What follows belongs to an exercise in optimizing a design on an open flow for small area; a production flow would make more cautious choices. Where RTL was checked, it was by simulation tests only, not by an equivalence proof against the original. Not every run is shown, and edits may drop behaviour that the tests do not exercise. Only the layout flow was run in runs 2 to 8; the RTL was not checked for function there.

===== design/flow/design.v =====
`timescale 1ns/10ps
module QAM(clk, rst, en, Din, IFout);
input clk, rst, en;
input Din;
output reg signed [17:0] IFout;
reg ce2;           
reg sm_ctrl;       
reg swap;          
reg [1:0] spc;     
reg sm_i, sm_q;    
reg sync_i0, sync_q0, sync_i1, sync_q1;
reg [3:0] usi;     
reg [3:0] cnt;     
reg [8:0] sym_i, sym_q;  
reg [1:0] mix_cnt;
wire en0 = en & ce2;
wire en1 = sm_ctrl & ce2;
wire en2 = usi[3];
wire load = en2 & (usi[1:0] == 2'd2);
wire [1:0] d = usi[1:0] + 2'd1;    
wire neg = ~mix_cnt[1];
wire [8:0] s = mix_cnt[0] ? sym_i : sym_q;
reg [17:0] kt;
always @(*) begin
  case ({neg, cnt, d})
    7'd0: kt = 18'd221980;
    7'd1: kt = 18'd223466;
    7'd2: kt = 18'd223408;
    7'd3: kt = 18'd223466;
    7'd4: kt = 18'd221812;
    7'd5: kt = 18'd223392;
    7'd6: kt = 18'd223593;
    7'd7: kt = 18'd223733;
    7'd8: kt = 18'd221848;
    7'd9: kt = 18'd223116;
    7'd10: kt = 18'd223360;
    7'd11: kt = 18'd224011;
    7'd12: kt = 18'd222561;
    7'd13: kt = 18'd223354;
    7'd14: kt = 18'd222098;
    7'd15: kt = 18'd221419;
    7'd16: kt = 18'd220831;
    7'd17: kt = 18'd225952;
    7'd18: kt = 18'd231597;
    7'd19: kt = 18'd237377;
    7'd20: kt = 18'd239415;
    7'd21: kt = 18'd241910;
    7'd22: kt = 18'd241096;
    7'd23: kt = 18'd239975;
    7'd24: kt = 18'd237685;
    7'd25: kt = 18'd239318;
    7'd26: kt = 18'd239834;
    7'd27: kt = 18'd240213;
    7'd28: kt = 18'd238398;
    7'd29: kt = 18'd239596;
    7'd30: kt = 18'd239601;
    7'd31: kt = 18'd239937;
    7'd32: kt = 18'd238434;
    7'd33: kt = 18'd239863;
    7'd34: kt = 18'd239786;
    7'd35: kt = 18'd239863;
    7'd36: kt = 18'd238266;
    7'd37: kt = 18'd239863;
    7'd38: kt = 18'd239786;
    7'd39: kt = 18'd239863;
    7'd64: kt = 18'd254552;
    7'd65: kt = 18'd256260;
    7'd66: kt = 18'd256164;
    7'd67: kt = 18'd256260;
    7'd68: kt = 18'd254720;
    7'd69: kt = 18'd256334;
    7'd70: kt = 18'd255979;
    7'd71: kt = 18'd255993;
    7'd72: kt = 18'd254684;
    7'd73: kt = 18'd256610;
    7'd74: kt = 18'd256212;
    7'd75: kt = 18'd255715;
    7'd76: kt = 18'd253971;
    7'd77: kt = 18'd256372;
    7'd78: kt = 18'd257474;
    7'd79: kt = 18'd258307;
    7'd80: kt = 18'd255701;
    7'd81: kt = 18'd253774;
    7'd82: kt = 18'd247975;
    7'd83: kt = 18'd242349;
    7'd84: kt = 18'd237117;
    7'd85: kt = 18'd237816;
    7'd86: kt = 18'd238476;
    7'd87: kt = 18'd239751;
    7'd88: kt = 18'd238847;
    7'd89: kt = 18'd240408;
    7'd90: kt = 18'd239738;
    7'd91: kt = 18'd239513;
    7'd92: kt = 18'd238134;
    7'd93: kt = 18'd240130;
    7'd94: kt = 18'd239971;
    7'd95: kt = 18'd239789;
    7'd96: kt = 18'd238098;
    7'd97: kt = 18'd239863;
    7'd98: kt = 18'd239786;
    7'd99: kt = 18'd239863;
    7'd100: kt = 18'd238266;
    7'd101: kt = 18'd239863;
    7'd102: kt = 18'd239786;
    7'd103: kt = 18'd239863;
    default: kt = 18'd0;
  endcase
end
reg [8:0] p;
always @(*) begin
  case (d)
    2'd0: p = 9'b100101001;
    2'd1: p = 9'b000100011;
    2'd2: p = 9'b001100110;
    2'd3: p = 9'b011000100;
  endcase
end
wire [8:0] wv = ~(s ^ p ^ {9{neg}});
reg [15:0] a0;
always @(*) begin
  case (d)
    2'd0: a0 = 16'd168;
    2'd1: a0 = 16'd74;
    2'd2: a0 = 16'd185;
    2'd3: a0 = 16'd267;
  endcase
end
reg [15:0] a1;
always @(*) begin
  case (d)
    2'd0: a1 = 16'd36;
    2'd1: a1 = 16'd276;
    2'd2: a1 = 16'd233;
    2'd3: a1 = 16'd278;
  endcase
end
reg [15:0] a2;
always @(*) begin
  case (d)
    2'd0: a2 = 16'd713;
    2'd1: a2 = 16'd238;
    2'd2: a2 = 16'd1262;
    2'd3: a2 = 16'd2592;
  endcase
end
reg [15:0] a3;
always @(*) begin
  case (d)
    2'd0: a3 = 16'd1730;
    2'd1: a3 = 16'd2598;
    2'd2: a3 = 16'd9499;
    2'd3: a3 = 16'd15958;
  endcase
end
reg [15:0] a4;
always @(*) begin
  case (d)
    2'd0: a4 = 16'd18584;
    2'd1: a4 = 16'd15958;
    2'd2: a4 = 16'd9499;
    2'd3: a4 = 16'd2598;
  endcase
end
reg [15:0] a5;
always @(*) begin
  case (d)
    2'd0: a5 = 16'd1730;
    2'd1: a5 = 16'd2592;
    2'd2: a5 = 16'd1262;
    2'd3: a5 = 16'd238;
  endcase
end
reg [15:0] a6;
always @(*) begin
  case (d)
    2'd0: a6 = 16'd713;
    2'd1: a6 = 16'd278;
    2'd2: a6 = 16'd233;
    2'd3: a6 = 16'd276;
  endcase
end
reg [15:0] a7;
always @(*) begin
  case (d)
    2'd0: a7 = 16'd36;
    2'd1: a7 = 16'd267;
    2'd2: a7 = 16'd185;
    2'd3: a7 = 16'd74;
  endcase
end
reg [15:0] a8;
always @(*) begin
  case (d)
    2'd0: a8 = 16'd168;
    2'd1: a8 = 16'd0;
    2'd2: a8 = 16'd0;
    2'd3: a8 = 16'd0;
  endcase
end
wire [17:0] u = (wv[0] ? {2'd0, a0} : 18'd0) + (wv[1] ? {2'd0, a1} : 18'd0) + (wv[2] ? {2'd0, a2} : 18'd0) + (wv[3] ? {2'd0, a3} : 18'd0) + (wv[4] ? {2'd0, a4} : 18'd0) + (wv[5] ? {2'd0, a5} : 18'd0) + (wv[6] ? {2'd0, a6} : 18'd0) + (wv[7] ? {2'd0, a7} : 18'd0) + (wv[8] ? {2'd0, a8} : 18'd0);
wire [17:0] nxt = kt + {u[16:0], 1'b0};
always @(posedge clk or posedge rst) begin
	if (rst) begin
		ce2 <= 1'b0; sm_ctrl <= 1'b0; swap <= 1'b0; spc <= 2'd0;
		sm_i <= 1'b0; sm_q <= 1'b0;
		sync_i0 <= 1'b0; sync_q0 <= 1'b0; sync_i1 <= 1'b0; sync_q1 <= 1'b0;
		usi <= 4'd0; cnt <= 4'd0; sym_i <= 9'd0; sym_q <= 9'd0;
		mix_cnt <= 2'd0; IFout <= 18'd0;
	end
	else begin
		ce2 <= ~ce2;
		if (ce2) sm_ctrl <= ~sm_ctrl;
		if (en0) begin
			swap <= ~swap;
			if (!swap) spc[0] <= Din;
			else spc <= {spc[0], Din};
		end
		if (en1) begin
			sm_i <= spc[1];
			sm_q <= spc[0];
		end
		sync_i0 <= sm_i; sync_q0 <= sm_q;
		sync_i1 <= sync_i0; sync_q1 <= sync_q0;
		if (!usi[3]) begin
			if (en) usi <= usi + 4'd1;
		end
		else usi[1:0] <= usi[1:0] + 2'd1;
		if (load) begin
			sym_i <= {sym_i[7:0], sync_i1};
			sym_q <= {sym_q[7:0], sync_q1};
			if (cnt != 4'd9) cnt <= cnt + 4'd1;
		end
		if (en) mix_cnt <= mix_cnt + 2'd1;
		IFout <= nxt;
	end
end
endmodule

===== design/flow/run.sh =====
#!/bin/bash
# synth_recipe.tcl (not shown) runs the flow's synth.tcl, then flattens the netlist and writes it again
# the make line also repeats each setting of config.mk as NAME=value (left out here)
make -C /OpenROAD-flow-scripts/flow DESIGN_CONFIG=/design/flow/config.mk WORK_HOME=/design/flow/orfs CLKGATE_MAP_FILE= SYNTH_SCRIPT=/design/flow/synth_recipe.tcl finish

===== design/flow/config.mk =====
export PLATFORM = sky130hd
export DESIGN_NAME = QAM
export DESIGN_NICKNAME = QAM
export VERILOG_FILES = /design/flow/design.v
export SDC_FILE = /design/flow/constraint.sdc
export NUM_CORES = 4
export LEC_CHECK = 0
export CAP_MARGIN = 20
export CORE_MARGIN = 2
export CORE_UTILIZATION = 40
export SLEW_MARGIN = 20

===== design/flow/constraint.sdc =====
create_clock -name core_clock -period 5.0 [get_ports {clk}]
set_input_delay 1.0000 -clock core_clock [delete_from_list [all_inputs] [get_ports {clk}]]
set_output_delay 1.0000 -clock core_clock [all_outputs]
set_load 0.01 [all_outputs]

run_1/power_grid.png
Bar = 50 um. Pins as bars on the die edge. Tap cells in grey.
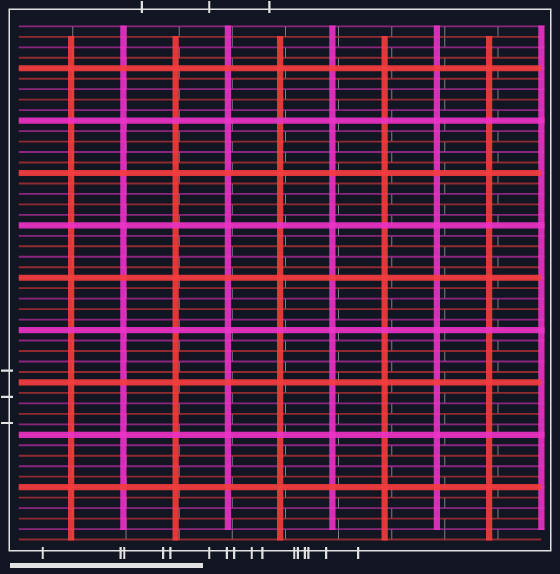
colour	net
red	VSS
magenta	VDD
signal pins	22
met1 rails	50
CORE AREA: 0.0181 mm^2
die height: 140 um

run_1/placement_by_type.png
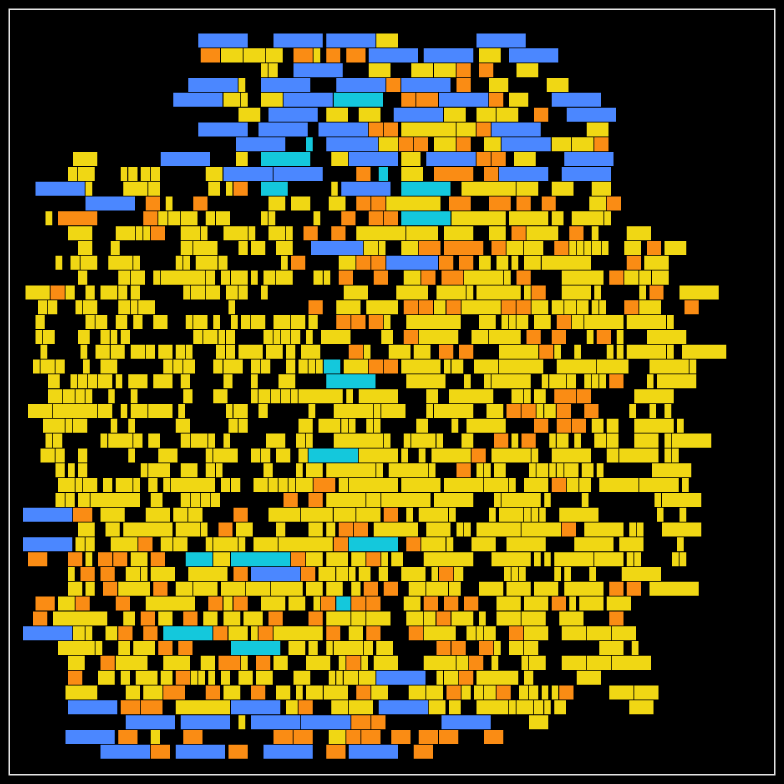
colour	class	cells	share of their area
cyan	clock drivers and dummy loads	16	3.1%
orange	remaining buffers and delay cells	198	16%
blue	sequential cells	57	15%
yellow	combinational and other logic	748	66%
row count: 49
Seq area share: 14.2%
design area: 0.0101 mm^2
Core Util, Final: 55.9%

run_1/clk_routes.png
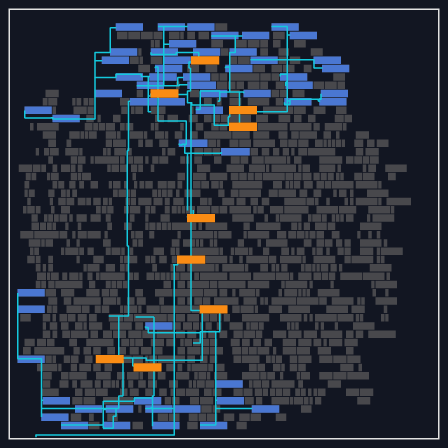
[cyan] clock wires | length: 1100 um
[blue] flip-flops | count: 57
[orange] clock drivers | count: 9
routed clock nets	10

run_1/wires.png
Bar = 50 um.
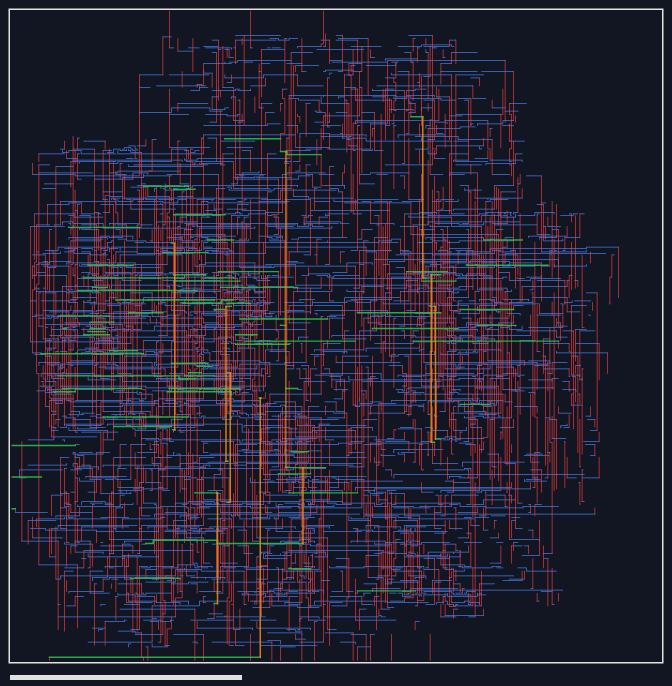
colour	layer	wire length
blue	metal 1	9390 um
orange	metal 4	365 um
red	metal 2	10000 um
green	metal 3	809 um

run 1: cells by family (layout without fill, tap and decap cells):
kind of cell / Yosys count / in the layout / share of synthesized area, %
adders and majority gates: 135 / 135 / 28.3
DFF: 57 / 57 / 19.2
buffers and inverters: 150 / 317 / 8.14
muxes: 44 / 44 / 7.03
and+or+nand+nor: 214 / 214 / 13.6
xor gates and xnor gates: 51 / 51 / 6.12
AOI/OAI and AO/OA: 201 / 201 / 17.6
run 1: metrics by stage:
stage / setup TNS (ps) / instance area [um^2]
finish: -12280 / 10100
global route: -15260 / 10100
detailed placement: -14240 / 9130
global placement: -13960 / 9130
CTS: -11800 / 9870
floorplan: -11570 / 7700
run 1: flip-flops by register name (all words and copies together) (netlist names):
register and cells:
IFout 18, ce2 1, cnt 4, mix_cnt 2, sm_ctrl 1, sm_i 1, sm_q 1, spc 2
swap 1, sym_i 9, sym_q 9, sync_i0 1, sync_i1 1, sync_q0 1, sync_q1 1, usi 4
run 1: repair_timing:
item,CTS,global route
resized for setup,62,41
buffers inserted,19,7
setup endpoints to repair,14,14
pin swaps,72,61
==> impl_metrics.ini, run 1 <==
[status]
outcome = failed layout checks
violations = negative setup slack

[timing]
setup_viol = 13
fin_ws_ps = -1370
hold_viol_final = 0
period_share_pct = 127
fin_crit_ps = 6370
skew_ps = 13.6

[critical_path]
cp-end-kind = flip-flop
cp_common_cell = fa_1
rr_worst_depth = 25
worst_path_max_delay_cell = fa_1
worst_path_largest_cell_delay_ps = 580
reg2reg_slack_ps = -1370
r2r-start = usi[1]$_DFFE_PP0P_
startpoint = usi[1]$_DFFE_PP0P_
critPathArrivalTime_ps = 6630
critPathKind = flip-flop to flip-flop
worstPathRequired_ps = 5260

[place]
place_inst = 1208
gp_congestion = 0.909
dp_hpwl_mm = 15.4
dp_slack_ps = -1550

[clock_network]
root_buffer = clkbuf_16
clk_pin_slew_ps = 50
insertion_delay_ps = 340
holdBufCountCts = 0

[routing]
routedWlPerCell_um = 16.5
antenna_left = 0
vias = 6557
avgViaCountPerCell = 5.25
routed_wl_mm = 20.6

[cells_and_area]
multiInputGateArea_mm2 = 0.00607
sequential_cell_total = 57
clockNetworkAreaShare_pct = 3.05
layout_common_cells = buf_4, inv_1, nand2_1, ha_1, dfrtp_1
fin_cells = 1248
final_nets = 1153
fill_cells = 1547
n_all_buffers = 198
buf_share_pct = 16.0

[floorplanning]
design.portCount = 22
fp.dieArea_mm2 = 0.0197
initial_core_util_pct = 41.1
dieWidth_um = 140

[grt]
busiest_layer = met2
grt_overflow = 0
grt_pass1_wl_mm = 33.9
gr-usage-met2_pct = 34.5
grt_pass1_vias = 6411

[logic_synthesis]
synth_top_area_share_pct = 19.2
synthTopCellsByCount = inv_1, ha_1, nand2_1, dfrtp_1, fa_1
synth.area.top_cells = dfrtp_1, fa_1, ha_1, inv_1, xnor2_1
netlist_area_mm2 = 0.00743
synthCells = 852
synth_edf_count = 0
synth_flop_cell = dfrtp_1
yosys_warnings = 1
ys_ff_latch = 57

[worst_hold_path]
min_to = sync_i1$_DFF_PP0_
run_1/routing.png
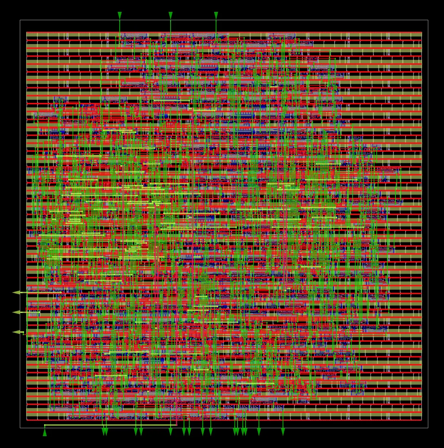

==> run 2: a larger rewrite; changed files in full <==
==> design/flow/design.v <==
`timescale 1ns/10ps
module QAM(clk, rst, en, Din, IFout);
input clk, rst, en;
input Din;
output reg signed [17:0] IFout;
reg ce2;           
reg sm_ctrl;       
reg swap;          
reg [1:0] spc;     
reg sm_i, sm_q;    
reg sync_i0, sync_q0, sync_i1, sync_q1;
reg [3:0] usi;     
reg [3:0] cnt;     
wire [8:0] v;      
assign v[0] = cnt > 4'd0;
assign v[1] = cnt > 4'd1;
assign v[2] = cnt > 4'd2;
assign v[3] = cnt > 4'd3;
assign v[4] = cnt > 4'd4;
assign v[5] = cnt > 4'd5;
assign v[6] = cnt > 4'd6;
assign v[7] = cnt > 4'd7;
assign v[8] = cnt > 4'd8;
reg [8:0] sym_i, sym_q;  
reg [1:0] mix_cnt;
reg [15:0] acc;    
wire en0 = en & ce2;
wire en1 = sm_ctrl & ce2;
wire en2 = usi[3];
wire load = en2 & (usi[1:0] == 2'd2);
wire [1:0] d = usi[1:0] + 2'd1;    
wire neg = ~mix_cnt[1];
wire [8:0] s = mix_cnt[0] ? sym_i : sym_q;
wire [8:0] x = s ^ {9{neg}};
reg [15:0] g0;
always @(*) begin
  case ({d, x[0], v[0]})
    4'd0: g0 = 16'd168;
    4'd1: g0 = 16'd0;
    4'd2: g0 = 16'd168;
    4'd3: g0 = 16'd336;
    4'd4: g0 = 16'd74;
    4'd5: g0 = 16'd0;
    4'd6: g0 = 16'd74;
    4'd7: g0 = 16'd148;
    4'd8: g0 = 16'd185;
    4'd9: g0 = 16'd370;
    4'd10: g0 = 16'd185;
    4'd11: g0 = 16'd0;
    4'd12: g0 = 16'd267;
    4'd13: g0 = 16'd534;
    4'd14: g0 = 16'd267;
    4'd15: g0 = 16'd0;
  endcase
end
reg [15:0] g1;
always @(*) begin
  case ({d, x[1], v[1]})
    4'd0: g1 = 16'd36;
    4'd1: g1 = 16'd72;
    4'd2: g1 = 16'd36;
    4'd3: g1 = 16'd0;
    4'd4: g1 = 16'd276;
    4'd5: g1 = 16'd0;
    4'd6: g1 = 16'd276;
    4'd7: g1 = 16'd552;
    4'd8: g1 = 16'd233;
    4'd9: g1 = 16'd0;
    4'd10: g1 = 16'd233;
    4'd11: g1 = 16'd466;
    4'd12: g1 = 16'd278;
    4'd13: g1 = 16'd556;
    4'd14: g1 = 16'd278;
    4'd15: g1 = 16'd0;
  endcase
end
reg [15:0] g2;
always @(*) begin
  case ({d, x[2], v[2]})
    4'd0: g2 = 16'd713;
    4'd1: g2 = 16'd1426;
    4'd2: g2 = 16'd713;
    4'd3: g2 = 16'd0;
    4'd4: g2 = 16'd238;
    4'd5: g2 = 16'd476;
    4'd6: g2 = 16'd238;
    4'd7: g2 = 16'd0;
    4'd8: g2 = 16'd1262;
    4'd9: g2 = 16'd0;
    4'd10: g2 = 16'd1262;
    4'd11: g2 = 16'd2524;
    4'd12: g2 = 16'd2592;
    4'd13: g2 = 16'd0;
    4'd14: g2 = 16'd2592;
    4'd15: g2 = 16'd5184;
  endcase
end
reg [15:0] g3;
always @(*) begin
  case ({d, x[3], v[3]})
    4'd0: g3 = 16'd1730;
    4'd1: g3 = 16'd0;
    4'd2: g3 = 16'd1730;
    4'd3: g3 = 16'd3460;
    4'd4: g3 = 16'd2598;
    4'd5: g3 = 16'd5196;
    4'd6: g3 = 16'd2598;
    4'd7: g3 = 16'd0;
    4'd8: g3 = 16'd9499;
    4'd9: g3 = 16'd18998;
    4'd10: g3 = 16'd9499;
    4'd11: g3 = 16'd0;
    4'd12: g3 = 16'd15958;
    4'd13: g3 = 16'd31916;
    4'd14: g3 = 16'd15958;
    4'd15: g3 = 16'd0;
  endcase
end
reg [15:0] g4;
always @(*) begin
  case ({d, x[4], v[4]})
    4'd0: g4 = 16'd18584;
    4'd1: g4 = 16'd37168;
    4'd2: g4 = 16'd18584;
    4'd3: g4 = 16'd0;
    4'd4: g4 = 16'd15958;
    4'd5: g4 = 16'd31916;
    4'd6: g4 = 16'd15958;
    4'd7: g4 = 16'd0;
    4'd8: g4 = 16'd9499;
    4'd9: g4 = 16'd18998;
    4'd10: g4 = 16'd9499;
    4'd11: g4 = 16'd0;
    4'd12: g4 = 16'd2598;
    4'd13: g4 = 16'd5196;
    4'd14: g4 = 16'd2598;
    4'd15: g4 = 16'd0;
  endcase
end
reg [15:0] g5;
always @(*) begin
  case ({d, x[5], v[5]})
    4'd0: g5 = 16'd1730;
    4'd1: g5 = 16'd0;
    4'd2: g5 = 16'd1730;
    4'd3: g5 = 16'd3460;
    4'd4: g5 = 16'd2592;
    4'd5: g5 = 16'd0;
    4'd6: g5 = 16'd2592;
    4'd7: g5 = 16'd5184;
    4'd8: g5 = 16'd1262;
    4'd9: g5 = 16'd0;
    4'd10: g5 = 16'd1262;
    4'd11: g5 = 16'd2524;
    4'd12: g5 = 16'd238;
    4'd13: g5 = 16'd476;
    4'd14: g5 = 16'd238;
    4'd15: g5 = 16'd0;
  endcase
end
reg [15:0] g6;
always @(*) begin
  case ({d, x[6], v[6]})
    4'd0: g6 = 16'd713;
    4'd1: g6 = 16'd1426;
    4'd2: g6 = 16'd713;
    4'd3: g6 = 16'd0;
    4'd4: g6 = 16'd278;
    4'd5: g6 = 16'd556;
    4'd6: g6 = 16'd278;
    4'd7: g6 = 16'd0;
    4'd8: g6 = 16'd233;
    4'd9: g6 = 16'd0;
    4'd10: g6 = 16'd233;
    4'd11: g6 = 16'd466;
    4'd12: g6 = 16'd276;
    4'd13: g6 = 16'd0;
    4'd14: g6 = 16'd276;
    4'd15: g6 = 16'd552;
  endcase
end
reg [15:0] g7;
always @(*) begin
  case ({d, x[7], v[7]})
    4'd0: g7 = 16'd36;
    4'd1: g7 = 16'd72;
    4'd2: g7 = 16'd36;
    4'd3: g7 = 16'd0;
    4'd4: g7 = 16'd267;
    4'd5: g7 = 16'd534;
    4'd6: g7 = 16'd267;
    4'd7: g7 = 16'd0;
    4'd8: g7 = 16'd185;
    4'd9: g7 = 16'd370;
    4'd10: g7 = 16'd185;
    4'd11: g7 = 16'd0;
    4'd12: g7 = 16'd74;
    4'd13: g7 = 16'd0;
    4'd14: g7 = 16'd74;
    4'd15: g7 = 16'd148;
  endcase
end
reg [15:0] g8;
always @(*) begin
  case ({d, x[8], v[8]})
    4'd0: g8 = 16'd168;
    4'd1: g8 = 16'd0;
    4'd2: g8 = 16'd168;
    4'd3: g8 = 16'd336;
    4'd4: g8 = 16'd0;
    4'd5: g8 = 16'd0;
    4'd6: g8 = 16'd0;
    4'd7: g8 = 16'd0;
    4'd8: g8 = 16'd0;
    4'd9: g8 = 16'd0;
    4'd10: g8 = 16'd0;
    4'd11: g8 = 16'd0;
    4'd12: g8 = 16'd0;
    4'd13: g8 = 16'd0;
    4'd14: g8 = 16'd0;
    4'd15: g8 = 16'd0;
  endcase
end
reg [15:0] kt;
always @(*) begin
  case (d)
    2'd0: kt = 16'd41658;
    2'd1: kt = 16'd43255;
    2'd2: kt = 16'd43178;
    2'd3: kt = 16'd43255;
  endcase
end
wire fs1 = g0[3] ^ g1[3] ^ g2[3];
wire fc2 = (g0[3] & g1[3]) | (g0[3] & g2[3]) | (g1[3] & g2[3]);
wire fs3 = g0[4] ^ g1[4] ^ g2[4];
wire fc4 = (g0[4] & g1[4]) | (g0[4] & g2[4]) | (g1[4] & g2[4]);
wire fs5 = g0[5] ^ g1[5] ^ g2[5];
wire fc6 = (g0[5] & g1[5]) | (g0[5] & g2[5]) | (g1[5] & g2[5]);
wire fs7 = g0[6] ^ g1[6] ^ g2[6];
wire fc8 = (g0[6] & g1[6]) | (g0[6] & g2[6]) | (g1[6] & g2[6]);
wire fs9 = g0[7] ^ g1[7] ^ g2[7];
wire fc10 = (g0[7] & g1[7]) | (g0[7] & g2[7]) | (g1[7] & g2[7]);
wire fs11 = g0[8] ^ g1[8] ^ g2[8];
wire fc12 = (g0[8] & g1[8]) | (g0[8] & g2[8]) | (g1[8] & g2[8]);
wire fs13 = g0[9] ^ g1[9] ^ g2[9];
wire fc14 = (g0[9] & g1[9]) | (g0[9] & g2[9]) | (g1[9] & g2[9]);
wire fs15 = g0[0] ^ g1[0] ^ g2[0];
wire fc16 = (g0[0] & g1[0]) | (g0[0] & g2[0]) | (g1[0] & g2[0]);
wire fs17 = g0[1] ^ g1[1] ^ g2[1];
wire fc18 = (g0[1] & g1[1]) | (g0[1] & g2[1]) | (g1[1] & g2[1]);
wire fs19 = g3[1] ^ g4[1] ^ g5[1];
wire fc20 = (g3[1] & g4[1]) | (g3[1] & g5[1]) | (g4[1] & g5[1]);
wire fs21 = g0[2] ^ g1[2] ^ g2[2];
wire fc22 = (g0[2] & g1[2]) | (g0[2] & g2[2]) | (g1[2] & g2[2]);
wire fs23 = g3[2] ^ g4[2] ^ g5[2];
wire fc24 = (g3[2] & g4[2]) | (g3[2] & g5[2]) | (g4[2] & g5[2]);
wire fs25 = g6[2] ^ g7[2] ^ kt[2];
wire fc26 = (g6[2] & g7[2]) | (g6[2] & kt[2]) | (g7[2] & kt[2]);
wire fs27 = fs1 ^ g3[3] ^ g4[3];
wire fc28 = (fs1 & g3[3]) | (fs1 & g4[3]) | (g3[3] & g4[3]);
wire fs29 = g5[3] ^ g6[3] ^ g7[3];
wire fc30 = (g5[3] & g6[3]) | (g5[3] & g7[3]) | (g6[3] & g7[3]);
wire hs31 = g8[3] ^ kt[3];
wire hc32 = g8[3] & kt[3];
wire fs33 = fc2 ^ fs3 ^ g3[4];
wire fc34 = (fc2 & fs3) | (fc2 & g3[4]) | (fs3 & g3[4]);
wire fs35 = g4[4] ^ g5[4] ^ g6[4];
wire fc36 = (g4[4] & g5[4]) | (g4[4] & g6[4]) | (g5[4] & g6[4]);
wire fs37 = g7[4] ^ g8[4] ^ kt[4];
wire fc38 = (g7[4] & g8[4]) | (g7[4] & kt[4]) | (g8[4] & kt[4]);
wire fs39 = fc4 ^ fs5 ^ g3[5];
wire fc40 = (fc4 & fs5) | (fc4 & g3[5]) | (fs5 & g3[5]);
wire fs41 = g4[5] ^ g5[5] ^ g6[5];
wire fc42 = (g4[5] & g5[5]) | (g4[5] & g6[5]) | (g5[5] & g6[5]);
wire fs43 = g7[5] ^ g8[5] ^ 1'b1;
wire fc44 = (g7[5] & g8[5]) | (g7[5] & 1'b1) | (g8[5] & 1'b1);
wire fs45 = fc6 ^ fs7 ^ g3[6];
wire fc46 = (fc6 & fs7) | (fc6 & g3[6]) | (fs7 & g3[6]);
wire fs47 = g4[6] ^ g5[6] ^ g6[6];
wire fc48 = (g4[6] & g5[6]) | (g4[6] & g6[6]) | (g5[6] & g6[6]);
wire fs49 = g7[6] ^ g8[6] ^ kt[6];
wire fc50 = (g7[6] & g8[6]) | (g7[6] & kt[6]) | (g8[6] & kt[6]);
wire fs51 = fc8 ^ fs9 ^ g3[7];
wire fc52 = (fc8 & fs9) | (fc8 & g3[7]) | (fs9 & g3[7]);
wire fs53 = g4[7] ^ g5[7] ^ g6[7];
wire fc54 = (g4[7] & g5[7]) | (g4[7] & g6[7]) | (g5[7] & g6[7]);
wire fs55 = g7[7] ^ g8[7] ^ 1'b1;
wire fc56 = (g7[7] & g8[7]) | (g7[7] & 1'b1) | (g8[7] & 1'b1);
wire fs57 = fc10 ^ fs11 ^ g3[8];
wire fc58 = (fc10 & fs11) | (fc10 & g3[8]) | (fs11 & g3[8]);
wire fs59 = g4[8] ^ g5[8] ^ g6[8];
wire fc60 = (g4[8] & g5[8]) | (g4[8] & g6[8]) | (g5[8] & g6[8]);
wire hs61 = g7[8] ^ g8[8];
wire hc62 = g7[8] & g8[8];
wire fs63 = fc12 ^ fs13 ^ g3[9];
wire fc64 = (fc12 & fs13) | (fc12 & g3[9]) | (fs13 & g3[9]);
wire fs65 = g4[9] ^ g5[9] ^ g6[9];
wire fc66 = (g4[9] & g5[9]) | (g4[9] & g6[9]) | (g5[9] & g6[9]);
wire hs67 = g7[9] ^ kt[9];
wire hc68 = g7[9] & kt[9];
wire fs69 = fc14 ^ g2[10] ^ g3[10];
wire fc70 = (fc14 & g2[10]) | (fc14 & g3[10]) | (g2[10] & g3[10]);
wire fs71 = g4[10] ^ g5[10] ^ g6[10];
wire fc72 = (g4[10] & g5[10]) | (g4[10] & g6[10]) | (g5[10] & g6[10]);
wire fs73 = g2[11] ^ g3[11] ^ g4[11];
wire fc74 = (g2[11] & g3[11]) | (g2[11] & g4[11]) | (g3[11] & g4[11]);
wire fs75 = fs15 ^ g3[0] ^ g4[0];
wire fc76 = (fs15 & g3[0]) | (fs15 & g4[0]) | (g3[0] & g4[0]);
wire fs77 = fc16 ^ fs17 ^ fs19;
wire fc78 = (fc16 & fs17) | (fc16 & fs19) | (fs17 & fs19);
wire fs79 = g6[1] ^ g7[1] ^ 1'b1;
wire fc80 = (g6[1] & g7[1]) | (g6[1] & 1'b1) | (g7[1] & 1'b1);
wire fs81 = fc18 ^ fc20 ^ fs21;
wire fc82 = (fc18 & fc20) | (fc18 & fs21) | (fc20 & fs21);
wire hs83 = fs23 ^ fs25;
wire hc84 = fs23 & fs25;
wire fs85 = fc22 ^ fc24 ^ fc26;
wire fc86 = (fc22 & fc24) | (fc22 & fc26) | (fc24 & fc26);
wire fs87 = fs27 ^ fs29 ^ hs31;
wire fc88 = (fs27 & fs29) | (fs27 & hs31) | (fs29 & hs31);
wire fs89 = fc28 ^ fc30 ^ hc32;
wire fc90 = (fc28 & fc30) | (fc28 & hc32) | (fc30 & hc32);
wire fs91 = fs33 ^ fs35 ^ fs37;
wire fc92 = (fs33 & fs35) | (fs33 & fs37) | (fs35 & fs37);
wire fs93 = fc34 ^ fc36 ^ fc38;
wire fc94 = (fc34 & fc36) | (fc34 & fc38) | (fc36 & fc38);
wire fs95 = fs39 ^ fs41 ^ fs43;
wire fc96 = (fs39 & fs41) | (fs39 & fs43) | (fs41 & fs43);
wire fs97 = fc40 ^ fc42 ^ fc44;
wire fc98 = (fc40 & fc42) | (fc40 & fc44) | (fc42 & fc44);
wire fs99 = fs45 ^ fs47 ^ fs49;
wire fc100 = (fs45 & fs47) | (fs45 & fs49) | (fs47 & fs49);
wire fs101 = fc46 ^ fc48 ^ fc50;
wire fc102 = (fc46 & fc48) | (fc46 & fc50) | (fc48 & fc50);
wire fs103 = fs51 ^ fs53 ^ fs55;
wire fc104 = (fs51 & fs53) | (fs51 & fs55) | (fs53 & fs55);
wire fs105 = fc52 ^ fc54 ^ fc56;
wire fc106 = (fc52 & fc54) | (fc52 & fc56) | (fc54 & fc56);
wire fs107 = fs57 ^ fs59 ^ hs61;
wire fc108 = (fs57 & fs59) | (fs57 & hs61) | (fs59 & hs61);
wire fs109 = fc58 ^ fc60 ^ hc62;
wire fc110 = (fc58 & fc60) | (fc58 & hc62) | (fc60 & hc62);
wire fs111 = fs63 ^ fs65 ^ hs67;
wire fc112 = (fs63 & fs65) | (fs63 & hs67) | (fs65 & hs67);
wire fs113 = fc64 ^ fc66 ^ hc68;
wire fc114 = (fc64 & fc66) | (fc64 & hc68) | (fc66 & hc68);
wire hs115 = fs69 ^ fs71;
wire hc116 = fs69 & fs71;
wire fs117 = fc70 ^ fc72 ^ fs73;
wire fc118 = (fc70 & fc72) | (fc70 & fs73) | (fc72 & fs73);
wire hs119 = g5[11] ^ kt[11];
wire hc120 = g5[11] & kt[11];
wire fs121 = fc74 ^ g2[12] ^ g3[12];
wire fc122 = (fc74 & g2[12]) | (fc74 & g3[12]) | (g2[12] & g3[12]);
wire hs123 = g4[12] ^ g5[12];
wire hc124 = g4[12] & g5[12];
wire fs125 = g3[13] ^ g4[13] ^ 1'b1;
wire fc126 = (g3[13] & g4[13]) | (g3[13] & 1'b1) | (g4[13] & 1'b1);
wire fs127 = fs75 ^ g6[0] ^ g7[0];
wire fc128 = (fs75 & g6[0]) | (fs75 & g7[0]) | (g6[0] & g7[0]);
wire fs129 = fc76 ^ fs77 ^ fs79;
wire fc130 = (fc76 & fs77) | (fc76 & fs79) | (fs77 & fs79);
wire fs131 = fc78 ^ fc80 ^ fs81;
wire fc132 = (fc78 & fc80) | (fc78 & fs81) | (fc80 & fs81);
wire fs133 = fc82 ^ hc84 ^ fs85;
wire fc134 = (fc82 & hc84) | (fc82 & fs85) | (hc84 & fs85);
wire fs135 = fc86 ^ fc88 ^ fs89;
wire fc136 = (fc86 & fc88) | (fc86 & fs89) | (fc88 & fs89);
wire fs137 = fc90 ^ fc92 ^ fs93;
wire fc138 = (fc90 & fc92) | (fc90 & fs93) | (fc92 & fs93);
wire fs139 = fc94 ^ fc96 ^ fs97;
wire fc140 = (fc94 & fc96) | (fc94 & fs97) | (fc96 & fs97);
wire fs141 = fc98 ^ fc100 ^ fs101;
wire fc142 = (fc98 & fc100) | (fc98 & fs101) | (fc100 & fs101);
wire fs143 = fc102 ^ fc104 ^ fs105;
wire fc144 = (fc102 & fc104) | (fc102 & fs105) | (fc104 & fs105);
wire fs145 = fc106 ^ fc108 ^ fs109;
wire fc146 = (fc106 & fc108) | (fc106 & fs109) | (fc108 & fs109);
wire fs147 = fc110 ^ fc112 ^ fs113;
wire fc148 = (fc110 & fc112) | (fc110 & fs113) | (fc112 & fs113);
wire fs149 = fc114 ^ hc116 ^ fs117;
wire fc150 = (fc114 & hc116) | (fc114 & fs117) | (hc116 & fs117);
wire fs151 = fc118 ^ hc120 ^ fs121;
wire fc152 = (fc118 & hc120) | (fc118 & fs121) | (hc120 & fs121);
wire fs153 = fc122 ^ hc124 ^ fs125;
wire fc154 = (fc122 & hc124) | (fc122 & fs125) | (hc124 & fs125);
wire fs155 = fc126 ^ g3[14] ^ g4[14];
wire fc156 = (fc126 & g3[14]) | (fc126 & g4[14]) | (g3[14] & g4[14]);
wire fs157 = fc130 ^ fs131 ^ hs83;
wire fc158 = (fc130 & fs131) | (fc130 & hs83) | (fs131 & hs83);
wire fs159 = fc132 ^ fs133 ^ fs87;
wire fc160 = (fc132 & fs133) | (fc132 & fs87) | (fs133 & fs87);
wire fs161 = fc134 ^ fs135 ^ fs91;
wire fc162 = (fc134 & fs135) | (fc134 & fs91) | (fs135 & fs91);
wire fs163 = fc136 ^ fs137 ^ fs95;
wire fc164 = (fc136 & fs137) | (fc136 & fs95) | (fs137 & fs95);
wire fs165 = fc138 ^ fs139 ^ fs99;
wire fc166 = (fc138 & fs139) | (fc138 & fs99) | (fs139 & fs99);
wire fs167 = fc140 ^ fs141 ^ fs103;
wire fc168 = (fc140 & fs141) | (fc140 & fs103) | (fs141 & fs103);
wire fs169 = fc142 ^ fs143 ^ fs107;
wire fc170 = (fc142 & fs143) | (fc142 & fs107) | (fs143 & fs107);
wire fs171 = fc144 ^ fs145 ^ fs111;
wire fc172 = (fc144 & fs145) | (fc144 & fs111) | (fs145 & fs111);
wire fs173 = fc146 ^ fs147 ^ hs115;
wire fc174 = (fc146 & fs147) | (fc146 & hs115) | (fs147 & hs115);
wire fs175 = fc148 ^ fs149 ^ hs119;
wire fc176 = (fc148 & fs149) | (fc148 & hs119) | (fs149 & hs119);
wire fs177 = fc150 ^ fs151 ^ hs123;
wire fc178 = (fc150 & fs151) | (fc150 & hs123) | (fs151 & hs123);
wire hs179 = fc152 ^ fs153;
wire hc180 = fc152 & fs153;
wire hs181 = fc154 ^ fs155;
wire hc182 = fc154 & fs155;
wire fs183 = fc156 ^ g4[15] ^ 1'b1;
wire [15:0] cpa_a = {hc182, hc180, fc178, fc176, fc174, fc172, fc170, fc168, fc166, fc164, fc162, fc160, fc158, fs157, fc128, fs127};
wire [15:0] cpa_b = {fs183, hs181, hs179, fs177, fs175, fs173, fs171, fs169, fs167, fs165, fs163, fs161, fs159, 1'b0, fs129, kt[0]};
wire [15:0] cpa_s = cpa_a + cpa_b;
wire [15:0] nxt = {cpa_s[15], cpa_s[14], cpa_s[13], cpa_s[12], cpa_s[11], cpa_s[10], cpa_s[9], cpa_s[8], cpa_s[7], cpa_s[6], cpa_s[5], cpa_s[4], cpa_s[3], cpa_s[2], cpa_s[1], cpa_s[0]};
always @(posedge clk or posedge rst) begin
	if (rst) begin
		ce2 <= 1'b0; sm_ctrl <= 1'b0; swap <= 1'b0; spc <= 2'd0;
		sm_i <= 1'b0; sm_q <= 1'b0;
		sync_i0 <= 1'b0; sync_q0 <= 1'b0; sync_i1 <= 1'b0; sync_q1 <= 1'b0;
		usi <= 4'd0; cnt <= 4'd0; sym_i <= 9'd0; sym_q <= 9'd0;
		mix_cnt <= 2'd0; acc <= 16'd0;
	end
	else begin
		ce2 <= ~ce2;
		if (ce2) sm_ctrl <= ~sm_ctrl;
		if (en0) begin
			swap <= ~swap;
			if (!swap) spc[0] <= Din;
			else spc <= {spc[0], Din};
		end
		if (en1) begin
			sm_i <= spc[1];
			sm_q <= spc[0];
		end
		sync_i0 <= sm_i; sync_q0 <= sm_q;
		sync_i1 <= sync_i0; sync_q1 <= sync_q0;
		if (!usi[3]) begin
			if (en) usi <= usi + 4'd1;
		end
		else usi[1:0] <= usi[1:0] + 2'd1;
		if (load) begin
			sym_i <= {sym_i[7:0], sync_i1};
			sym_q <= {sym_q[7:0], sync_q1};
			if (cnt != 4'd9) cnt <= cnt + 4'd1;
		end
		if (en) mix_cnt <= mix_cnt + 2'd1;
		acc <= nxt;
	end
end
always @(*) IFout = {acc[15], acc[15], acc};
endmodule
==> design/flow/config.mk <==
export PLATFORM = sky130hd
export DESIGN_NAME = QAM
export DESIGN_NICKNAME = QAM
export VERILOG_FILES = /design/flow/design.v
export SDC_FILE = /design/flow/constraint.sdc
export NUM_CORES = 4
export LEC_CHECK = 0
export ABC_AREA = 1
export CAP_MARGIN = 20
export CORE_MARGIN = 2
export CORE_UTILIZATION = 40
export SLEW_MARGIN = 20
run_2/routing.png
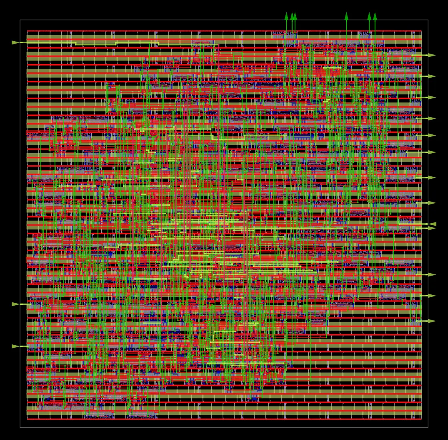
Vias: 5540
met2 WL: 8.21 mm

run_2/clk_routes.png
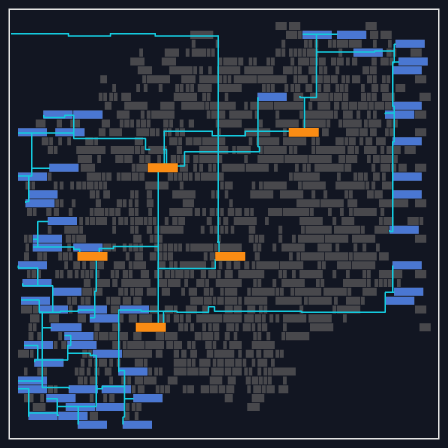
[cyan] clock wires | length: 1000 um
[blue] flip-flops | count: 55
[orange] clock drivers | count: 5
flops lie	widely spread
Clock Latency Late Sink: 330 ps
Worst Clk Skew: 18.3 ps

==> impl_metrics.ini, run 2 <==
[cells_and_area]
layout_common_cells = nand2_1, inv_1, fa_1, buf_4, dfrtp_1
largest_reg_flops = 16
final_area_mm2 = 0.00804
top_regs = acc: 16 flops, sym_i: 9 flops, sym_q: 9 flops
fill_cells = 1579
diodes = 0
final_nets = 1045
regMostFlops = acc

[floorplanning]
row_count = 46
coreArea_mm2 = 0.0159
dieWidth_um = 131
design.portCount = 22
fp.dieArea_mm2 = 0.0173
dieHeight_um = 131
initial_core_util_pct = 40.9

[critical_path]
worst_path_max_delay_cell = fa_1
reg2reg_slack_ps = 100
worstPathRequired_ps = 5210
worst_path_largest_cell_delay_ps = 550
critPathKind = flip-flop to flip-flop
rr_worst_depth = 23
r2r-start = usi[1]$_DFFE_PP0P_
startpoint = usi[1]$_DFFE_PP0P_
cp_common_cell = fa_1
cp-end-kind = flip-flop
critPathArrivalTime_ps = 5110

[clock_network]
clk_pin_slew_ps = 90
holdBufCountCts = 0
root_buffer = clkbuf_16

[timing]
hold_viol_final = 0
setup_viol = 0
fin_ws_ps = 104
period_share_pct = 97.9
fin_crit_ps = 4900

[logic_synthesis]
synthCells = 859
synth.area.top_cells = fa_1, dfrtp_1, nand2_1, inv_1, ha_1
synth_top_family_by_area = adder cells
avgSynthCellArea_um2 = 7.56
synth_fa_ha_area_share_pct = 30.9
yosys_warnings = 1
synth_edf_count = 0
muxShareOfSynthArea_pct = 0.173
synth_compound_area_share_pct = 7.98
synth_top_area_share_pct = 24.4
synthSimpleGateAreaFrac_pct = 24.2
synthTopCellsByCount = nand2_1, inv_1, fa_1, dfrtp_1
netlist_area_mm2 = 0.00649
synth_flop_cell = dfrtp_1
ys_ff_latch = 55
synthXorXnorAreaFrac_pct = 2.56

[routing]
antenna_left = 0
first_iter_violations = 358
drtPass1Iterations = 5
drc_errors = 0
routedWlPerCell_um = 15.2
avgViaCountPerCell = 4.84
routed_wl_mm = 17.4

[place]
gp_congestion = 0.927
dp_hpwl_mm = 13.9
dp_slack_ps = -64.1
dpl-instance-area_mm2 = 0.00729

[grt]
gr-usage-met2_pct = 33.4
busiest_layer = met2
grt_pass1_wl_mm = 27.6
grt_use_total_pct = 20.5
grt_overflow = 0
grt_pass1_vias = 5377

[worst_hold_path]
min_to = sync_q1$_DFF_PP0_

[status]
outcome = timing/DRC/antenna clean
run_2/power_grid.png
Bar = 50 um. Pins as bars on the die edge. Tap cells in grey.
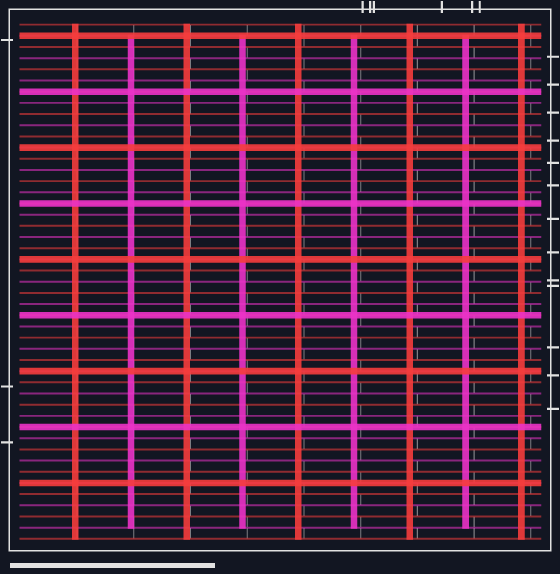
colour	net
red	VSS
magenta	VDD
met1 rails	47
signal pins	22
met4 straps	9
met5 straps	9

==> run 2: cell type report <==
type,instances,area (um^2),area share (%)
well taps,216,270,3.36
inverters,190,734,9.13
clock buffers,5,125,1.56
repair buffers,86,743,9.24
flip-flops and latches,55,1380,17.1
multi-input cells,590,4760,59.2
clock inverters,3,33.8,0.420
==> run 2: repair_timing <==
item | in CTS | in global routing
endpoints found under the setup margin | 6 | 11
setup buffers | 0 | 23
gates cloned | 0 | 1
pin swaps | 1 | 73
resized for setup | 6 | 121
==> run 2: stage by stage <==
stage          hold slack (ps)  instances  TNS (ps)  util (%)
4_1_cts                    357       1121         0      47.1
2_1_floorplan              331        859         0         -
3_5_place_dp               335       1113      -110      45.9
3_3_place_gp               333       1113         0      45.9
6_report                   356       1145         0      50.6
5_1_grt                    367       1145      -345      50.6
==> run 2: per-layer routing <==
metal	part of all wire, %	vias up	wire length (um)
met2	47	142	8210
met4	2.8	0	493
met5	0	-	0
met3	5.0	30	879
li1	-	2744	-
met1	45	2624	7820
run_2/wires.png
Bar = 50 um.
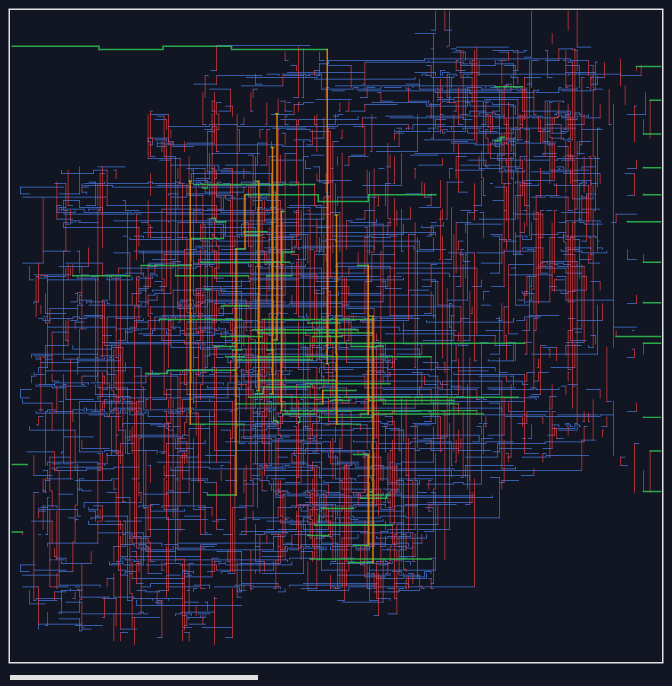

==> run 3, diff against run 2 <==
--- a/design/flow/design.v
+++ b/design/flow/design.v
@@ -413,10 +413,38 @@
 wire hs181 = fc154 ^ fs155;
 wire hc182 = fc154 & fs155;
 wire fs183 = fc156 ^ g4[15] ^ 1'b1;
-wire [15:0] cpa_a = {hc182, hc180, fc178, fc176, fc174, fc172, fc170, fc168, fc166, fc164, fc162, fc160, fc158, fs157, fc128, fs127};
-wire [15:0] cpa_b = {fs183, hs181, hs179, fs177, fs175, fs173, fs171, fs169, fs167, fs165, fs163, fs161, fs159, 1'b0, fs129, kt[0]};
-wire [15:0] cpa_s = cpa_a + cpa_b;
-wire [15:0] nxt = {cpa_s[15], cpa_s[14], cpa_s[13], cpa_s[12], cpa_s[11], cpa_s[10], cpa_s[9], cpa_s[8], cpa_s[7], cpa_s[6], cpa_s[5], cpa_s[4], cpa_s[3], cpa_s[2], cpa_s[1], cpa_s[0]};
+wire rs185 = fs127 ^ kt[0];
+wire rc186 = fs127 & kt[0];
+wire rs187 = fc128 ^ fs129 ^ rc186;
+wire rc188 = (fc128 & fs129) | (fc128 & rc186) | (fs129 & rc186);
+wire rs189 = fs157 ^ rc188;
+wire rc190 = fs157 & rc188;
+wire rs191 = fc158 ^ fs159 ^ rc190;
+wire rc192 = (fc158 & fs159) | (fc158 & rc190) | (fs159 & rc190);
+wire rs193 = fc160 ^ fs161 ^ rc192;
+wire rc194 = (fc160 & fs161) | (fc160 & rc192) | (fs161 & rc192);
+wire rs195 = fc162 ^ fs163 ^ rc194;
+wire rc196 = (fc162 & fs163) | (fc162 & rc194) | (fs163 & rc194);
+wire rs197 = fc164 ^ fs165 ^ rc196;
+wire rc198 = (fc164 & fs165) | (fc164 & rc196) | (fs165 & rc196);
+wire rs199 = fc166 ^ fs167 ^ rc198;
+wire rc200 = (fc166 & fs167) | (fc166 & rc198) | (fs167 & rc198);
+wire rs201 = fc168 ^ fs169 ^ rc200;
+wire rc202 = (fc168 & fs169) | (fc168 & rc200) | (fs169 & rc200);
+wire rs203 = fc170 ^ fs171 ^ rc202;
+wire rc204 = (fc170 & fs171) | (fc170 & rc202) | (fs171 & rc202);
+wire rs205 = fc172 ^ fs173 ^ rc204;
+wire rc206 = (fc172 & fs173) | (fc172 & rc204) | (fs173 & rc204);
+wire rs207 = fc174 ^ fs175 ^ rc206;
+wire rc208 = (fc174 & fs175) | (fc174 & rc206) | (fs175 & rc206);
+wire rs209 = fc176 ^ fs177 ^ rc208;
+wire rc210 = (fc176 & fs177) | (fc176 & rc208) | (fs177 & rc208);
+wire rs211 = fc178 ^ hs179 ^ rc210;
+wire rc212 = (fc178 & hs179) | (fc178 & rc210) | (hs179 & rc210);
+wire rs213 = hc180 ^ hs181 ^ rc212;
+wire rc214 = (hc180 & hs181) | (hc180 & rc212) | (hs181 & rc212);
+wire rs215 = hc182 ^ fs183 ^ rc214;
+wire [15:0] nxt = {rs215, rs213, rs211, rs209, rs207, rs205, rs203, rs201, rs199, rs197, rs195, rs193, rs191, rs189, rs187, rs185};
 always @(posedge clk or posedge rst) begin
 	if (rst) begin
 		ce2 <= 1'b0; sm_ctrl <= 1'b0; swap <= 1'b0; spc <= 2'd0;
run_3/wires.png
Bar = 50 um.
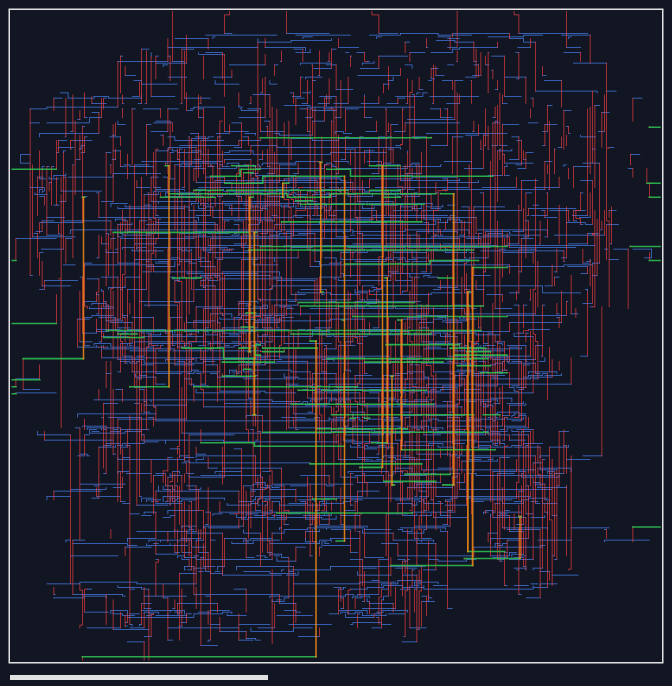
colour	layer	wire length
red	metal 2	7920 um
green	metal 3	1240 um
blue	metal 1	7390 um
orange	metal 4	609 um
final WL: 17.2 mm
Total GRT Usage: 23.0%
Vias: 5320
Routed WL per cell: 15.7 um

run_3/routing.png
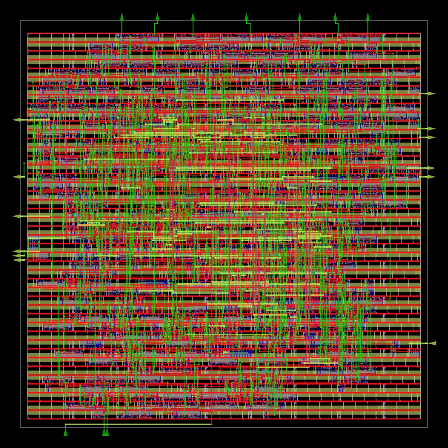
DR WL met3: 1.24 mm
highest metal used: met4
Post-Route M1 WL: 7.39 mm
met2 WL: 7.92 mm

==> impl_metrics.ini, run 3 <==
[routing]
antenna_left = 0
drc_errors = 0
drtPass1Iterations = 6

[cells_and_area]
diodes = 0
layout_common_cells = nand2_1, buf_4, inv_1, fa_1, dfrtp_1
final_nets = 1029
post-route-util_pct = 54.6
fill_cells = 1334
top_regs = acc: 16 flops, sym_i: 9 flops, sym_q: 9 flops
largest_reg_flops = 16

[clock_network]
insertion_delay_ps = 320
clk_pin_slew_ps = 90
root_buffer = clkbuf_16

[worst_hold_path]
min_to = sync_q1$_DFF_PP0_

[critical_path]
reg2reg_slack_ps = -2910
worstPathRequired_ps = 5220
critPathArrivalTime_ps = 8140
cp-end-kind = flip-flop
worst_path_largest_cell_delay_ps = 580
critPathKind = flip-flop to flip-flop
cp_common_cell = fa_2
worst_path_max_delay_cell = fa_2

[logic_synthesis]
avgSynthCellArea_um2 = 8.06
yosys_warnings = 1
synth_flop_cell = dfrtp_1
synth_edf_count = 0
netlist_area_mm2 = 0.00599
synthCells = 744
synth_top_area_share_pct = 30.4
synth.area.top_cells = fa_1, dfrtp_1, nand2_1, inv_1, ha_1
ys_ff_latch = 55

[timing]
skew_ps = 11.2
hold_viol_final = 0
fin_ws_ps = -2910
setup_viol = 10
fin_crit_ps = 7910

[place]
dpl-instance-area_mm2 = 0.00748
gp_congestion = 0.976
dp_slack_ps = -3200
dp_hpwl_mm = 13.8

[floorplanning]
dieWidth_um = 126
dieHeight_um = 126
coreArea_mm2 = 0.0146
fp.dieArea_mm2 = 0.0160
row_count = 44

[status]
outcome = failed layout checks
violations = negative setup slack

[grt]
grt_pass1_wl_mm = 28.4
grt_overflow = 0
run_3/clk_routes.png
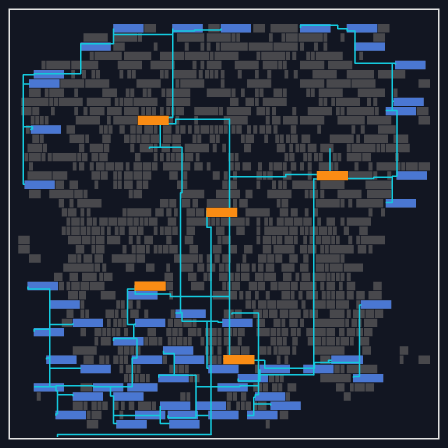
[cyan] clock wires | length: 1080 um
[orange] clock drivers | count: 5
[blue] flip-flops | count: 55
routed clock nets	6
flops lie	widely spread

==> run 3: cells by family (layout without fill, tap and decap cells) <==
| group | after synthesis | in the layout | synth area share [%] |
|---|---|---|---|
| and+or+nand+nor | 300 | 300 | 20.9 |
| xor gates and xnor gates | 11 | 11 | 1.61 |
| muxes | 3 | 3 | 0.543 |
| AOI/OAI and AO/OA | 67 | 67 | 5.87 |
| DFF | 55 | 55 | 23.0 |
| buffers and inverters | 193 | 360 | 12.8 |
| adders and majority gates | 115 | 115 | 35.4 |
==> run 3: area by class of cell <==
type	count	area, um^2	area share, %
multi-input combinational	496	4110	51.5
timing repair buffer	184	1460	18.3
sequential	55	1380	17.3
inverter	168	638	8.01
tap	184	230	2.89
clock buffer	5	125	1.57
clock inverter	3	31.3	0.392
==> run 3: critical path, delay by kind of cell, from the launching register on <==
| kind | cells | cell delay [ps] |
|---|---|---|
| adders and majority gates | 17 | 5720 |
| and+or+nand+nor | 9 | 860 |
| xor gates and xnor gates | 1 | 140 |
| buffers and inverters | 12 | 670 |
| DFF | 1 | 460 |
==> run 3: repair_timing <==
item,CTS,global route
buffers inserted,5,8
resized for setup,40,37
pin swaps,5,5
setup endpoints to repair,11,11
run_3/placement_by_type.png
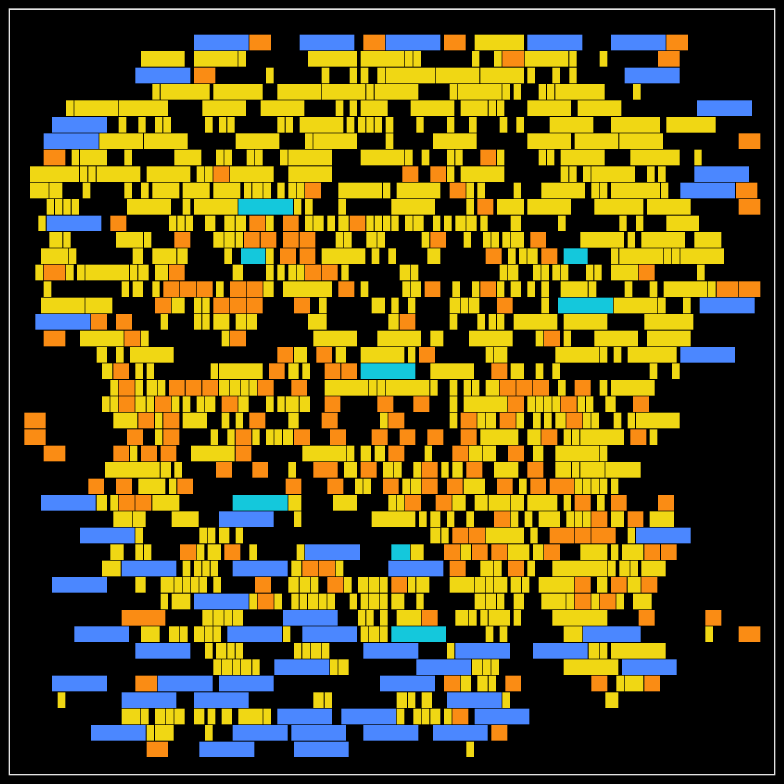

--- run 4 (changed files replaced; the others as in run 3) ---
removed: design/flow/run.sh
==> design/flow/design.v <==
`timescale 1ns/10ps
module QAM(clk, rst, en, Din, IFout);
input clk, rst, en;
input Din;
output reg signed [17:0] IFout;
reg ce2;           
reg sm_ctrl;       
reg swap;          
reg [1:0] spc;     
reg sm_i, sm_q;    
reg [3:0] usi;     
reg [3:0] cnt;     
reg [8:0] sym_i, sym_q;  
reg [1:0] mix_cnt;
reg [15:0] acc;    
wire en0 = en & ce2;
wire en1 = sm_ctrl & ce2;
wire en2 = usi[3];
wire [1:0] sw = usi[1:0];
wire load = en2 & (sw == 2'd0);
wire neg = ~mix_cnt[1];                         
wire [8:0] s = mix_cnt[0] ? sym_i : sym_q;      
wire [8:0] x = s ^ {9{neg}};
wire [8:0] v;      
reg [8:0] wpr;
wire [3:0] usi_d = !usi[3] ? (en ? usi + 4'd1 : usi) : {usi[3:2], usi[1:0] + 2'd1};
wire [8:0] sym_i_d = load ? {sym_i[7:0], sm_i} : sym_i;
wire [8:0] sym_q_d = load ? {sym_q[7:0], sm_q} : sym_q;
wire [3:0] cnt_d = (load && cnt != 4'd9) ? cnt + 4'd1 : cnt;
wire [1:0] mix_d = en ? mix_cnt + 2'd1 : mix_cnt;
wire [1:0] sw_d = usi_d[1:0];
wire [8:0] x_d = (mix_d[0] ? sym_i_d : sym_q_d) ^ {9{~mix_d[1]}};
wire [8:0] v_d;
assign v_d[0] = cnt_d > 4'd0;
assign v_d[1] = cnt_d > 4'd1;
assign v_d[2] = cnt_d > 4'd2;
assign v_d[3] = cnt_d > 4'd3;
assign v_d[4] = cnt_d > 4'd4;
assign v_d[5] = cnt_d > 4'd5;
assign v_d[6] = cnt_d > 4'd6;
assign v_d[7] = cnt_d > 4'd7;
assign v_d[8] = cnt_d > 4'd8;
assign v[0] = cnt > 4'd0;
assign v[1] = cnt > 4'd1;
assign v[2] = cnt > 4'd2;
assign v[3] = cnt > 4'd3;
assign v[4] = cnt > 4'd4;
assign v[5] = cnt > 4'd5;
assign v[6] = cnt > 4'd6;
assign v[7] = cnt > 4'd7;
assign v[8] = cnt > 4'd8;
reg sg0; reg [15:0] ka0, kb0;    
always @(*) begin
  case (sw)
    2'd0: begin sg0 = 1'b1; ka0 = 16'd74; kb0 = 16'd148; end
    2'd1: begin sg0 = 1'b0; ka0 = 16'd0; kb0 = 16'd0; end
    2'd2: begin sg0 = 1'b0; ka0 = 16'd0; kb0 = 16'd0; end
    2'd3: begin sg0 = 1'b1; ka0 = 16'd168; kb0 = 16'd336; end
  endcase
end
reg sgd0;    
always @(*) begin
  case (sw_d)
    2'd0: sgd0 = 1'b1;
    2'd1: sgd0 = 1'b0;
    2'd2: sgd0 = 1'b0;
    2'd3: sgd0 = 1'b1;
  endcase
end
wire wp_d0 = v_d[0] & ~(x_d[0] ^ sgd0);
wire wp0 = wpr[0];
wire [15:0] t0 = ({16{wp0}} & kb0) | ({16{~v[0]}} & ka0);
reg sg1; reg [15:0] ka1, kb1;    
always @(*) begin
  case (sw)
    2'd0: begin sg1 = 1'b1; ka1 = 16'd276; kb1 = 16'd552; end
    2'd1: begin sg1 = 1'b0; ka1 = 16'd185; kb1 = 16'd370; end
    2'd2: begin sg1 = 1'b0; ka1 = 16'd267; kb1 = 16'd534; end
    2'd3: begin sg1 = 1'b0; ka1 = 16'd36; kb1 = 16'd72; end
  endcase
end
reg sgd1;    
always @(*) begin
  case (sw_d)
    2'd0: sgd1 = 1'b1;
    2'd1: sgd1 = 1'b0;
    2'd2: sgd1 = 1'b0;
    2'd3: sgd1 = 1'b0;
  endcase
end
wire wp_d1 = v_d[1] & ~(x_d[1] ^ sgd1);
wire wp1 = wpr[1];
wire [15:0] t1 = ({16{wp1}} & kb1) | ({16{~v[1]}} & ka1);
reg sg2; reg [15:0] ka2, kb2;    
always @(*) begin
  case (sw)
    2'd0: begin sg2 = 1'b0; ka2 = 16'd238; kb2 = 16'd476; end
    2'd1: begin sg2 = 1'b1; ka2 = 16'd233; kb2 = 16'd466; end
    2'd2: begin sg2 = 1'b0; ka2 = 16'd278; kb2 = 16'd556; end
    2'd3: begin sg2 = 1'b0; ka2 = 16'd713; kb2 = 16'd1426; end
  endcase
end
reg sgd2;    
always @(*) begin
  case (sw_d)
    2'd0: sgd2 = 1'b0;
    2'd1: sgd2 = 1'b1;
    2'd2: sgd2 = 1'b0;
    2'd3: sgd2 = 1'b0;
  endcase
end
wire wp_d2 = v_d[2] & ~(x_d[2] ^ sgd2);
wire wp2 = wpr[2];
wire [15:0] t2 = ({16{wp2}} & kb2) | ({16{~v[2]}} & ka2);
reg sg3; reg [15:0] ka3, kb3;    
always @(*) begin
  case (sw)
    2'd0: begin sg3 = 1'b0; ka3 = 16'd2598; kb3 = 16'd5196; end
    2'd1: begin sg3 = 1'b1; ka3 = 16'd1262; kb3 = 16'd2524; end
    2'd2: begin sg3 = 1'b1; ka3 = 16'd2592; kb3 = 16'd5184; end
    2'd3: begin sg3 = 1'b1; ka3 = 16'd1730; kb3 = 16'd3460; end
  endcase
end
reg sgd3;    
always @(*) begin
  case (sw_d)
    2'd0: sgd3 = 1'b0;
    2'd1: sgd3 = 1'b1;
    2'd2: sgd3 = 1'b1;
    2'd3: sgd3 = 1'b1;
  endcase
end
wire wp_d3 = v_d[3] & ~(x_d[3] ^ sgd3);
wire wp3 = wpr[3];
wire [15:0] t3 = ({16{wp3}} & kb3) | ({16{~v[3]}} & ka3);
reg sg4; reg [15:0] ka4, kb4;    
always @(*) begin
  case (sw)
    2'd0: begin sg4 = 1'b0; ka4 = 16'd15958; kb4 = 16'd31916; end
    2'd1: begin sg4 = 1'b0; ka4 = 16'd9499; kb4 = 16'd18998; end
    2'd2: begin sg4 = 1'b0; ka4 = 16'd15958; kb4 = 16'd31916; end
    2'd3: begin sg4 = 1'b0; ka4 = 16'd18584; kb4 = 16'd37168; end
  endcase
end
reg sgd4;    
always @(*) begin
  case (sw_d)
    2'd0: sgd4 = 1'b0;
    2'd1: sgd4 = 1'b0;
    2'd2: sgd4 = 1'b0;
    2'd3: sgd4 = 1'b0;
  endcase
end
wire wp_d4 = v_d[4] & ~(x_d[4] ^ sgd4);
wire wp4 = wpr[4];
wire [15:0] t4 = ({16{wp4}} & kb4) | ({16{~v[4]}} & ka4);
reg sg5; reg [15:0] ka5, kb5;    
always @(*) begin
  case (sw)
    2'd0: begin sg5 = 1'b1; ka5 = 16'd2592; kb5 = 16'd5184; end
    2'd1: begin sg5 = 1'b0; ka5 = 16'd9499; kb5 = 16'd18998; end
    2'd2: begin sg5 = 1'b0; ka5 = 16'd2598; kb5 = 16'd5196; end
    2'd3: begin sg5 = 1'b1; ka5 = 16'd1730; kb5 = 16'd3460; end
  endcase
end
reg sgd5;    
always @(*) begin
  case (sw_d)
    2'd0: sgd5 = 1'b1;
    2'd1: sgd5 = 1'b0;
    2'd2: sgd5 = 1'b0;
    2'd3: sgd5 = 1'b1;
  endcase
end
wire wp_d5 = v_d[5] & ~(x_d[5] ^ sgd5);
wire wp5 = wpr[5];
wire [15:0] t5 = ({16{wp5}} & kb5) | ({16{~v[5]}} & ka5);
reg sg6; reg [15:0] ka6, kb6;    
always @(*) begin
  case (sw)
    2'd0: begin sg6 = 1'b0; ka6 = 16'd278; kb6 = 16'd556; end
    2'd1: begin sg6 = 1'b1; ka6 = 16'd1262; kb6 = 16'd2524; end
    2'd2: begin sg6 = 1'b0; ka6 = 16'd238; kb6 = 16'd476; end
    2'd3: begin sg6 = 1'b0; ka6 = 16'd713; kb6 = 16'd1426; end
  endcase
end
reg sgd6;    
always @(*) begin
  case (sw_d)
    2'd0: sgd6 = 1'b0;
    2'd1: sgd6 = 1'b1;
    2'd2: sgd6 = 1'b0;
    2'd3: sgd6 = 1'b0;
  endcase
end
wire wp_d6 = v_d[6] & ~(x_d[6] ^ sgd6);
wire wp6 = wpr[6];
wire [15:0] t6 = ({16{wp6}} & kb6) | ({16{~v[6]}} & ka6);
reg sg7; reg [15:0] ka7, kb7;    
always @(*) begin
  case (sw)
    2'd0: begin sg7 = 1'b0; ka7 = 16'd267; kb7 = 16'd534; end
    2'd1: begin sg7 = 1'b1; ka7 = 16'd233; kb7 = 16'd466; end
    2'd2: begin sg7 = 1'b1; ka7 = 16'd276; kb7 = 16'd552; end
    2'd3: begin sg7 = 1'b0; ka7 = 16'd36; kb7 = 16'd72; end
  endcase
end
reg sgd7;    
always @(*) begin
  case (sw_d)
    2'd0: sgd7 = 1'b0;
    2'd1: sgd7 = 1'b1;
    2'd2: sgd7 = 1'b1;
    2'd3: sgd7 = 1'b0;
  endcase
end
wire wp_d7 = v_d[7] & ~(x_d[7] ^ sgd7);
wire wp7 = wpr[7];
wire [15:0] t7 = ({16{wp7}} & kb7) | ({16{~v[7]}} & ka7);
reg sg8; reg [15:0] ka8, kb8;    
always @(*) begin
  case (sw)
    2'd0: begin sg8 = 1'b0; ka8 = 16'd0; kb8 = 16'd0; end
    2'd1: begin sg8 = 1'b0; ka8 = 16'd185; kb8 = 16'd370; end
    2'd2: begin sg8 = 1'b1; ka8 = 16'd74; kb8 = 16'd148; end
    2'd3: begin sg8 = 1'b1; ka8 = 16'd168; kb8 = 16'd336; end
  endcase
end
reg sgd8;    
always @(*) begin
  case (sw_d)
    2'd0: sgd8 = 1'b0;
    2'd1: sgd8 = 1'b0;
    2'd2: sgd8 = 1'b1;
    2'd3: sgd8 = 1'b1;
  endcase
end
wire wp_d8 = v_d[8] & ~(x_d[8] ^ sgd8);
wire wp8 = wpr[8];
wire [15:0] t8 = ({16{wp8}} & kb8) | ({16{~v[8]}} & ka8);
reg [15:0] kc;
always @(*) begin
  case (sw)
    2'd0: kc = 16'd43255;
    2'd1: kc = 16'd43178;
    2'd2: kc = 16'd43255;
    2'd3: kc = 16'd41658;
  endcase
end
wire fs1 = t0[1] ^ t1[1] ^ t2[1];
wire fc2 = (t0[1] & t1[1]) | (t0[1] & t2[1]) | (t1[1] & t2[1]);
wire fs3 = t0[2] ^ t1[2] ^ t2[2];
wire fc4 = (t0[2] & t1[2]) | (t0[2] & t2[2]) | (t1[2] & t2[2]);
wire fs5 = t0[3] ^ t1[3] ^ t2[3];
wire fc6 = (t0[3] & t1[3]) | (t0[3] & t2[3]) | (t1[3] & t2[3]);
wire fs7 = t0[4] ^ t1[4] ^ t2[4];
wire fc8 = (t0[4] & t1[4]) | (t0[4] & t2[4]) | (t1[4] & t2[4]);
wire fs9 = t0[5] ^ t1[5] ^ t2[5];
wire fc10 = (t0[5] & t1[5]) | (t0[5] & t2[5]) | (t1[5] & t2[5]);
wire fs11 = t0[6] ^ t1[6] ^ t2[6];
wire fc12 = (t0[6] & t1[6]) | (t0[6] & t2[6]) | (t1[6] & t2[6]);
wire fs13 = t0[7] ^ t1[7] ^ t2[7];
wire fc14 = (t0[7] & t1[7]) | (t0[7] & t2[7]) | (t1[7] & t2[7]);
wire fs15 = t0[8] ^ t1[8] ^ t2[8];
wire fc16 = (t0[8] & t1[8]) | (t0[8] & t2[8]) | (t1[8] & t2[8]);
wire fs17 = t1[0] ^ t2[0] ^ t4[0];
wire fc18 = (t1[0] & t2[0]) | (t1[0] & t4[0]) | (t2[0] & t4[0]);
wire fs19 = fs1 ^ t3[1] ^ t4[1];
wire fc20 = (fs1 & t3[1]) | (fs1 & t4[1]) | (t3[1] & t4[1]);
wire fs21 = t5[1] ^ t6[1] ^ t7[1];
wire fc22 = (t5[1] & t6[1]) | (t5[1] & t7[1]) | (t6[1] & t7[1]);
wire fs23 = fc2 ^ fs3 ^ t3[2];
wire fc24 = (fc2 & fs3) | (fc2 & t3[2]) | (fs3 & t3[2]);
wire fs25 = t4[2] ^ t5[2] ^ t6[2];
wire fc26 = (t4[2] & t5[2]) | (t4[2] & t6[2]) | (t5[2] & t6[2]);
wire fs27 = t7[2] ^ t8[2] ^ kc[2];
wire fc28 = (t7[2] & t8[2]) | (t7[2] & kc[2]) | (t8[2] & kc[2]);
wire fs29 = fc4 ^ fs5 ^ t3[3];
wire fc30 = (fc4 & fs5) | (fc4 & t3[3]) | (fs5 & t3[3]);
wire fs31 = t4[3] ^ t5[3] ^ t6[3];
wire fc32 = (t4[3] & t5[3]) | (t4[3] & t6[3]) | (t5[3] & t6[3]);
wire fs33 = t7[3] ^ t8[3] ^ kc[3];
wire fc34 = (t7[3] & t8[3]) | (t7[3] & kc[3]) | (t8[3] & kc[3]);
wire fs35 = fc6 ^ fs7 ^ t3[4];
wire fc36 = (fc6 & fs7) | (fc6 & t3[4]) | (fs7 & t3[4]);
wire fs37 = t4[4] ^ t5[4] ^ t6[4];
wire fc38 = (t4[4] & t5[4]) | (t4[4] & t6[4]) | (t5[4] & t6[4]);
wire fs39 = t7[4] ^ t8[4] ^ kc[4];
wire fc40 = (t7[4] & t8[4]) | (t7[4] & kc[4]) | (t8[4] & kc[4]);
wire fs41 = fc8 ^ fs9 ^ t3[5];
wire fc42 = (fc8 & fs9) | (fc8 & t3[5]) | (fs9 & t3[5]);
wire fs43 = t4[5] ^ t5[5] ^ t6[5];
wire fc44 = (t4[5] & t5[5]) | (t4[5] & t6[5]) | (t5[5] & t6[5]);
wire fs45 = t7[5] ^ t8[5] ^ 1'b1;
wire fc46 = (t7[5] & t8[5]) | (t7[5] & 1'b1) | (t8[5] & 1'b1);
wire fs47 = fc10 ^ fs11 ^ t3[6];
wire fc48 = (fc10 & fs11) | (fc10 & t3[6]) | (fs11 & t3[6]);
wire fs49 = t4[6] ^ t5[6] ^ t6[6];
wire fc50 = (t4[6] & t5[6]) | (t4[6] & t6[6]) | (t5[6] & t6[6]);
wire fs51 = t7[6] ^ t8[6] ^ kc[6];
wire fc52 = (t7[6] & t8[6]) | (t7[6] & kc[6]) | (t8[6] & kc[6]);
wire fs53 = fc12 ^ fs13 ^ t3[7];
wire fc54 = (fc12 & fs13) | (fc12 & t3[7]) | (fs13 & t3[7]);
wire fs55 = t4[7] ^ t5[7] ^ t6[7];
wire fc56 = (t4[7] & t5[7]) | (t4[7] & t6[7]) | (t5[7] & t6[7]);
wire fs57 = t7[7] ^ t8[7] ^ 1'b1;
wire fc58 = (t7[7] & t8[7]) | (t7[7] & 1'b1) | (t8[7] & 1'b1);
wire fs59 = fc14 ^ fs15 ^ t3[8];
wire fc60 = (fc14 & fs15) | (fc14 & t3[8]) | (fs15 & t3[8]);
wire fs61 = t4[8] ^ t5[8] ^ t6[8];
wire fc62 = (t4[8] & t5[8]) | (t4[8] & t6[8]) | (t5[8] & t6[8]);
wire hs63 = t7[8] ^ t8[8];
wire hc64 = t7[8] & t8[8];
wire fs65 = fc16 ^ t1[9] ^ t2[9];
wire fc66 = (fc16 & t1[9]) | (fc16 & t2[9]) | (t1[9] & t2[9]);
wire fs67 = t3[9] ^ t4[9] ^ t5[9];
wire fc68 = (t3[9] & t4[9]) | (t3[9] & t5[9]) | (t4[9] & t5[9]);
wire fs69 = t6[9] ^ t7[9] ^ kc[9];
wire fc70 = (t6[9] & t7[9]) | (t6[9] & kc[9]) | (t7[9] & kc[9]);
wire fs71 = t2[10] ^ t3[10] ^ t4[10];
wire fc72 = (t2[10] & t3[10]) | (t2[10] & t4[10]) | (t3[10] & t4[10]);
wire fs73 = fs17 ^ t5[0] ^ t6[0];
wire fc74 = (fs17 & t5[0]) | (fs17 & t6[0]) | (t5[0] & t6[0]);
wire fs75 = fc18 ^ fs19 ^ fs21;
wire fc76 = (fc18 & fs19) | (fc18 & fs21) | (fs19 & fs21);
wire fs77 = fc20 ^ fc22 ^ fs23;
wire fc78 = (fc20 & fc22) | (fc20 & fs23) | (fc22 & fs23);
wire fs79 = fc24 ^ fc26 ^ fc28;
wire fc80 = (fc24 & fc26) | (fc24 & fc28) | (fc26 & fc28);
wire fs81 = fs29 ^ fs31 ^ fs33;
wire fc82 = (fs29 & fs31) | (fs29 & fs33) | (fs31 & fs33);
wire fs83 = fc30 ^ fc32 ^ fc34;
wire fc84 = (fc30 & fc32) | (fc30 & fc34) | (fc32 & fc34);
wire fs85 = fs35 ^ fs37 ^ fs39;
wire fc86 = (fs35 & fs37) | (fs35 & fs39) | (fs37 & fs39);
wire fs87 = fc36 ^ fc38 ^ fc40;
wire fc88 = (fc36 & fc38) | (fc36 & fc40) | (fc38 & fc40);
wire fs89 = fs41 ^ fs43 ^ fs45;
wire fc90 = (fs41 & fs43) | (fs41 & fs45) | (fs43 & fs45);
wire fs91 = fc42 ^ fc44 ^ fc46;
wire fc92 = (fc42 & fc44) | (fc42 & fc46) | (fc44 & fc46);
wire fs93 = fs47 ^ fs49 ^ fs51;
wire fc94 = (fs47 & fs49) | (fs47 & fs51) | (fs49 & fs51);
wire fs95 = fc48 ^ fc50 ^ fc52;
wire fc96 = (fc48 & fc50) | (fc48 & fc52) | (fc50 & fc52);
wire fs97 = fs53 ^ fs55 ^ fs57;
wire fc98 = (fs53 & fs55) | (fs53 & fs57) | (fs55 & fs57);
wire fs99 = fc54 ^ fc56 ^ fc58;
wire fc100 = (fc54 & fc56) | (fc54 & fc58) | (fc56 & fc58);
wire fs101 = fs59 ^ fs61 ^ hs63;
wire fc102 = (fs59 & fs61) | (fs59 & hs63) | (fs61 & hs63);
wire fs103 = fc60 ^ fc62 ^ hc64;
wire fc104 = (fc60 & fc62) | (fc60 & hc64) | (fc62 & hc64);
wire fs105 = fs65 ^ fs67 ^ fs69;
wire fc106 = (fs65 & fs67) | (fs65 & fs69) | (fs67 & fs69);
wire fs107 = fc66 ^ fc68 ^ fc70;
wire fc108 = (fc66 & fc68) | (fc66 & fc70) | (fc68 & fc70);
wire fs109 = fs71 ^ t5[10] ^ t6[10];
wire fc110 = (fs71 & t5[10]) | (fs71 & t6[10]) | (t5[10] & t6[10]);
wire fs111 = fc72 ^ t3[11] ^ t4[11];
wire fc112 = (fc72 & t3[11]) | (fc72 & t4[11]) | (t3[11] & t4[11]);
wire fs113 = t5[11] ^ t6[11] ^ kc[11];
wire fc114 = (t5[11] & t6[11]) | (t5[11] & kc[11]) | (t6[11] & kc[11]);
wire fs115 = t3[12] ^ t4[12] ^ t5[12];
wire fc116 = (t3[12] & t4[12]) | (t3[12] & t5[12]) | (t4[12] & t5[12]);
wire fs117 = fs73 ^ t7[0] ^ t8[0];
wire fc118 = (fs73 & t7[0]) | (fs73 & t8[0]) | (t7[0] & t8[0]);
wire fs119 = fc74 ^ fs75 ^ t8[1];
wire fc120 = (fc74 & fs75) | (fc74 & t8[1]) | (fs75 & t8[1]);
wire fs121 = fc76 ^ fs77 ^ fs25;
wire fc122 = (fc76 & fs77) | (fc76 & fs25) | (fs77 & fs25);
wire fs123 = fc78 ^ fs79 ^ fs81;
wire fc124 = (fc78 & fs79) | (fc78 & fs81) | (fs79 & fs81);
wire fs125 = fc80 ^ fc82 ^ fs83;
wire fc126 = (fc80 & fc82) | (fc80 & fs83) | (fc82 & fs83);
wire fs127 = fc84 ^ fc86 ^ fs87;
wire fc128 = (fc84 & fc86) | (fc84 & fs87) | (fc86 & fs87);
wire fs129 = fc88 ^ fc90 ^ fs91;
wire fc130 = (fc88 & fc90) | (fc88 & fs91) | (fc90 & fs91);
wire fs131 = fc92 ^ fc94 ^ fs95;
wire fc132 = (fc92 & fc94) | (fc92 & fs95) | (fc94 & fs95);
wire fs133 = fc96 ^ fc98 ^ fs99;
wire fc134 = (fc96 & fc98) | (fc96 & fs99) | (fc98 & fs99);
wire fs135 = fc100 ^ fc102 ^ fs103;
wire fc136 = (fc100 & fc102) | (fc100 & fs103) | (fc102 & fs103);
wire fs137 = fc104 ^ fc106 ^ fs107;
wire fc138 = (fc104 & fc106) | (fc104 & fs107) | (fc106 & fs107);
wire fs139 = fc108 ^ fc110 ^ fs111;
wire fc140 = (fc108 & fc110) | (fc108 & fs111) | (fc110 & fs111);
wire fs141 = fc112 ^ fc114 ^ fs115;
wire fc142 = (fc112 & fc114) | (fc112 & fs115) | (fc114 & fs115);
wire fs143 = fc116 ^ t4[13] ^ t5[13];
wire fc144 = (fc116 & t4[13]) | (fc116 & t5[13]) | (t4[13] & t5[13]);
wire fs145 = fc118 ^ fs119 ^ 1'b1;
wire fc146 = (fc118 & fs119) | (fc118 & 1'b1) | (fs119 & 1'b1);
wire fs147 = fc120 ^ fs121 ^ fs27;
wire fc148 = (fc120 & fs121) | (fc120 & fs27) | (fs121 & fs27);
wire hs149 = fc122 ^ fs123;
wire hc150 = fc122 & fs123;
wire fs151 = fc124 ^ fs125 ^ fs85;
wire fc152 = (fc124 & fs125) | (fc124 & fs85) | (fs125 & fs85);
wire fs153 = fc126 ^ fs127 ^ fs89;
wire fc154 = (fc126 & fs127) | (fc126 & fs89) | (fs127 & fs89);
wire fs155 = fc128 ^ fs129 ^ fs93;
wire fc156 = (fc128 & fs129) | (fc128 & fs93) | (fs129 & fs93);
wire fs157 = fc130 ^ fs131 ^ fs97;
wire fc158 = (fc130 & fs131) | (fc130 & fs97) | (fs131 & fs97);
wire fs159 = fc132 ^ fs133 ^ fs101;
wire fc160 = (fc132 & fs133) | (fc132 & fs101) | (fs133 & fs101);
wire fs161 = fc134 ^ fs135 ^ fs105;
wire fc162 = (fc134 & fs135) | (fc134 & fs105) | (fs135 & fs105);
wire fs163 = fc136 ^ fs137 ^ fs109;
wire fc164 = (fc136 & fs137) | (fc136 & fs109) | (fs137 & fs109);
wire fs165 = fc138 ^ fs139 ^ fs113;
wire fc166 = (fc138 & fs139) | (fc138 & fs113) | (fs139 & fs113);
wire hs167 = fc140 ^ fs141;
wire hc168 = fc140 & fs141;
wire fs169 = fc142 ^ fs143 ^ 1'b1;
wire fc170 = (fc142 & fs143) | (fc142 & 1'b1) | (fs143 & 1'b1);
wire fs171 = fc144 ^ t4[14] ^ t5[14];
wire fc172 = (fc144 & t4[14]) | (fc144 & t5[14]) | (t4[14] & t5[14]);
wire hs173 = t4[15] ^ 1'b1;
wire [15:0] cpa_a = {fc172, fc170, hc168, fc166, fc164, fc162, fc160, fc158, fc156, fc154, fc152, hc150, fc148, fc146, fs145, fs117};
wire [15:0] cpa_b = {hs173, fs171, fs169, hs167, fs165, fs163, fs161, fs159, fs157, fs155, fs153, fs151, hs149, fs147, 1'b0, kc[0]};
wire [15:0] cpa_s = cpa_a + cpa_b;
wire [15:0] nxt = {cpa_s[15], cpa_s[14], cpa_s[13], cpa_s[12], cpa_s[11], cpa_s[10], cpa_s[9], cpa_s[8], cpa_s[7], cpa_s[6], cpa_s[5], cpa_s[4], cpa_s[3], cpa_s[2], cpa_s[1], cpa_s[0]};
always @(posedge clk or posedge rst) begin
	if (rst) begin
		ce2 <= 1'b0; sm_ctrl <= 1'b0; swap <= 1'b0; spc <= 2'd0;
		sm_i <= 1'b0; sm_q <= 1'b0;
		usi <= 4'd0; cnt <= 4'd0; sym_i <= 9'd0; sym_q <= 9'd0;
		mix_cnt <= 2'd0; acc <= 16'd0; wpr <= 9'd0;
	end
	else begin
		ce2 <= ~ce2;
		if (ce2) sm_ctrl <= ~sm_ctrl;
		if (en0) begin
			swap <= ~swap;
			if (!swap) spc[0] <= Din;
			else spc <= {spc[0], Din};
		end
		if (en1) begin
			sm_i <= spc[1];
			sm_q <= spc[0];
		end
		usi <= usi_d;
		sym_i <= sym_i_d;
		sym_q <= sym_q_d;
		cnt <= cnt_d;
		mix_cnt <= mix_d;
		wpr <= {wp_d8, wp_d7, wp_d6, wp_d5, wp_d4, wp_d3, wp_d2, wp_d1, wp_d0};
		acc <= nxt;
	end
end
always @(*) IFout = {acc[15], acc[15], acc};
endmodule
==> design/flow/flow/run.sh <==
#!/bin/bash
# Layout flow: the standard ORFS flow (standard.sh), with Yosys's generic synthesis run
# without its intermediate ABC pass (SYNTH_ARGS=-noabc), so that the adder tree written in
# the RTL reaches full-adder extraction as written. Registers, their names and cell types
# are those of the standard synthesis. Each ORFS step writes its own log under
# orfs/logs/; make's own output goes to make.log in this folder.
set -euo pipefail
bash standard.sh SYNTH_ARGS=-noabc finish > make.log 2>&1
==> design/flow/standard.sh <==
#!/bin/bash
# synth_recipe.tcl (not shown) runs the flow's synth.tcl, then flattens the netlist and writes it again
# the make line also repeats each setting of config.mk as NAME=value (left out here)
make -C /OpenROAD-flow-scripts/flow DESIGN_CONFIG=/design/flow/config.mk WORK_HOME=/design/flow/orfs CLKGATE_MAP_FILE= SYNTH_SCRIPT=/design/flow/synth_recipe.tcl "${@:-finish}"
==> design/flow/config.mk <==
export PLATFORM = sky130hd
export DESIGN_NAME = QAM
export DESIGN_NICKNAME = QAM
export VERILOG_FILES = /design/flow/design.v
export SDC_FILE = /design/flow/constraint.sdc
export NUM_CORES = 4
export LEC_CHECK = 0
export ABC_AREA = 1
export CAP_MARGIN = 20
export CORE_MARGIN = 2
export CORE_UTILIZATION = 40
export GPL_TIMING_DRIVEN = 0
export SLEW_MARGIN = 20
run_4/placement_by_type.png
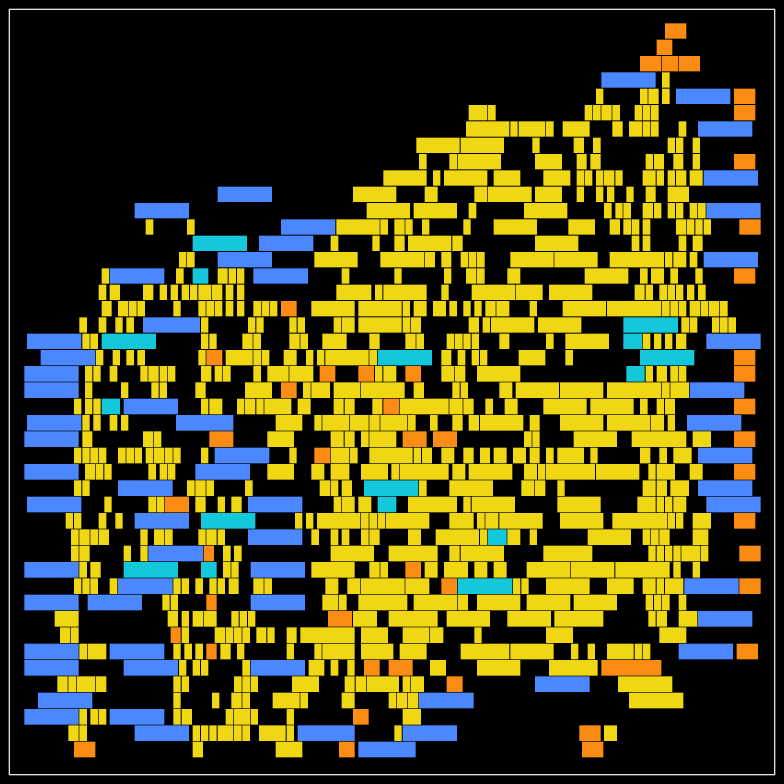
colour	class	cells	share of their area
cyan	clock drivers and dummy loads	16	4.0%
orange	remaining buffers and delay cells	47	6.2%
yellow	combinational and other logic	673	68%
blue	sequential cells	60	21%

run_4/power_grid.png
Bar = 50 um. Pins as bars on the die edge. Tap cells in grey.
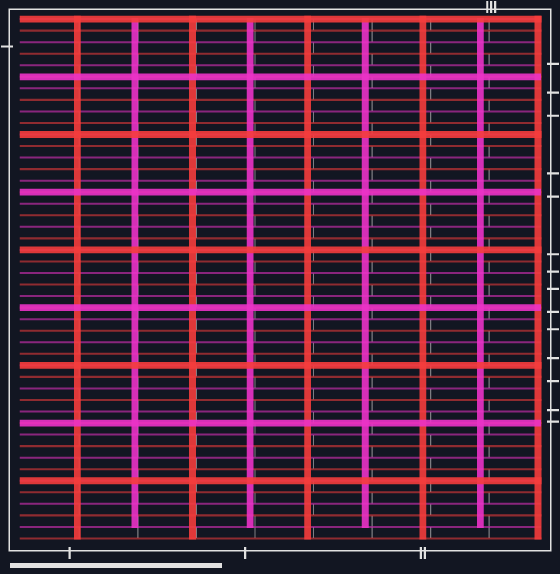
colour	net
red	VSS
magenta	VDD
signal pins	22
tap cells	188
Die X: 127 um
die height: 127 um
CORE AREA: 0.0150 mm^2

==> impl_metrics.ini, run 4 <==
[grt]
grt_pass1_wl_mm = 25.6
grt_pass1_vias = 5307

[clock_network]
holdBufCountCts = 0
insertion_delay_ps = 340
post_cts_buffers = 2
root_buffer = clkbuf_16
ctsResizeCount = 45
clk_pin_slew_ps = 60

[critical_path]
critPathKind = flip-flop to flip-flop
critical_path_buf_inv_count = 1
worstPathRequired_ps = 5230
critPathArrivalTime_ps = 5080
startpoint = usi[0]$_DFF_PP0_
rr_worst_depth = 17
reg2reg_slack_ps = 150
cp_common_cell = fa_1
worstSetupPathDepth = 17
r2r-start = usi[0]$_DFF_PP0_
worst_path_largest_cell_delay_ps = 550
worst_path_max_delay_cell = fa_1
worstReg2RegEnd = acc[13]$_DFF_PP0_
cp-end-kind = flip-flop

[floorplanning]
design.portCount = 22
initial_core_util_pct = 40.4
row_count = 45
fp.dieArea_mm2 = 0.0162
n_tap_cell = 188

[cells_and_area]
post-route-util_pct = 48.2
regMostFlops = acc
fill_cells = 1421
clockNetworkAreaShare_pct = 3.92
largest_cell_class = multi-input gates
final_nets = 913
buf_share_pct = 6.01
seqCellArea_mm2 = 0.00151
multi_input_area_share_pct = 60.5
sequential_cell_total = 60
n_all_buffers = 47
multiInputGateArea_mm2 = 0.00439
num-multi-input-gates = 570
final_area_mm2 = 0.00725
fin_cells = 984
layout_common_cells = nand2_1, inv_1, fa_1, dfrtp_1
largest_reg_flops = 16
diodes = 0

[routing]
antenna_left = 0
met1_length_mm = 6.13
routedWlPerCell_um = 15.6
avgViaCountPerCell = 5.15
drtPass1Iterations = 5
drc_errors = 0
wl_met3_um = 860
first_iter_violations = 228
vias = 5065
dr.max_layer_used = met4

[logic_synthesis]
synth_edf_count = 0
synthTopCellsByCount = nand2_1, inv_1, fa_1, nor2_1, dfrtp_1
synth.area.top_cells = fa_1, dfrtp_1, nand2_1, ha_1, inv_1
synthCells = 748
ys_ff_latch = 60
synth_top_area_share_pct = 26.0
avgSynthCellArea_um2 = 8.12
netlist_area_mm2 = 0.00608

[status]
outcome = timing/DRC/antenna clean

[timing]
period_share_pct = 97.1
tns_ps = 0
hold_viol_final = 0
worst_hold_slack_ps = 471
setup_viol = 0
fin_crit_ps = 4850
skew_ps = 12.8

[place]
dpl-instance-area_mm2 = 0.00654
place_inst = 957
dp_hpwl_mm = 12.2
run_4/routing.png
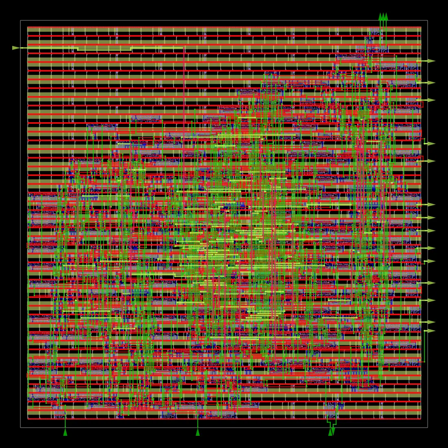
met2 WL: 7.69 mm
final WL: 15.4 mm
Total GRT Usage: 20.3%

==> run 4: logic make-up after synthesis <==
kind of cell / synth area share, %
mux: 0.185
compound gates: 8.26
fa+ha+maj: 34.1
xor+xnor: 1.59
buf+inv: 7.99
flops: 24.7
simple gates: 23.2
==> run 4: worst reg2reg max path: stages (launching register included) <==
cell	delay, ps
dfrtp_2	460
inv_4	110
ha_2	310
nor2_2	100
o21ai_0	130
o21ai_0	230
fa_1	550
fa_2	460
fa_1	460
fa_1	530
fa_1	450
ha_4	310
nand2_2	80
nor2_2	150
and2_1	140
nand2_1	100
nand4_1	110
nand2_1	60
==> run 4: layer usage <==
metal  track usage (%)  vias to the layer above
met4              10.9                        0
met5                 0                        -
li1                  -                     2454
met2              34.7                      187
met1              23.5                     2365
met3              4.94                       59
==> run 4: worst min path at each step <==
stage,endpoint,slack (ps),cells after the start
final,sm_ctrl$_DFFE_PP0P_,470,1
after detailed placement,sm_ctrl$_DFFE_PP0P_,460,1
after CTS,sm_ctrl$_DFFE_PP0P_,470,1
after global routing,sm_ctrl$_DFFE_PP0P_,500,1
after floorplan,sm_ctrl$_DFFE_PP0P_,440,1
after global placement,sm_ctrl$_DFFE_PP0P_,450,1
run_4/clk_routes.png
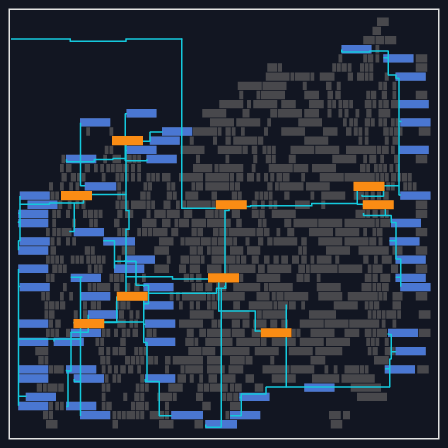

==> run 5, diff against run 4 <==
--- a/design/flow/design.v
+++ b/design/flow/design.v
@@ -420,10 +420,104 @@
 wire fs171 = fc144 ^ t4[14] ^ t5[14];
 wire fc172 = (fc144 & t4[14]) | (fc144 & t5[14]) | (t4[14] & t5[14]);
 wire hs173 = t4[15] ^ 1'b1;
-wire [15:0] cpa_a = {fc172, fc170, hc168, fc166, fc164, fc162, fc160, fc158, fc156, fc154, fc152, hc150, fc148, fc146, fs145, fs117};
-wire [15:0] cpa_b = {hs173, fs171, fs169, hs167, fs165, fs163, fs161, fs159, fs157, fs155, fs153, fs151, hs149, fs147, 1'b0, kc[0]};
-wire [15:0] cpa_s = cpa_a + cpa_b;
-wire [15:0] nxt = {cpa_s[15], cpa_s[14], cpa_s[13], cpa_s[12], cpa_s[11], cpa_s[10], cpa_s[9], cpa_s[8], cpa_s[7], cpa_s[6], cpa_s[5], cpa_s[4], cpa_s[3], cpa_s[2], cpa_s[1], cpa_s[0]};
+wire pp174 = fs117 ^ kc[0];
+wire pg175 = fs117 & kc[0];
+wire pp176 = fc146 ^ fs147;
+wire pg177 = fc146 & fs147;
+wire pp178 = fc148 ^ hs149;
+wire pg179 = fc148 & hs149;
+wire pp180 = hc150 ^ fs151;
+wire pg181 = hc150 & fs151;
+wire pp182 = fc152 ^ fs153;
+wire pg183 = fc152 & fs153;
+wire pp184 = fc154 ^ fs155;
+wire pg185 = fc154 & fs155;
+wire pp186 = fc156 ^ fs157;
+wire pg187 = fc156 & fs157;
+wire pp188 = fc158 ^ fs159;
+wire pg189 = fc158 & fs159;
+wire pp190 = fc160 ^ fs161;
+wire pg191 = fc160 & fs161;
+wire pp192 = fc162 ^ fs163;
+wire pg193 = fc162 & fs163;
+wire pp194 = fc164 ^ fs165;
+wire pg195 = fc164 & fs165;
+wire pp196 = fc166 ^ hs167;
+wire pg197 = fc166 & hs167;
+wire pp198 = hc168 ^ fs169;
+wire pg199 = hc168 & fs169;
+wire pp200 = fc170 ^ fs171;
+wire pg201 = fc170 & fs171;
+wire pp202 = fc172 ^ hs173;
+wire pg203 = fc172 & hs173;
+wire cg204 = (fs145 & pg175);
+wire cp205 = (fs145 & pp174);
+wire cg206 = (pg179 | (pp178 & pg177));
+wire cp207 = (pp178 & pp176);
+wire cg208 = (pg183 | (pp182 & pg181));
+wire cp209 = (pp182 & pp180);
+wire cg210 = (pg187 | (pp186 & pg185));
+wire cp211 = (pp186 & pp184);
+wire cg212 = (pg191 | (pp190 & pg189));
+wire cp213 = (pp190 & pp188);
+wire cg214 = (pg195 | (pp194 & pg193));
+wire cp215 = (pp194 & pp192);
+wire cg216 = (pg199 | (pp198 & pg197));
+wire cp217 = (pp198 & pp196);
+wire cg218 = (pg203 | (pp202 & pg201));
+wire cp219 = (pp202 & pp200);
+wire cg220 = (cg206 | (cp207 & cg204));
+wire cp221 = (cp207 & cp205);
+wire cg222 = (cg210 | (cp211 & cg208));
+wire cp223 = (cp211 & cp209);
+wire cg224 = (cg214 | (cp215 & cg212));
+wire cp225 = (cp215 & cp213);
+wire cg226 = (cg218 | (cp219 & cg216));
+wire cp227 = (cp219 & cp217);
+wire cg228 = (cg222 | (cp223 & cg220));
+wire cp229 = (cp223 & cp221);
+wire cg230 = (cg226 | (cp227 & cg224));
+wire cp231 = (cp227 & cp225);
+wire cg232 = (cg230 | (cp231 & cg228));
+wire cp233 = (cp231 & cp229);
+wire cg234 = (cg224 | (cp225 & cg228));
+wire cp235 = (cp225 & cp229);
+wire cg236 = (cg208 | (cp209 & cg220));
+wire cp237 = (cp209 & cp221);
+wire cg238 = (cg212 | (cp213 & cg228));
+wire cp239 = (cp213 & cp229);
+wire cg240 = (cg216 | (cp217 & cg234));
+wire cp241 = (cp217 & cp235);
+wire cg242 = (pg177 | (pp176 & cg204));
+wire cp243 = (pp176 & cp205);
+wire cg244 = (pg181 | (pp180 & cg220));
+wire cp245 = (pp180 & cp221);
+wire cg246 = (pg185 | (pp184 & cg236));
+wire cp247 = (pp184 & cp237);
+wire cg248 = (pg189 | (pp188 & cg228));
+wire cp249 = (pp188 & cp229);
+wire cg250 = (pg193 | (pp192 & cg238));
+wire cp251 = (pp192 & cp239);
+wire cg252 = (pg197 | (pp196 & cg234));
+wire cp253 = (pp196 & cp235);
+wire cg254 = (pg201 | (pp200 & cg240));
+wire cp255 = (pp200 & cp241);
+wire sum256 = fs145 ^ pg175;
+wire sum257 = pp176 ^ cg204;
+wire sum258 = pp178 ^ cg242;
+wire sum259 = pp180 ^ cg220;
+wire sum260 = pp182 ^ cg244;
+wire sum261 = pp184 ^ cg236;
+wire sum262 = pp186 ^ cg246;
+wire sum263 = pp188 ^ cg228;
+wire sum264 = pp190 ^ cg248;
+wire sum265 = pp192 ^ cg238;
+wire sum266 = pp194 ^ cg250;
+wire sum267 = pp196 ^ cg234;
+wire sum268 = pp198 ^ cg252;
+wire sum269 = pp200 ^ cg240;
+wire sum270 = pp202 ^ cg254;
+wire [15:0] nxt = {sum270, sum269, sum268, sum267, sum266, sum265, sum264, sum263, sum262, sum261, sum260, sum259, sum258, sum257, sum256, pp174};
 always @(posedge clk or posedge rst) begin
 	if (rst) begin
 		ce2 <= 1'b0; sm_ctrl <= 1'b0; swap <= 1'b0; spc <= 2'd0;
==> design/flow/flow/run.sh (replaced) <==
#!/bin/bash
# Layout flow: the standard ORFS flow (standard.sh) with two synthesis changes that keep
# the standard synthesis's registers, names and cell types:
#  - Yosys's generic synthesis runs without its intermediate ABC pass (SYNTH_ARGS=-noabc),
#    so the adder tree written in the RTL reaches full-adder extraction as written;
#  - the final ABC technology mapping uses an area-oriented script (flow/abc_area.script),
#    through a copy of ORFS's scripts folder that differs only in that file.
# Each ORFS step writes its own log under orfs/logs/; make's output goes to make.log here.
set -euo pipefail
rm -rf scripts_local
cp -r "$FLOW_HOME/scripts" scripts_local
cp flow/abc_area.script scripts_local/abc_area.script
bash standard.sh SYNTH_ARGS=-noabc SCRIPTS_DIR="$PWD/scripts_local" finish > make.log 2>&1
==> design/flow/flow/abc_area.script (new file) <==
strash
dch -f
map -D 800
topo
stime -c
buffer -c
upsize -c -D 800
dnsize -c -D 800
run_5/clk_routes.png
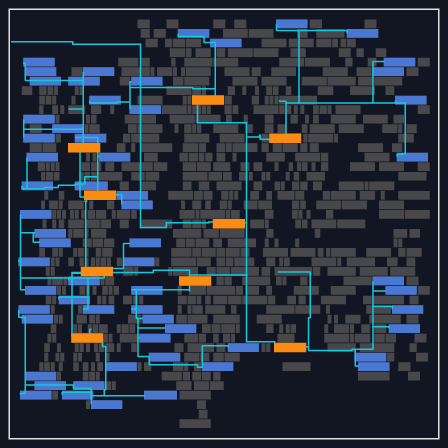
[blue] flip-flops | count: 60
[cyan] clock wires | length: 1040 um
[orange] clock drivers | count: 9
flops lie	widely spread
Clock Latency Late Sink: 340 ps
Worst Clk Skew: 8.72 ps

run_5/placement_by_type.png
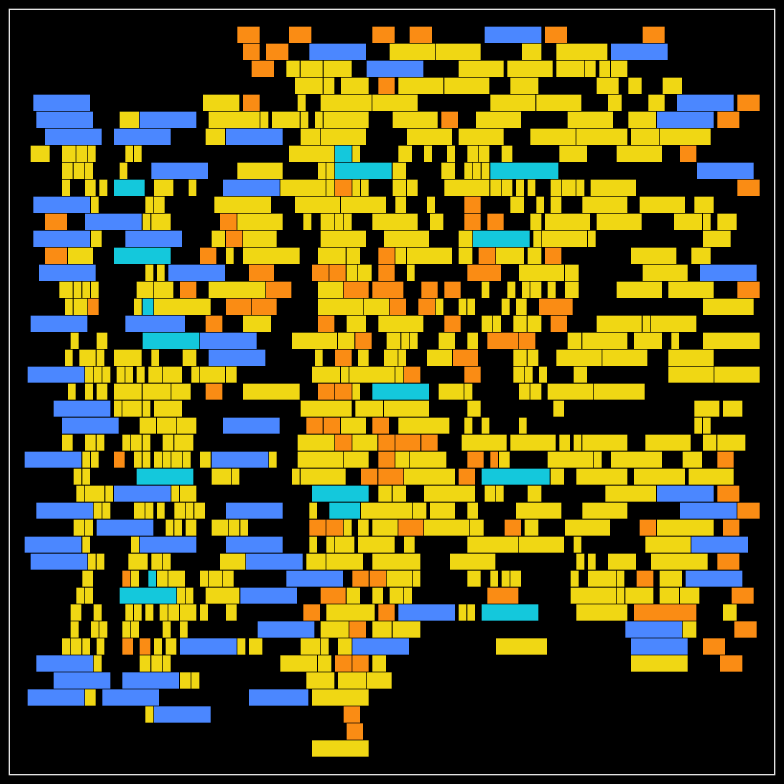
colour	class	cells	share of their area
blue	sequential cells	60	21%
cyan	clock drivers and dummy loads	16	4.6%
yellow	combinational and other logic	483	62%
orange	remaining buffers and delay cells	104	13%
Seq area share: 20.2%
CORE AREA: 0.0138 mm^2
design area: 0.00743 mm^2
row count: 43

run_5/routing.png
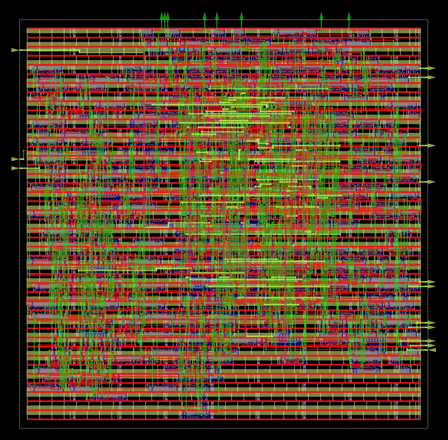
Routed WL per cell: 18.5 um
Post-Route M1 WL: 6.41 mm
met2 WL: 7.98 mm

==> impl_metrics.ini, run 5 <==
[cells_and_area]
buf_share_pct = 12.2
n_all_buffers = 104
num-multi-input-gates = 414
layout_common_cells = fa_1, nand2_1, buf_4, dfrtp_1, inv_1
final_nets = 786
diodes = 0
multi_input_area_share_pct = 56.4
clockNetworkAreaShare_pct = 4.43
seqCellArea_mm2 = 0.00150
fin_cells = 843
largest_reg_flops = 16
fill_cells = 1248

[routing]
antenna_left = 0
first_iter_violations = 151
routed_wl_mm = 15.6
dr.max_layer_used = met4
drc_errors = 0
vias = 4383

[logic_synthesis]
netlist_area_mm2 = 0.00560
muxShareOfSynthArea_pct = 0
synth_edf_count = 0
synth_flop_cell = dfrtp_1
synthCells = 560
synthXorXnorAreaFrac_pct = 3.87
ys_ff_latch = 60
yosys_warnings = 1
avgSynthCellArea_um2 = 10.0
synth_top_family_by_area = adder cells

[place]
gp_congestion = 0.929

[grt]
busiest_layer = met2
grt_overflow = 0
grt_pass1_wl_mm = 25.3
use_met3_pct = 4.09
grt_pass1_vias = 4714

[timing]
worst_hold_slack_ps = 474
period_share_pct = 109
setup_viol = 8
fin_crit_ps = 5430
fin_ws_ps = -435

[status]
outcome = failed layout checks
violations = negative setup slack

[clock_network]
root_buffer = clkbuf_16
post_cts_buffers = 38
clk_pin_slew_ps = 50
ctsResizeCount = 65

[worst_hold_path]
min_to = sm_ctrl$_DFFE_PP0P_

[critical_path]
cp-end-kind = flip-flop
r2r-start = usi[0]$_DFF_PP0_
worstReg2RegEnd = acc[15]$_DFF_PP0_

[floorplanning]
fp.dieArea_mm2 = 0.0150
dieHeight_um = 122
initial_core_util_pct = 40.7
[run 5: per-stage QoR]
stage	setup slack, ps	setup TNS (ps)	util (%)	cell area [um^2]
after global placement	-1320	-8910	44.8	6170
after detailed placement	-1320	-8820	45.0	6200
after CTS	-578	-2210	51.4	7070
after global routing	-655	-3560	53.9	7430
after floorplan	-335	-819	-	5730
final	-435	-2050	53.9	7430
[run 5: how the worst max path moves through the flow]
stage | startpoint | end | slack, ps | depth (start not counted)
2_1_floorplan | usi[0]$_DFF_PP0_ | acc[15]$_DFF_PP0_ | -340 | 23
3_3_place_gp | cnt[0]$_DFF_PP0_ | acc[15]$_DFF_PP0_ | -1320 | 23
6_report | usi[0]$_DFF_PP0_ | acc[15]$_DFF_PP0_ | -430 | 23
4_1_cts | usi[0]$_DFF_PP0_ | acc[15]$_DFF_PP0_ | -580 | 23
5_1_grt | usi[0]$_DFF_PP0_ | acc[15]$_DFF_PP0_ | -660 | 24
3_5_place_dp | cnt[0]$_DFF_PP0_ | acc[15]$_DFF_PP0_ | -1320 | 23
run_5/power_grid.png
Bar = 20 um. Pins as bars on the die edge. Tap cells in grey.
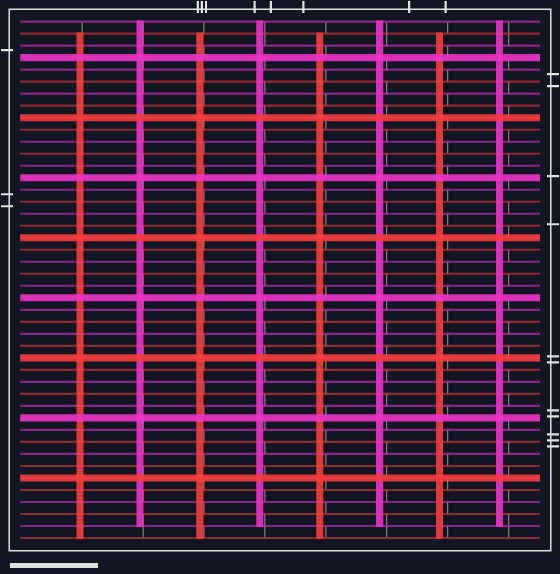

## Run 6: large edit since run 5, in outline
design/flow/design.v: 550 -> 343 lines; modules unchanged: 0
  QAM: edited, 549 -> 342 lines
run_6/power_grid.png
Bar = 20 um. Pins as bars on the die edge. Tap cells in grey.
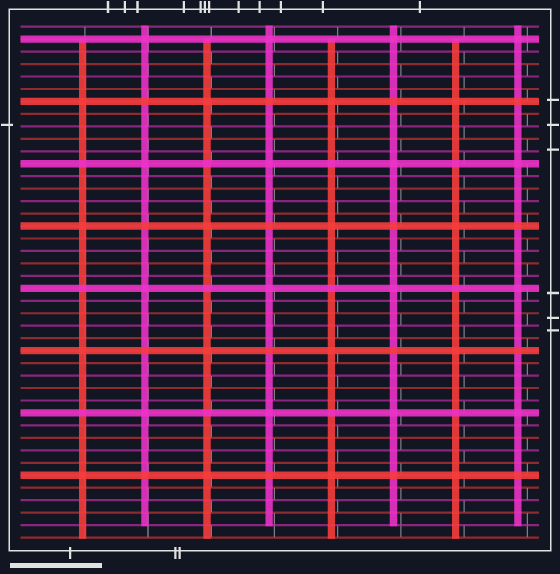
colour	net
magenta	VDD
red	VSS
rows	41
met4 straps	8
met5 straps	8

run_6/wires.png
Bar = 20 um.
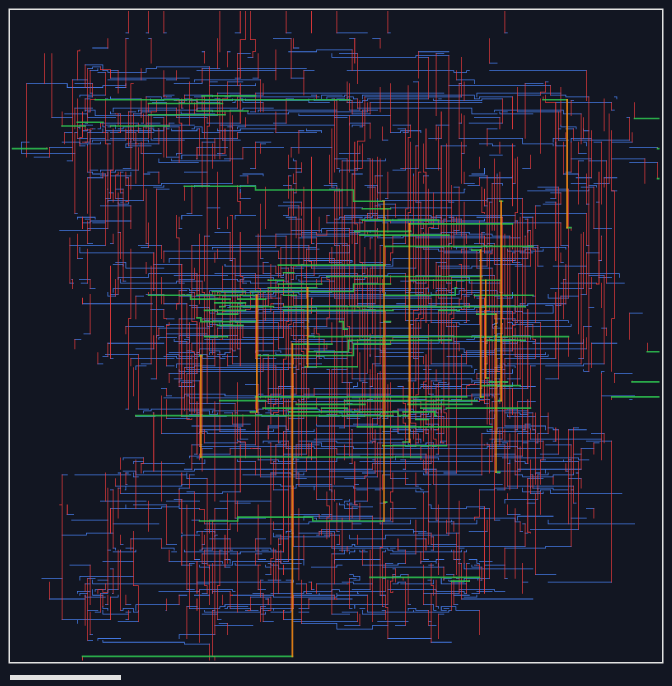
colour	layer	wire length
blue	metal 1	6520 um
green	metal 3	1080 um
red	metal 2	6540 um
orange	metal 4	339 um

==> impl_metrics.ini, run 6 <==
[status]
outcome = timing/DRC/antenna clean

[cells_and_area]
final_nets = 721
layout_common_cells = nand2_1, fa_1, o21ai_0, dfrtp_1, nor2_1
diodes = 0
regMostFlops = acc
top_regs = acc: 16 flops, sym_i: 9 flops, sym_q: 9 flops
largest_reg_flops = 16
fill_cells = 1256
fin_cells = 781

[critical_path]
crit_path_end = acc[15]$_DFF_PP0_
worstReg2RegEnd = acc[15]$_DFF_PP0_
worst_path_largest_cell_delay_ps = 540
cp_common_cell = fa_1
cp-end-kind = flip-flop
worstPathCellList = clkinv_4 -> ha_1 -> buf_6 -> xor2_4 -> xnor2_2 -> nand2_2 -> buf_6 -> o21ai_2 -> fa_1 -> fa_1 -> fa_1 -> fa_1 -> ha_4 -> nand3_1 -> nand2_2 -> nand2_4 -> a211oi_4 -> nor2_1 -> nand3_1 -> nand2_1
rr_worst_depth = 20
worstSetupPathDepth = 20
r2r-start = usi[0]$_DFFE_PP0P_
startpoint = usi[0]$_DFFE_PP0P_
worst_path_max_delay_cell = fa_1
critical_path_buf_inv_count = 3
cp_top_family = adder cells
critPathKind = flip-flop to flip-flop
worstPathRequired_ps = 5200
critPathArrivalTime_ps = 5020

[timing]
period_share_pct = 96.4
fin_ws_ps = 178
hold_viol_final = 0
skew_ps = 13.9
tns_ps = 0
setup_viol = 0
rsz0062_at_grt = yes
worst_hold_slack_ps = 476
fin_crit_ps = 4820
fmax_mhz = 207

[place]
io_buffers = 20
place_inst = 759
dp_hpwl_mm = 11.1
dp_slack_ps = -788
dpl-instance-area_mm2 = 0.00562

[logic_synthesis]
synthTopCellsByCount = nand2_1, fa_1, o21ai_0, nor2_1
synth_top_area_share_pct = 29.3
ys_ff_latch = 51
synthCells = 566
synth.area.top_cells = fa_1, dfrtp_1, ha_1, o21ai_0, nand2_1
synth_flop_cell = dfrtp_1
yosys_warnings = 1
synth_edf_count = 0
netlist_area_mm2 = 0.00519
avgSynthCellArea_um2 = 9.17
syn_nets = 679

[floorplanning]
dieHeight_um = 118
dieWidth_um = 118
initial_core_util_pct = 41.1
fp.dieArea_mm2 = 0.0139
design.portCount = 22

[grt]
grt_use_met1_pct = 32.1
grt_overflow = 0
use_met3_pct = 5.18
busiest_layer = met2
grt_pass1_wl_mm = 23.8
grt_max_degree = 36
gr-usage-met2_pct = 33.4
grt_pass1_vias = 4401
grt_use_total_pct = 22.2

[routing]
drc_errors = 0
met2_length_mm = 6.54
drtPass1Iterations = 5
wl_met3_mm = 1.08
first_iter_violations = 262
antenna_left = 0
vias = 4207
avgViaCountPerCell = 5.39
met1_length_mm = 6.52
routedWlPerCell_um = 18.5
routed_wl_mm = 14.5
dr.max_layer_used = met4

[clock_network]
ctsResizeCount = 37
root_buffer = clkbuf_16
holdBufCountCts = 0
post_cts_buffers = 6
clk_pin_slew_ps = 80
insertion_delay_ps = 320

[worst_hold_path]
min_to = swap$_DFFE_PP0P_
holdPathStages = 1
run_6/placement_by_type.png
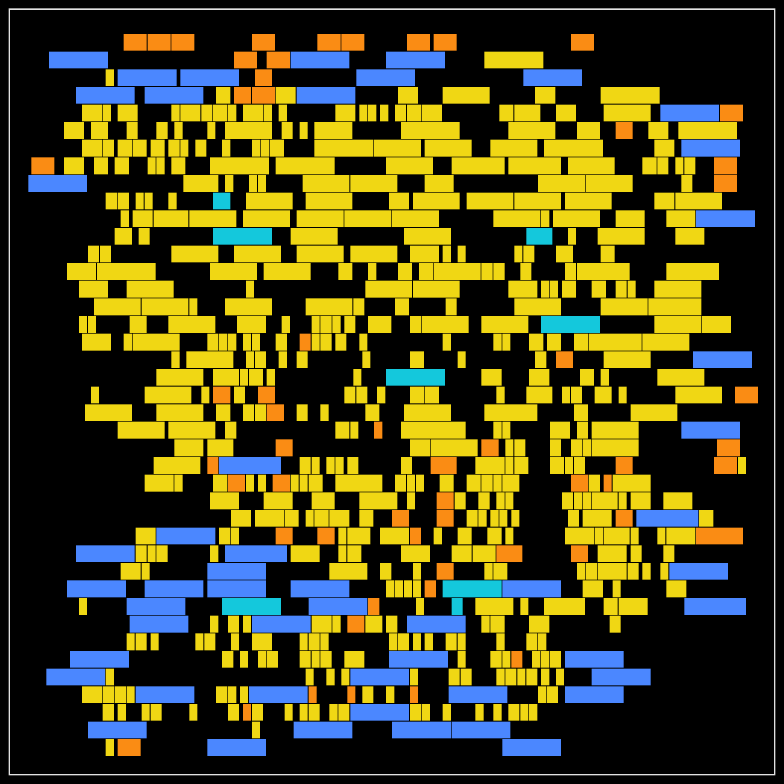
colour	class	cells	share of their area
orange	remaining buffers and delay cells	57	7.6%
cyan	clock drivers and dummy loads	8	2.4%
blue	sequential cells	51	21%
yellow	combinational and other logic	493	69%
CORE AREA: 0.0126 mm^2
design area: 0.00629 mm^2
row count: 41
Core Util, Final: 49.9%
Seq area share: 20.4%

[run 6: cell types whose count changed in the layout (fill, tap and decap cells not counted), moves of 8 or more]
cell     delta
dfrtp_1    -11
o22ai_1    -13
fa_2       -12
nor2_1      +8
nand2_1     +9
buf_6       -8
inv_1       -8
o21ai_0    +16
buf_4      -39
nand3_1    +10
[run 6: final cells by class]
| type | instances | area [um^2] | share of cell area (%) |
|---|---|---|---|
| tap | 172 | 215 | 3.42 |
| clock buffer | 5 | 125 | 1.99 |
| sequential | 51 | 1280 | 20.4 |
| inverter | 55 | 215 | 3.42 |
| clock inverter | 3 | 23.8 | 0.378 |
| timing repair buffer | 39 | 359 | 5.70 |
| buffer | 18 | 101 | 1.61 |
| multi-input combinational | 438 | 3970 | 63.1 |
[run 6: cells by family (layout without fill, tap and decap cells)]
| kind of cell | after synthesis | count (layout) | share of synthesized area (%) |
|---|---|---|---|
| adders and majority gates | 109 | 109 | 37.3 |
| and+or+nand+nor | 183 | 183 | 15.1 |
| buffers and inverters | 77 | 120 | 5.86 |
| DFF | 51 | 51 | 24.6 |
| xor gates and xnor gates | 26 | 26 | 4.53 |
| AOI/OAI and AO/OA | 120 | 120 | 12.6 |
run_6/clk_routes.png
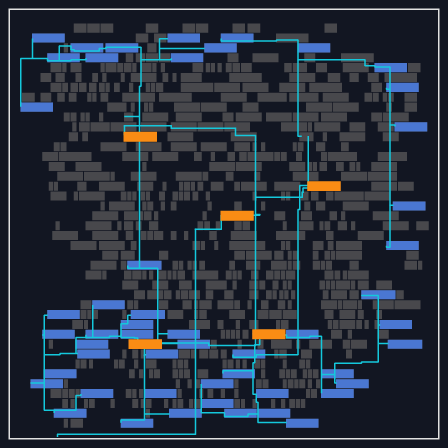

==> run 7, diff against run 6 <==
==> design/flow/flow/abc_area.script (replaced) <==
strash
dch -f
map -D 1100
topo
stime -c
buffer -c
upsize -c -D 1100
dnsize -c -D 1100
run_7/clk_routes.png
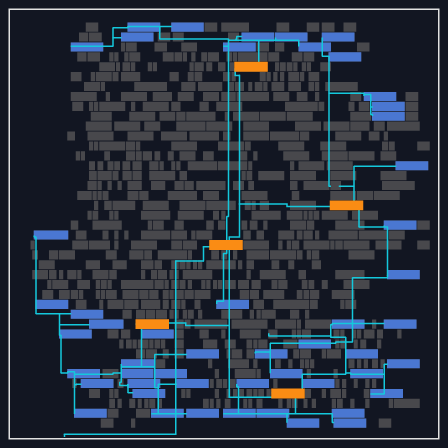
[cyan] clock wires | length: 910 um
[orange] clock drivers | count: 5
[blue] flip-flops | count: 51
routed clock nets	6
flops lie	widely spread

run_7/routing.png
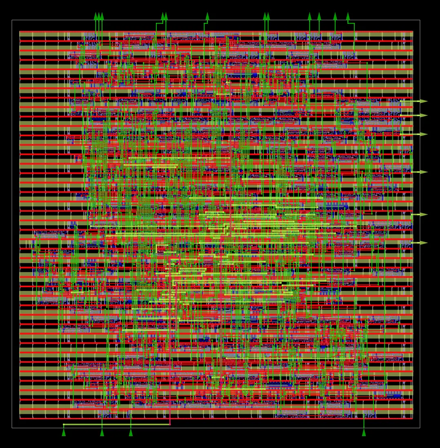
DR WL met3: 968 um
Total GRT Usage: 21.2%
Vias: 4208
Routed WL per cell: 17.7 um

==> impl_metrics.ini, run 7 <==
[status]
outcome = timing/DRC/antenna clean

[clock_network]
root_buffer = clkbuf_16
post_cts_buffers = 21
cts_tree = yes
clk_pin_slew_ps = 80
ctsResizeCount = 62
insertion_delay_ps = 310
holdBufCountCts = 0

[timing]
fin_crit_ps = 4880
setup_viol = 0
fmax_mhz = 205
fin_ws_ps = 119
worst_hold_slack_ps = 467

[cells_and_area]
fin_cells = 797
final_nets = 737
final_area_mm2 = 0.00666
fill_cells = 1194
post-route-util_pct = 52.8
top_regs = acc: 16 flops, sym_i: 9 flops, sym_q: 9 flops
largest_reg_flops = 16
diodes = 0
layout_common_cells = nand2_1, fa_1, dfrtp_1, o21ai_0, buf_4

[place]
dp_hpwl_mm = 10.8
io_buffers = 20
place_inst = 752
dpl-instance-area_mm2 = 0.00560
gp_congestion = 0.966
dp_slack_ps = -957

[critical_path]
worstReg2RegEnd = acc[15]$_DFF_PP0_
critPathKind = flip-flop to flip-flop
reg2reg_slack_ps = 120
critPathArrivalTime_ps = 5080
cp-end-kind = flip-flop
r2r-start = usi[1]$_DFFE_PP0P_
startpoint = usi[1]$_DFFE_PP0P_
rr_worst_depth = 19
worstPathCellList = buf_4 -> buf_4 -> ha_2 -> nor2_4 -> buf_4 -> nor2_2 -> fa_2 -> fa_1 -> fa_1 -> fa_1 -> ha_1 -> buf_6 -> inv_4 -> o21bai_4 -> a31oi_4 -> nor2_1 -> nor3_1 -> o221ai_2 -> xor2_1
worstPathRequired_ps = 5200
crit_path_end = acc[15]$_DFF_PP0_
worst_path_max_delay_cell = fa_1
worst_path_largest_cell_delay_ps = 590

[grt]
grt_max_degree = 33
grt_overflow = 0
grt_pass1_wl_mm = 22.7
grt_pass1_vias = 4236

[logic_synthesis]
yosys_warnings = 1
synth_fa_ha_area_share_pct = 37.5
netlist_area_mm2 = 0.00516
ys_ff_latch = 51
synth_edf_count = 0
synthCells = 559
synthSimpleGateAreaFrac_pct = 13.9
muxShareOfSynthArea_pct = 0.218
synthXorXnorAreaFrac_pct = 5.09
synth_top_family_by_area = adder cells
synthTopCellsByCount = nand2_1, fa_1, o21ai_0, inv_1
synth_top_area_share_pct = 29.5
synth.area.top_cells = fa_1, dfrtp_1, ha_1, nand2_1, o21ai_0

[routing]
antenna_left = 0
met2_length_mm = 6.62
drtPass1Iterations = 5
avgViaCountPerCell = 5.28
dr.max_layer_used = met4
met1_length_mm = 6.40

[floorplanning]
coreArea_mm2 = 0.0126
dieHeight_um = 118
fp.dieArea_mm2 = 0.0138

[worst_hold_path]
holdPathStages = 1
run_7/wires.png
Bar = 20 um.
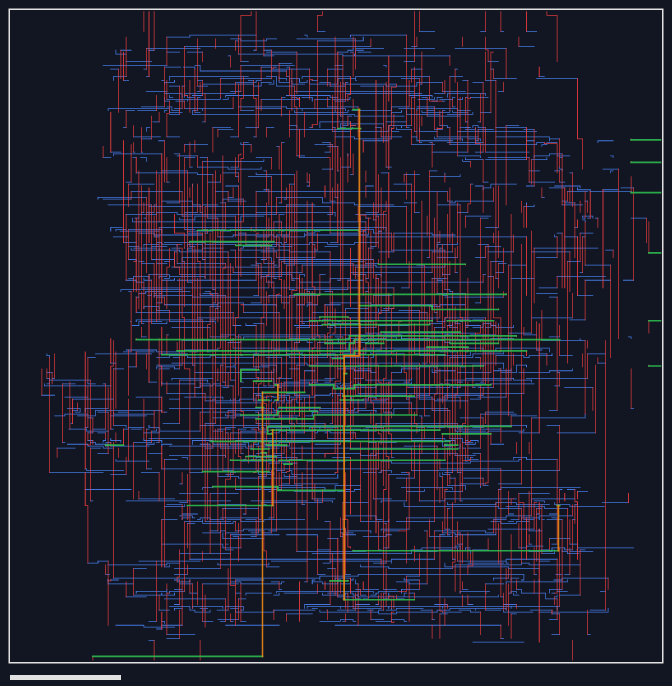
colour	layer	wire length
green	metal 3	968 um
red	metal 2	6620 um
blue	metal 1	6400 um
orange	metal 4	163 um
final WL: 14.1 mm

-- run 7: cell types whose count changed in the layout (fill, tap and decap cells not counted), moves of 5 or more --
cell	previous run	this run
nand2_1	75	82
o21ai_0	50	45
nand3_1	17	8
o21ai_2	3	11
a21oi_1	20	14
fa_2	7	21
nor2_1	46	39
buf_4	20	45
inv_1	45	40
or2_2	6	0
fa_1	69	55
-- run 7: routing by layer --
layer  vias to the layer above  track usage [%]
met3                        13             4.75
met4                         0             4.67
li1                       1957                -
met2                       118             34.1
met5                         -                0
met1                      2120             29.6
-- run 7: worst max-delay path, delay by kind of cell (launching register included) --
| kind | cells | cell delay (ps) |
|---|---|---|
| simple gates | 4 | 580 |
| flops | 1 | 440 |
| buf+inv | 5 | 690 |
| xor+xnor | 1 | 170 |
| fa+ha+maj | 6 | 2470 |
| compound gates | 3 | 400 |
-- run 7: final cells by class --
class,instances,area [um^2],share of cell area (%)
buffer,16,121,1.82
inverter,58,254,3.81
tap,172,215,3.23
timing repair buffer,62,528,7.93
sequential,51,1280,19.2
clock buffer,5,125,1.88
multi-input combinational,430,4110,61.7
clock inverter,3,27.5,0.413
run_7/power_grid.png
Bar = 20 um. Pins as bars on the die edge. Tap cells in grey.
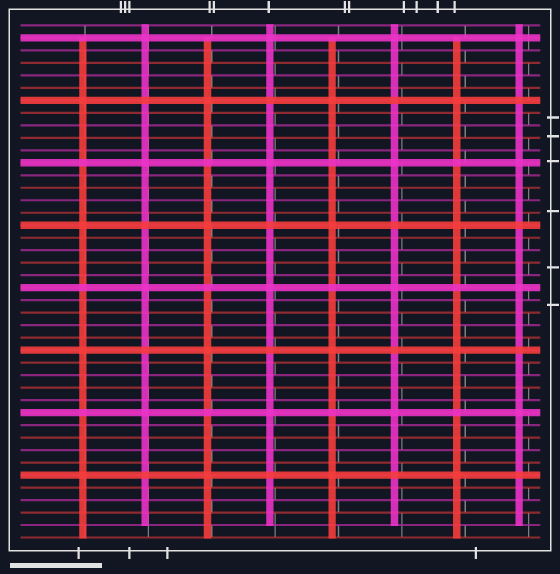

==> run 8, diff against run 7 <==
==> design/flow/flow/run.sh (replaced) <==
#!/bin/bash
# Layout flow: the standard ORFS flow (standard.sh), with Yosys's generic synthesis run
# without its intermediate ABC pass (SYNTH_ARGS=-noabc), so that the adder tree written in
# the RTL reaches full-adder extraction as written. Registers, their names and cell types
# are those of the standard synthesis. Each ORFS step writes its own log under
# orfs/logs/; make's own output goes to make.log in this folder.
set -euo pipefail
bash standard.sh SYNTH_ARGS=-noabc finish > make.log 2>&1
removed: design/flow/flow/abc_area.script
run_8/power_grid.png
Bar = 20 um. Pins as bars on the die edge. Tap cells in grey.
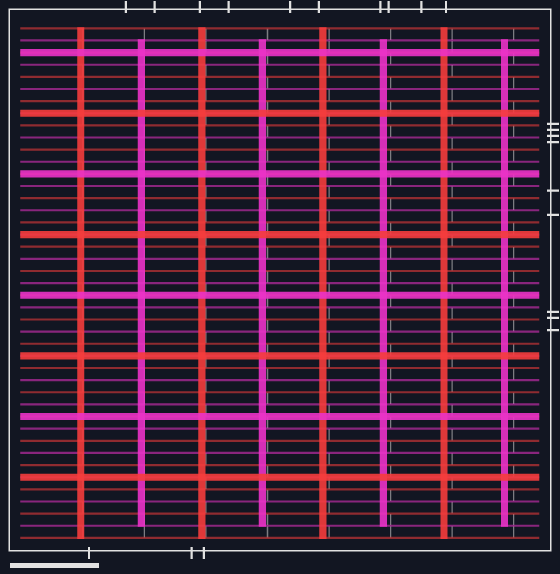
colour	net
magenta	VDD
red	VSS
signal pins	22
tap cells	176
met4 straps	8
met1 rails	43
rows	42
CORE AREA: 0.0133 mm^2
Die X: 121 um
die height: 121 um

run_8/wires.png
Bar = 20 um.
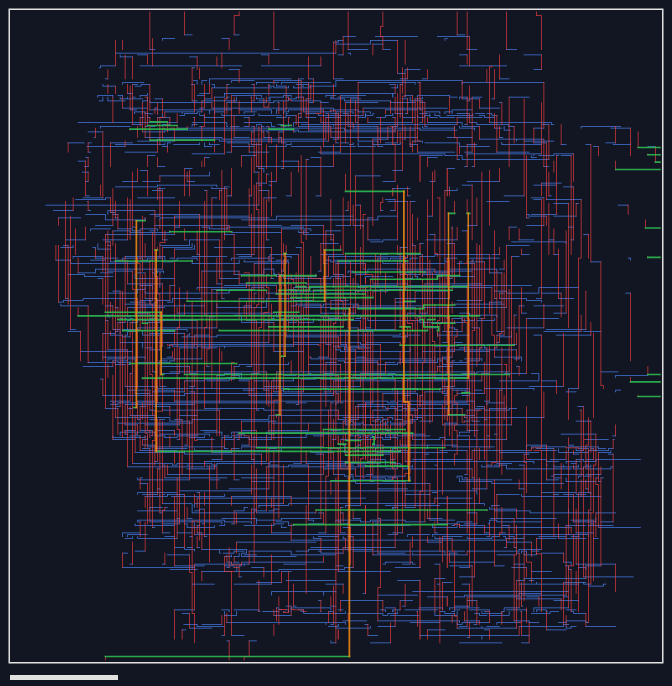
colour	layer	wire length
green	metal 3	1030 um
red	metal 2	6680 um
blue	metal 1	6970 um
orange	metal 4	325 um

==> impl_metrics.ini, run 8 <==
[status]
outcome = timing/DRC/antenna clean

[cells_and_area]
layout_common_cells = nand2_1, fa_1, inv_1, dfrtp_1, nor2_1
fill_cells = 1275
largest_reg_flops = 16
area_growth_syn_to_layout_pct = 17.9
fin_cells = 828
layout.cells.most_common = nand2_1
top_regs = acc: 16 flops, sym_i: 9 flops, sym_q: 9 flops
diodes = 0
final_area_mm2 = 0.00646
post-route-util_pct = 48.6
final_nets = 764
regMostFlops = acc

[routing]
routed_wl_mm = 15.0
drc_errors = 0
drtPass1Iterations = 5
antenna_left = 0
wl_met3_mm = 1.03
dr.max_layer_used = met4
vias = 4446
avgViaCountPerCell = 5.37
routedWlPerCell_um = 18.1
first_iter_violations = 312
met2_length_mm = 6.68
met1_length_mm = 6.97

[worst_hold_path]
hold_path_class = flip-flop to flip-flop
min_to = sm_ctrl$_DFFE_PP0P_
hold_path.startpoint = sm_ctrl$_DFFE_PP0P_
holdPathStages = 1

[logic_synthesis]
synth_top_area_share_pct = 27.8
netlist_area_mm2 = 0.00548
yosys.cell_count.top_type = nand2_1
ys_ff_latch = 51
yosysTopAreaCell = fa_1
synth_compound_area_share_pct = 12.5
muxShareOfSynthArea_pct = 0.411
synth_cell_types = 39
synth_top_family_by_area = adder cells
synth_fa_ha_area_share_pct = 35.3
syn_nets = 724
synthCells = 611
synth.area.top_cells = fa_1, dfrtp_1, nand2_1, ha_1, inv_1
avgSynthCellArea_um2 = 8.97
synthSimpleGateAreaFrac_pct = 16.5
yosysSeqAreaShare_pct = 23.3
synthXorXnorAreaFrac_pct = 4.43
synthArstFlopShare_pct = 100
synth_flop_cell = dfrtp_1
yosys_warnings = 1
synth_edf_count = 0
synthTopCellsByCount = nand2_1, fa_1, inv_1, dfrtp_1, nor2_1

[clock_network]
root_buffer = clkbuf_16
clockBufferDepth = 2
numClockSinks = 51
htreeDepth = 2
cts_tree = yes
numCtsBuffers = 5
post_cts_buffers = 4
ctsResizeCount = 15
holdBufCountCts = 0
clk_pin_slew_ps = 70

[critical_path]
worstPathRequired_ps = 5180
critPathArrivalTime_ps = 4970
startpoint = usi[0]$_DFFE_PP0P_
cp-end-kind = flip-flop
crit_path_end = acc[15]$_DFF_PP0_
r2r-start = usi[0]$_DFFE_PP0P_
worstReg2RegEnd = acc[15]$_DFF_PP0_
critical_path.max_fanout = 10
cp-start-kind = flip-flop
reg2reg_slack_ps = 200
rr_worst_depth = 19
critPathKind = flip-flop to flip-flop

[floorplanning]
row_count = 42
design.portCount = 22
initial_core_util_pct = 41.2
fp.dieArea_mm2 = 0.0147

[grt]
gr-usage-met2_pct = 31.9
grt_pass1_wl_mm = 23.8
use_met3_pct = 5.36
grt_max_degree = 36
grt_use_total_pct = 21.5
busiest_layer = met2
grt_use_met1_pct = 30.9
antenna_found_initial = 0
grt_overflow = 0
grt_pass1_vias = 4402

[timing]
hold_viol_final = 0
relSlewSlack_pct = 57.3
setup_viol = 0
tns_ps = 0
fmax_mhz = 209
fin_ws_ps = 204
period_share_pct = 95.9
worst_hold_slack_ps = 470
fin_crit_ps = 4800
worst_pin_slew_ps = 641
slew_viol_final = 0

[place]
io_buffers = 21
gp_congestion = 0.963
place_inst = 809
dp_hpwl_mm = 11.8
dpl-instance-area_mm2 = 0.00593
dp_slack_ps = -415

[run]
drv_cap = 0
run_8/clk_routes.png
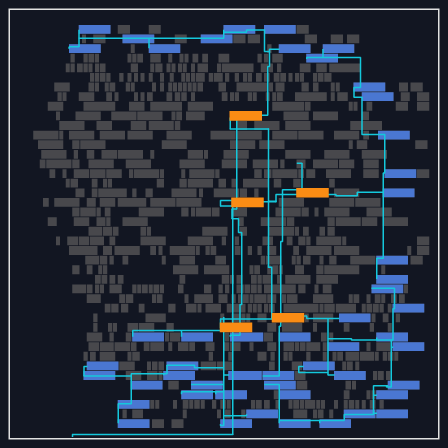
[cyan] clock wires | length: 895 um
[blue] flip-flops | count: 51
[orange] clock drivers | count: 5
routed clock nets	6
flops lie	widely spread
Worst Clk Skew: 3.68 ps
Clock Latency Late Sink: 300 ps

run 8: cell type report:
| type | count | area [um^2] | share of cell area (%) |
|---|---|---|---|
| multi-input cells | 466 | 4070 | 63.0 |
| flip-flops and latches | 51 | 1280 | 19.8 |
| repair buffers | 33 | 313 | 4.84 |
| inverters | 73 | 283 | 4.38 |
| well taps | 176 | 220 | 3.41 |
| plain buffers | 21 | 151 | 2.34 |
| clock buffers | 6 | 129 | 1.99 |
| clock inverters | 2 | 16.3 | 0.252 |
run 8: critical path, cell delays in order (launching register included):
cell        delay (ps)
dfrtp_2            400
clkinvlp_4         150
ha_4               300
xnor2_4            270
xor2_4             250
nand2_2            100
buf_6              160
o21ai_2            150
fa_2               520
fa_1               440
fa_1               530
fa_1               460
ha_4               310
inv_1               40
nand2_1             60
nand3_1            150
a21oi_1            170
nor2_1              50
nand3_1             60
nand2_1             90

## re-timing with driven ports
In the flow no input, the clock included, has a driving cell. The finished layouts below were timed again as built, in two steps.
Step 1 sets driving cells, clkbuf_16 on the clock port and buf_2 on the other inputs (assumed; they add their load-dependent delay and slew).
Step 2 also shifts input and output timing later by t, the mid clock arrival at the registers, as if the neighbouring blocks saw the same clock.
Slacks: ideal / step 1 / step 2; pairs: ideal / step 1.
| run | t, ns | setup WS [ns] | worst data-port slew with drivers (ns) |
|---|---|---|---|
| run 1 | 0.369 | -1.370 / -1.370 / -1.370 | 0.03 |
| run 2 | 0.362 | 0.104 / 0.104 / 0.104 | 0.03 |
| run 3 | 0.354 | -2.911 / -2.911 / -2.911 | 0.04 |
| run 4 | 0.377 | 0.147 / 0.147 / 0.147 | 0.03 |
| run 5 | 0.373 | -0.435 / -0.435 / -0.435 | 0.03 |
| run 6 | 0.348 | 0.178 / 0.178 / 0.178 | 0.04 |
| run 7 | 0.347 | 0.119 / 0.119 / 0.119 | 0.03 |
| run 8 | 0.339 | 0.204 / 0.204 / 0.204 | 0.03 |
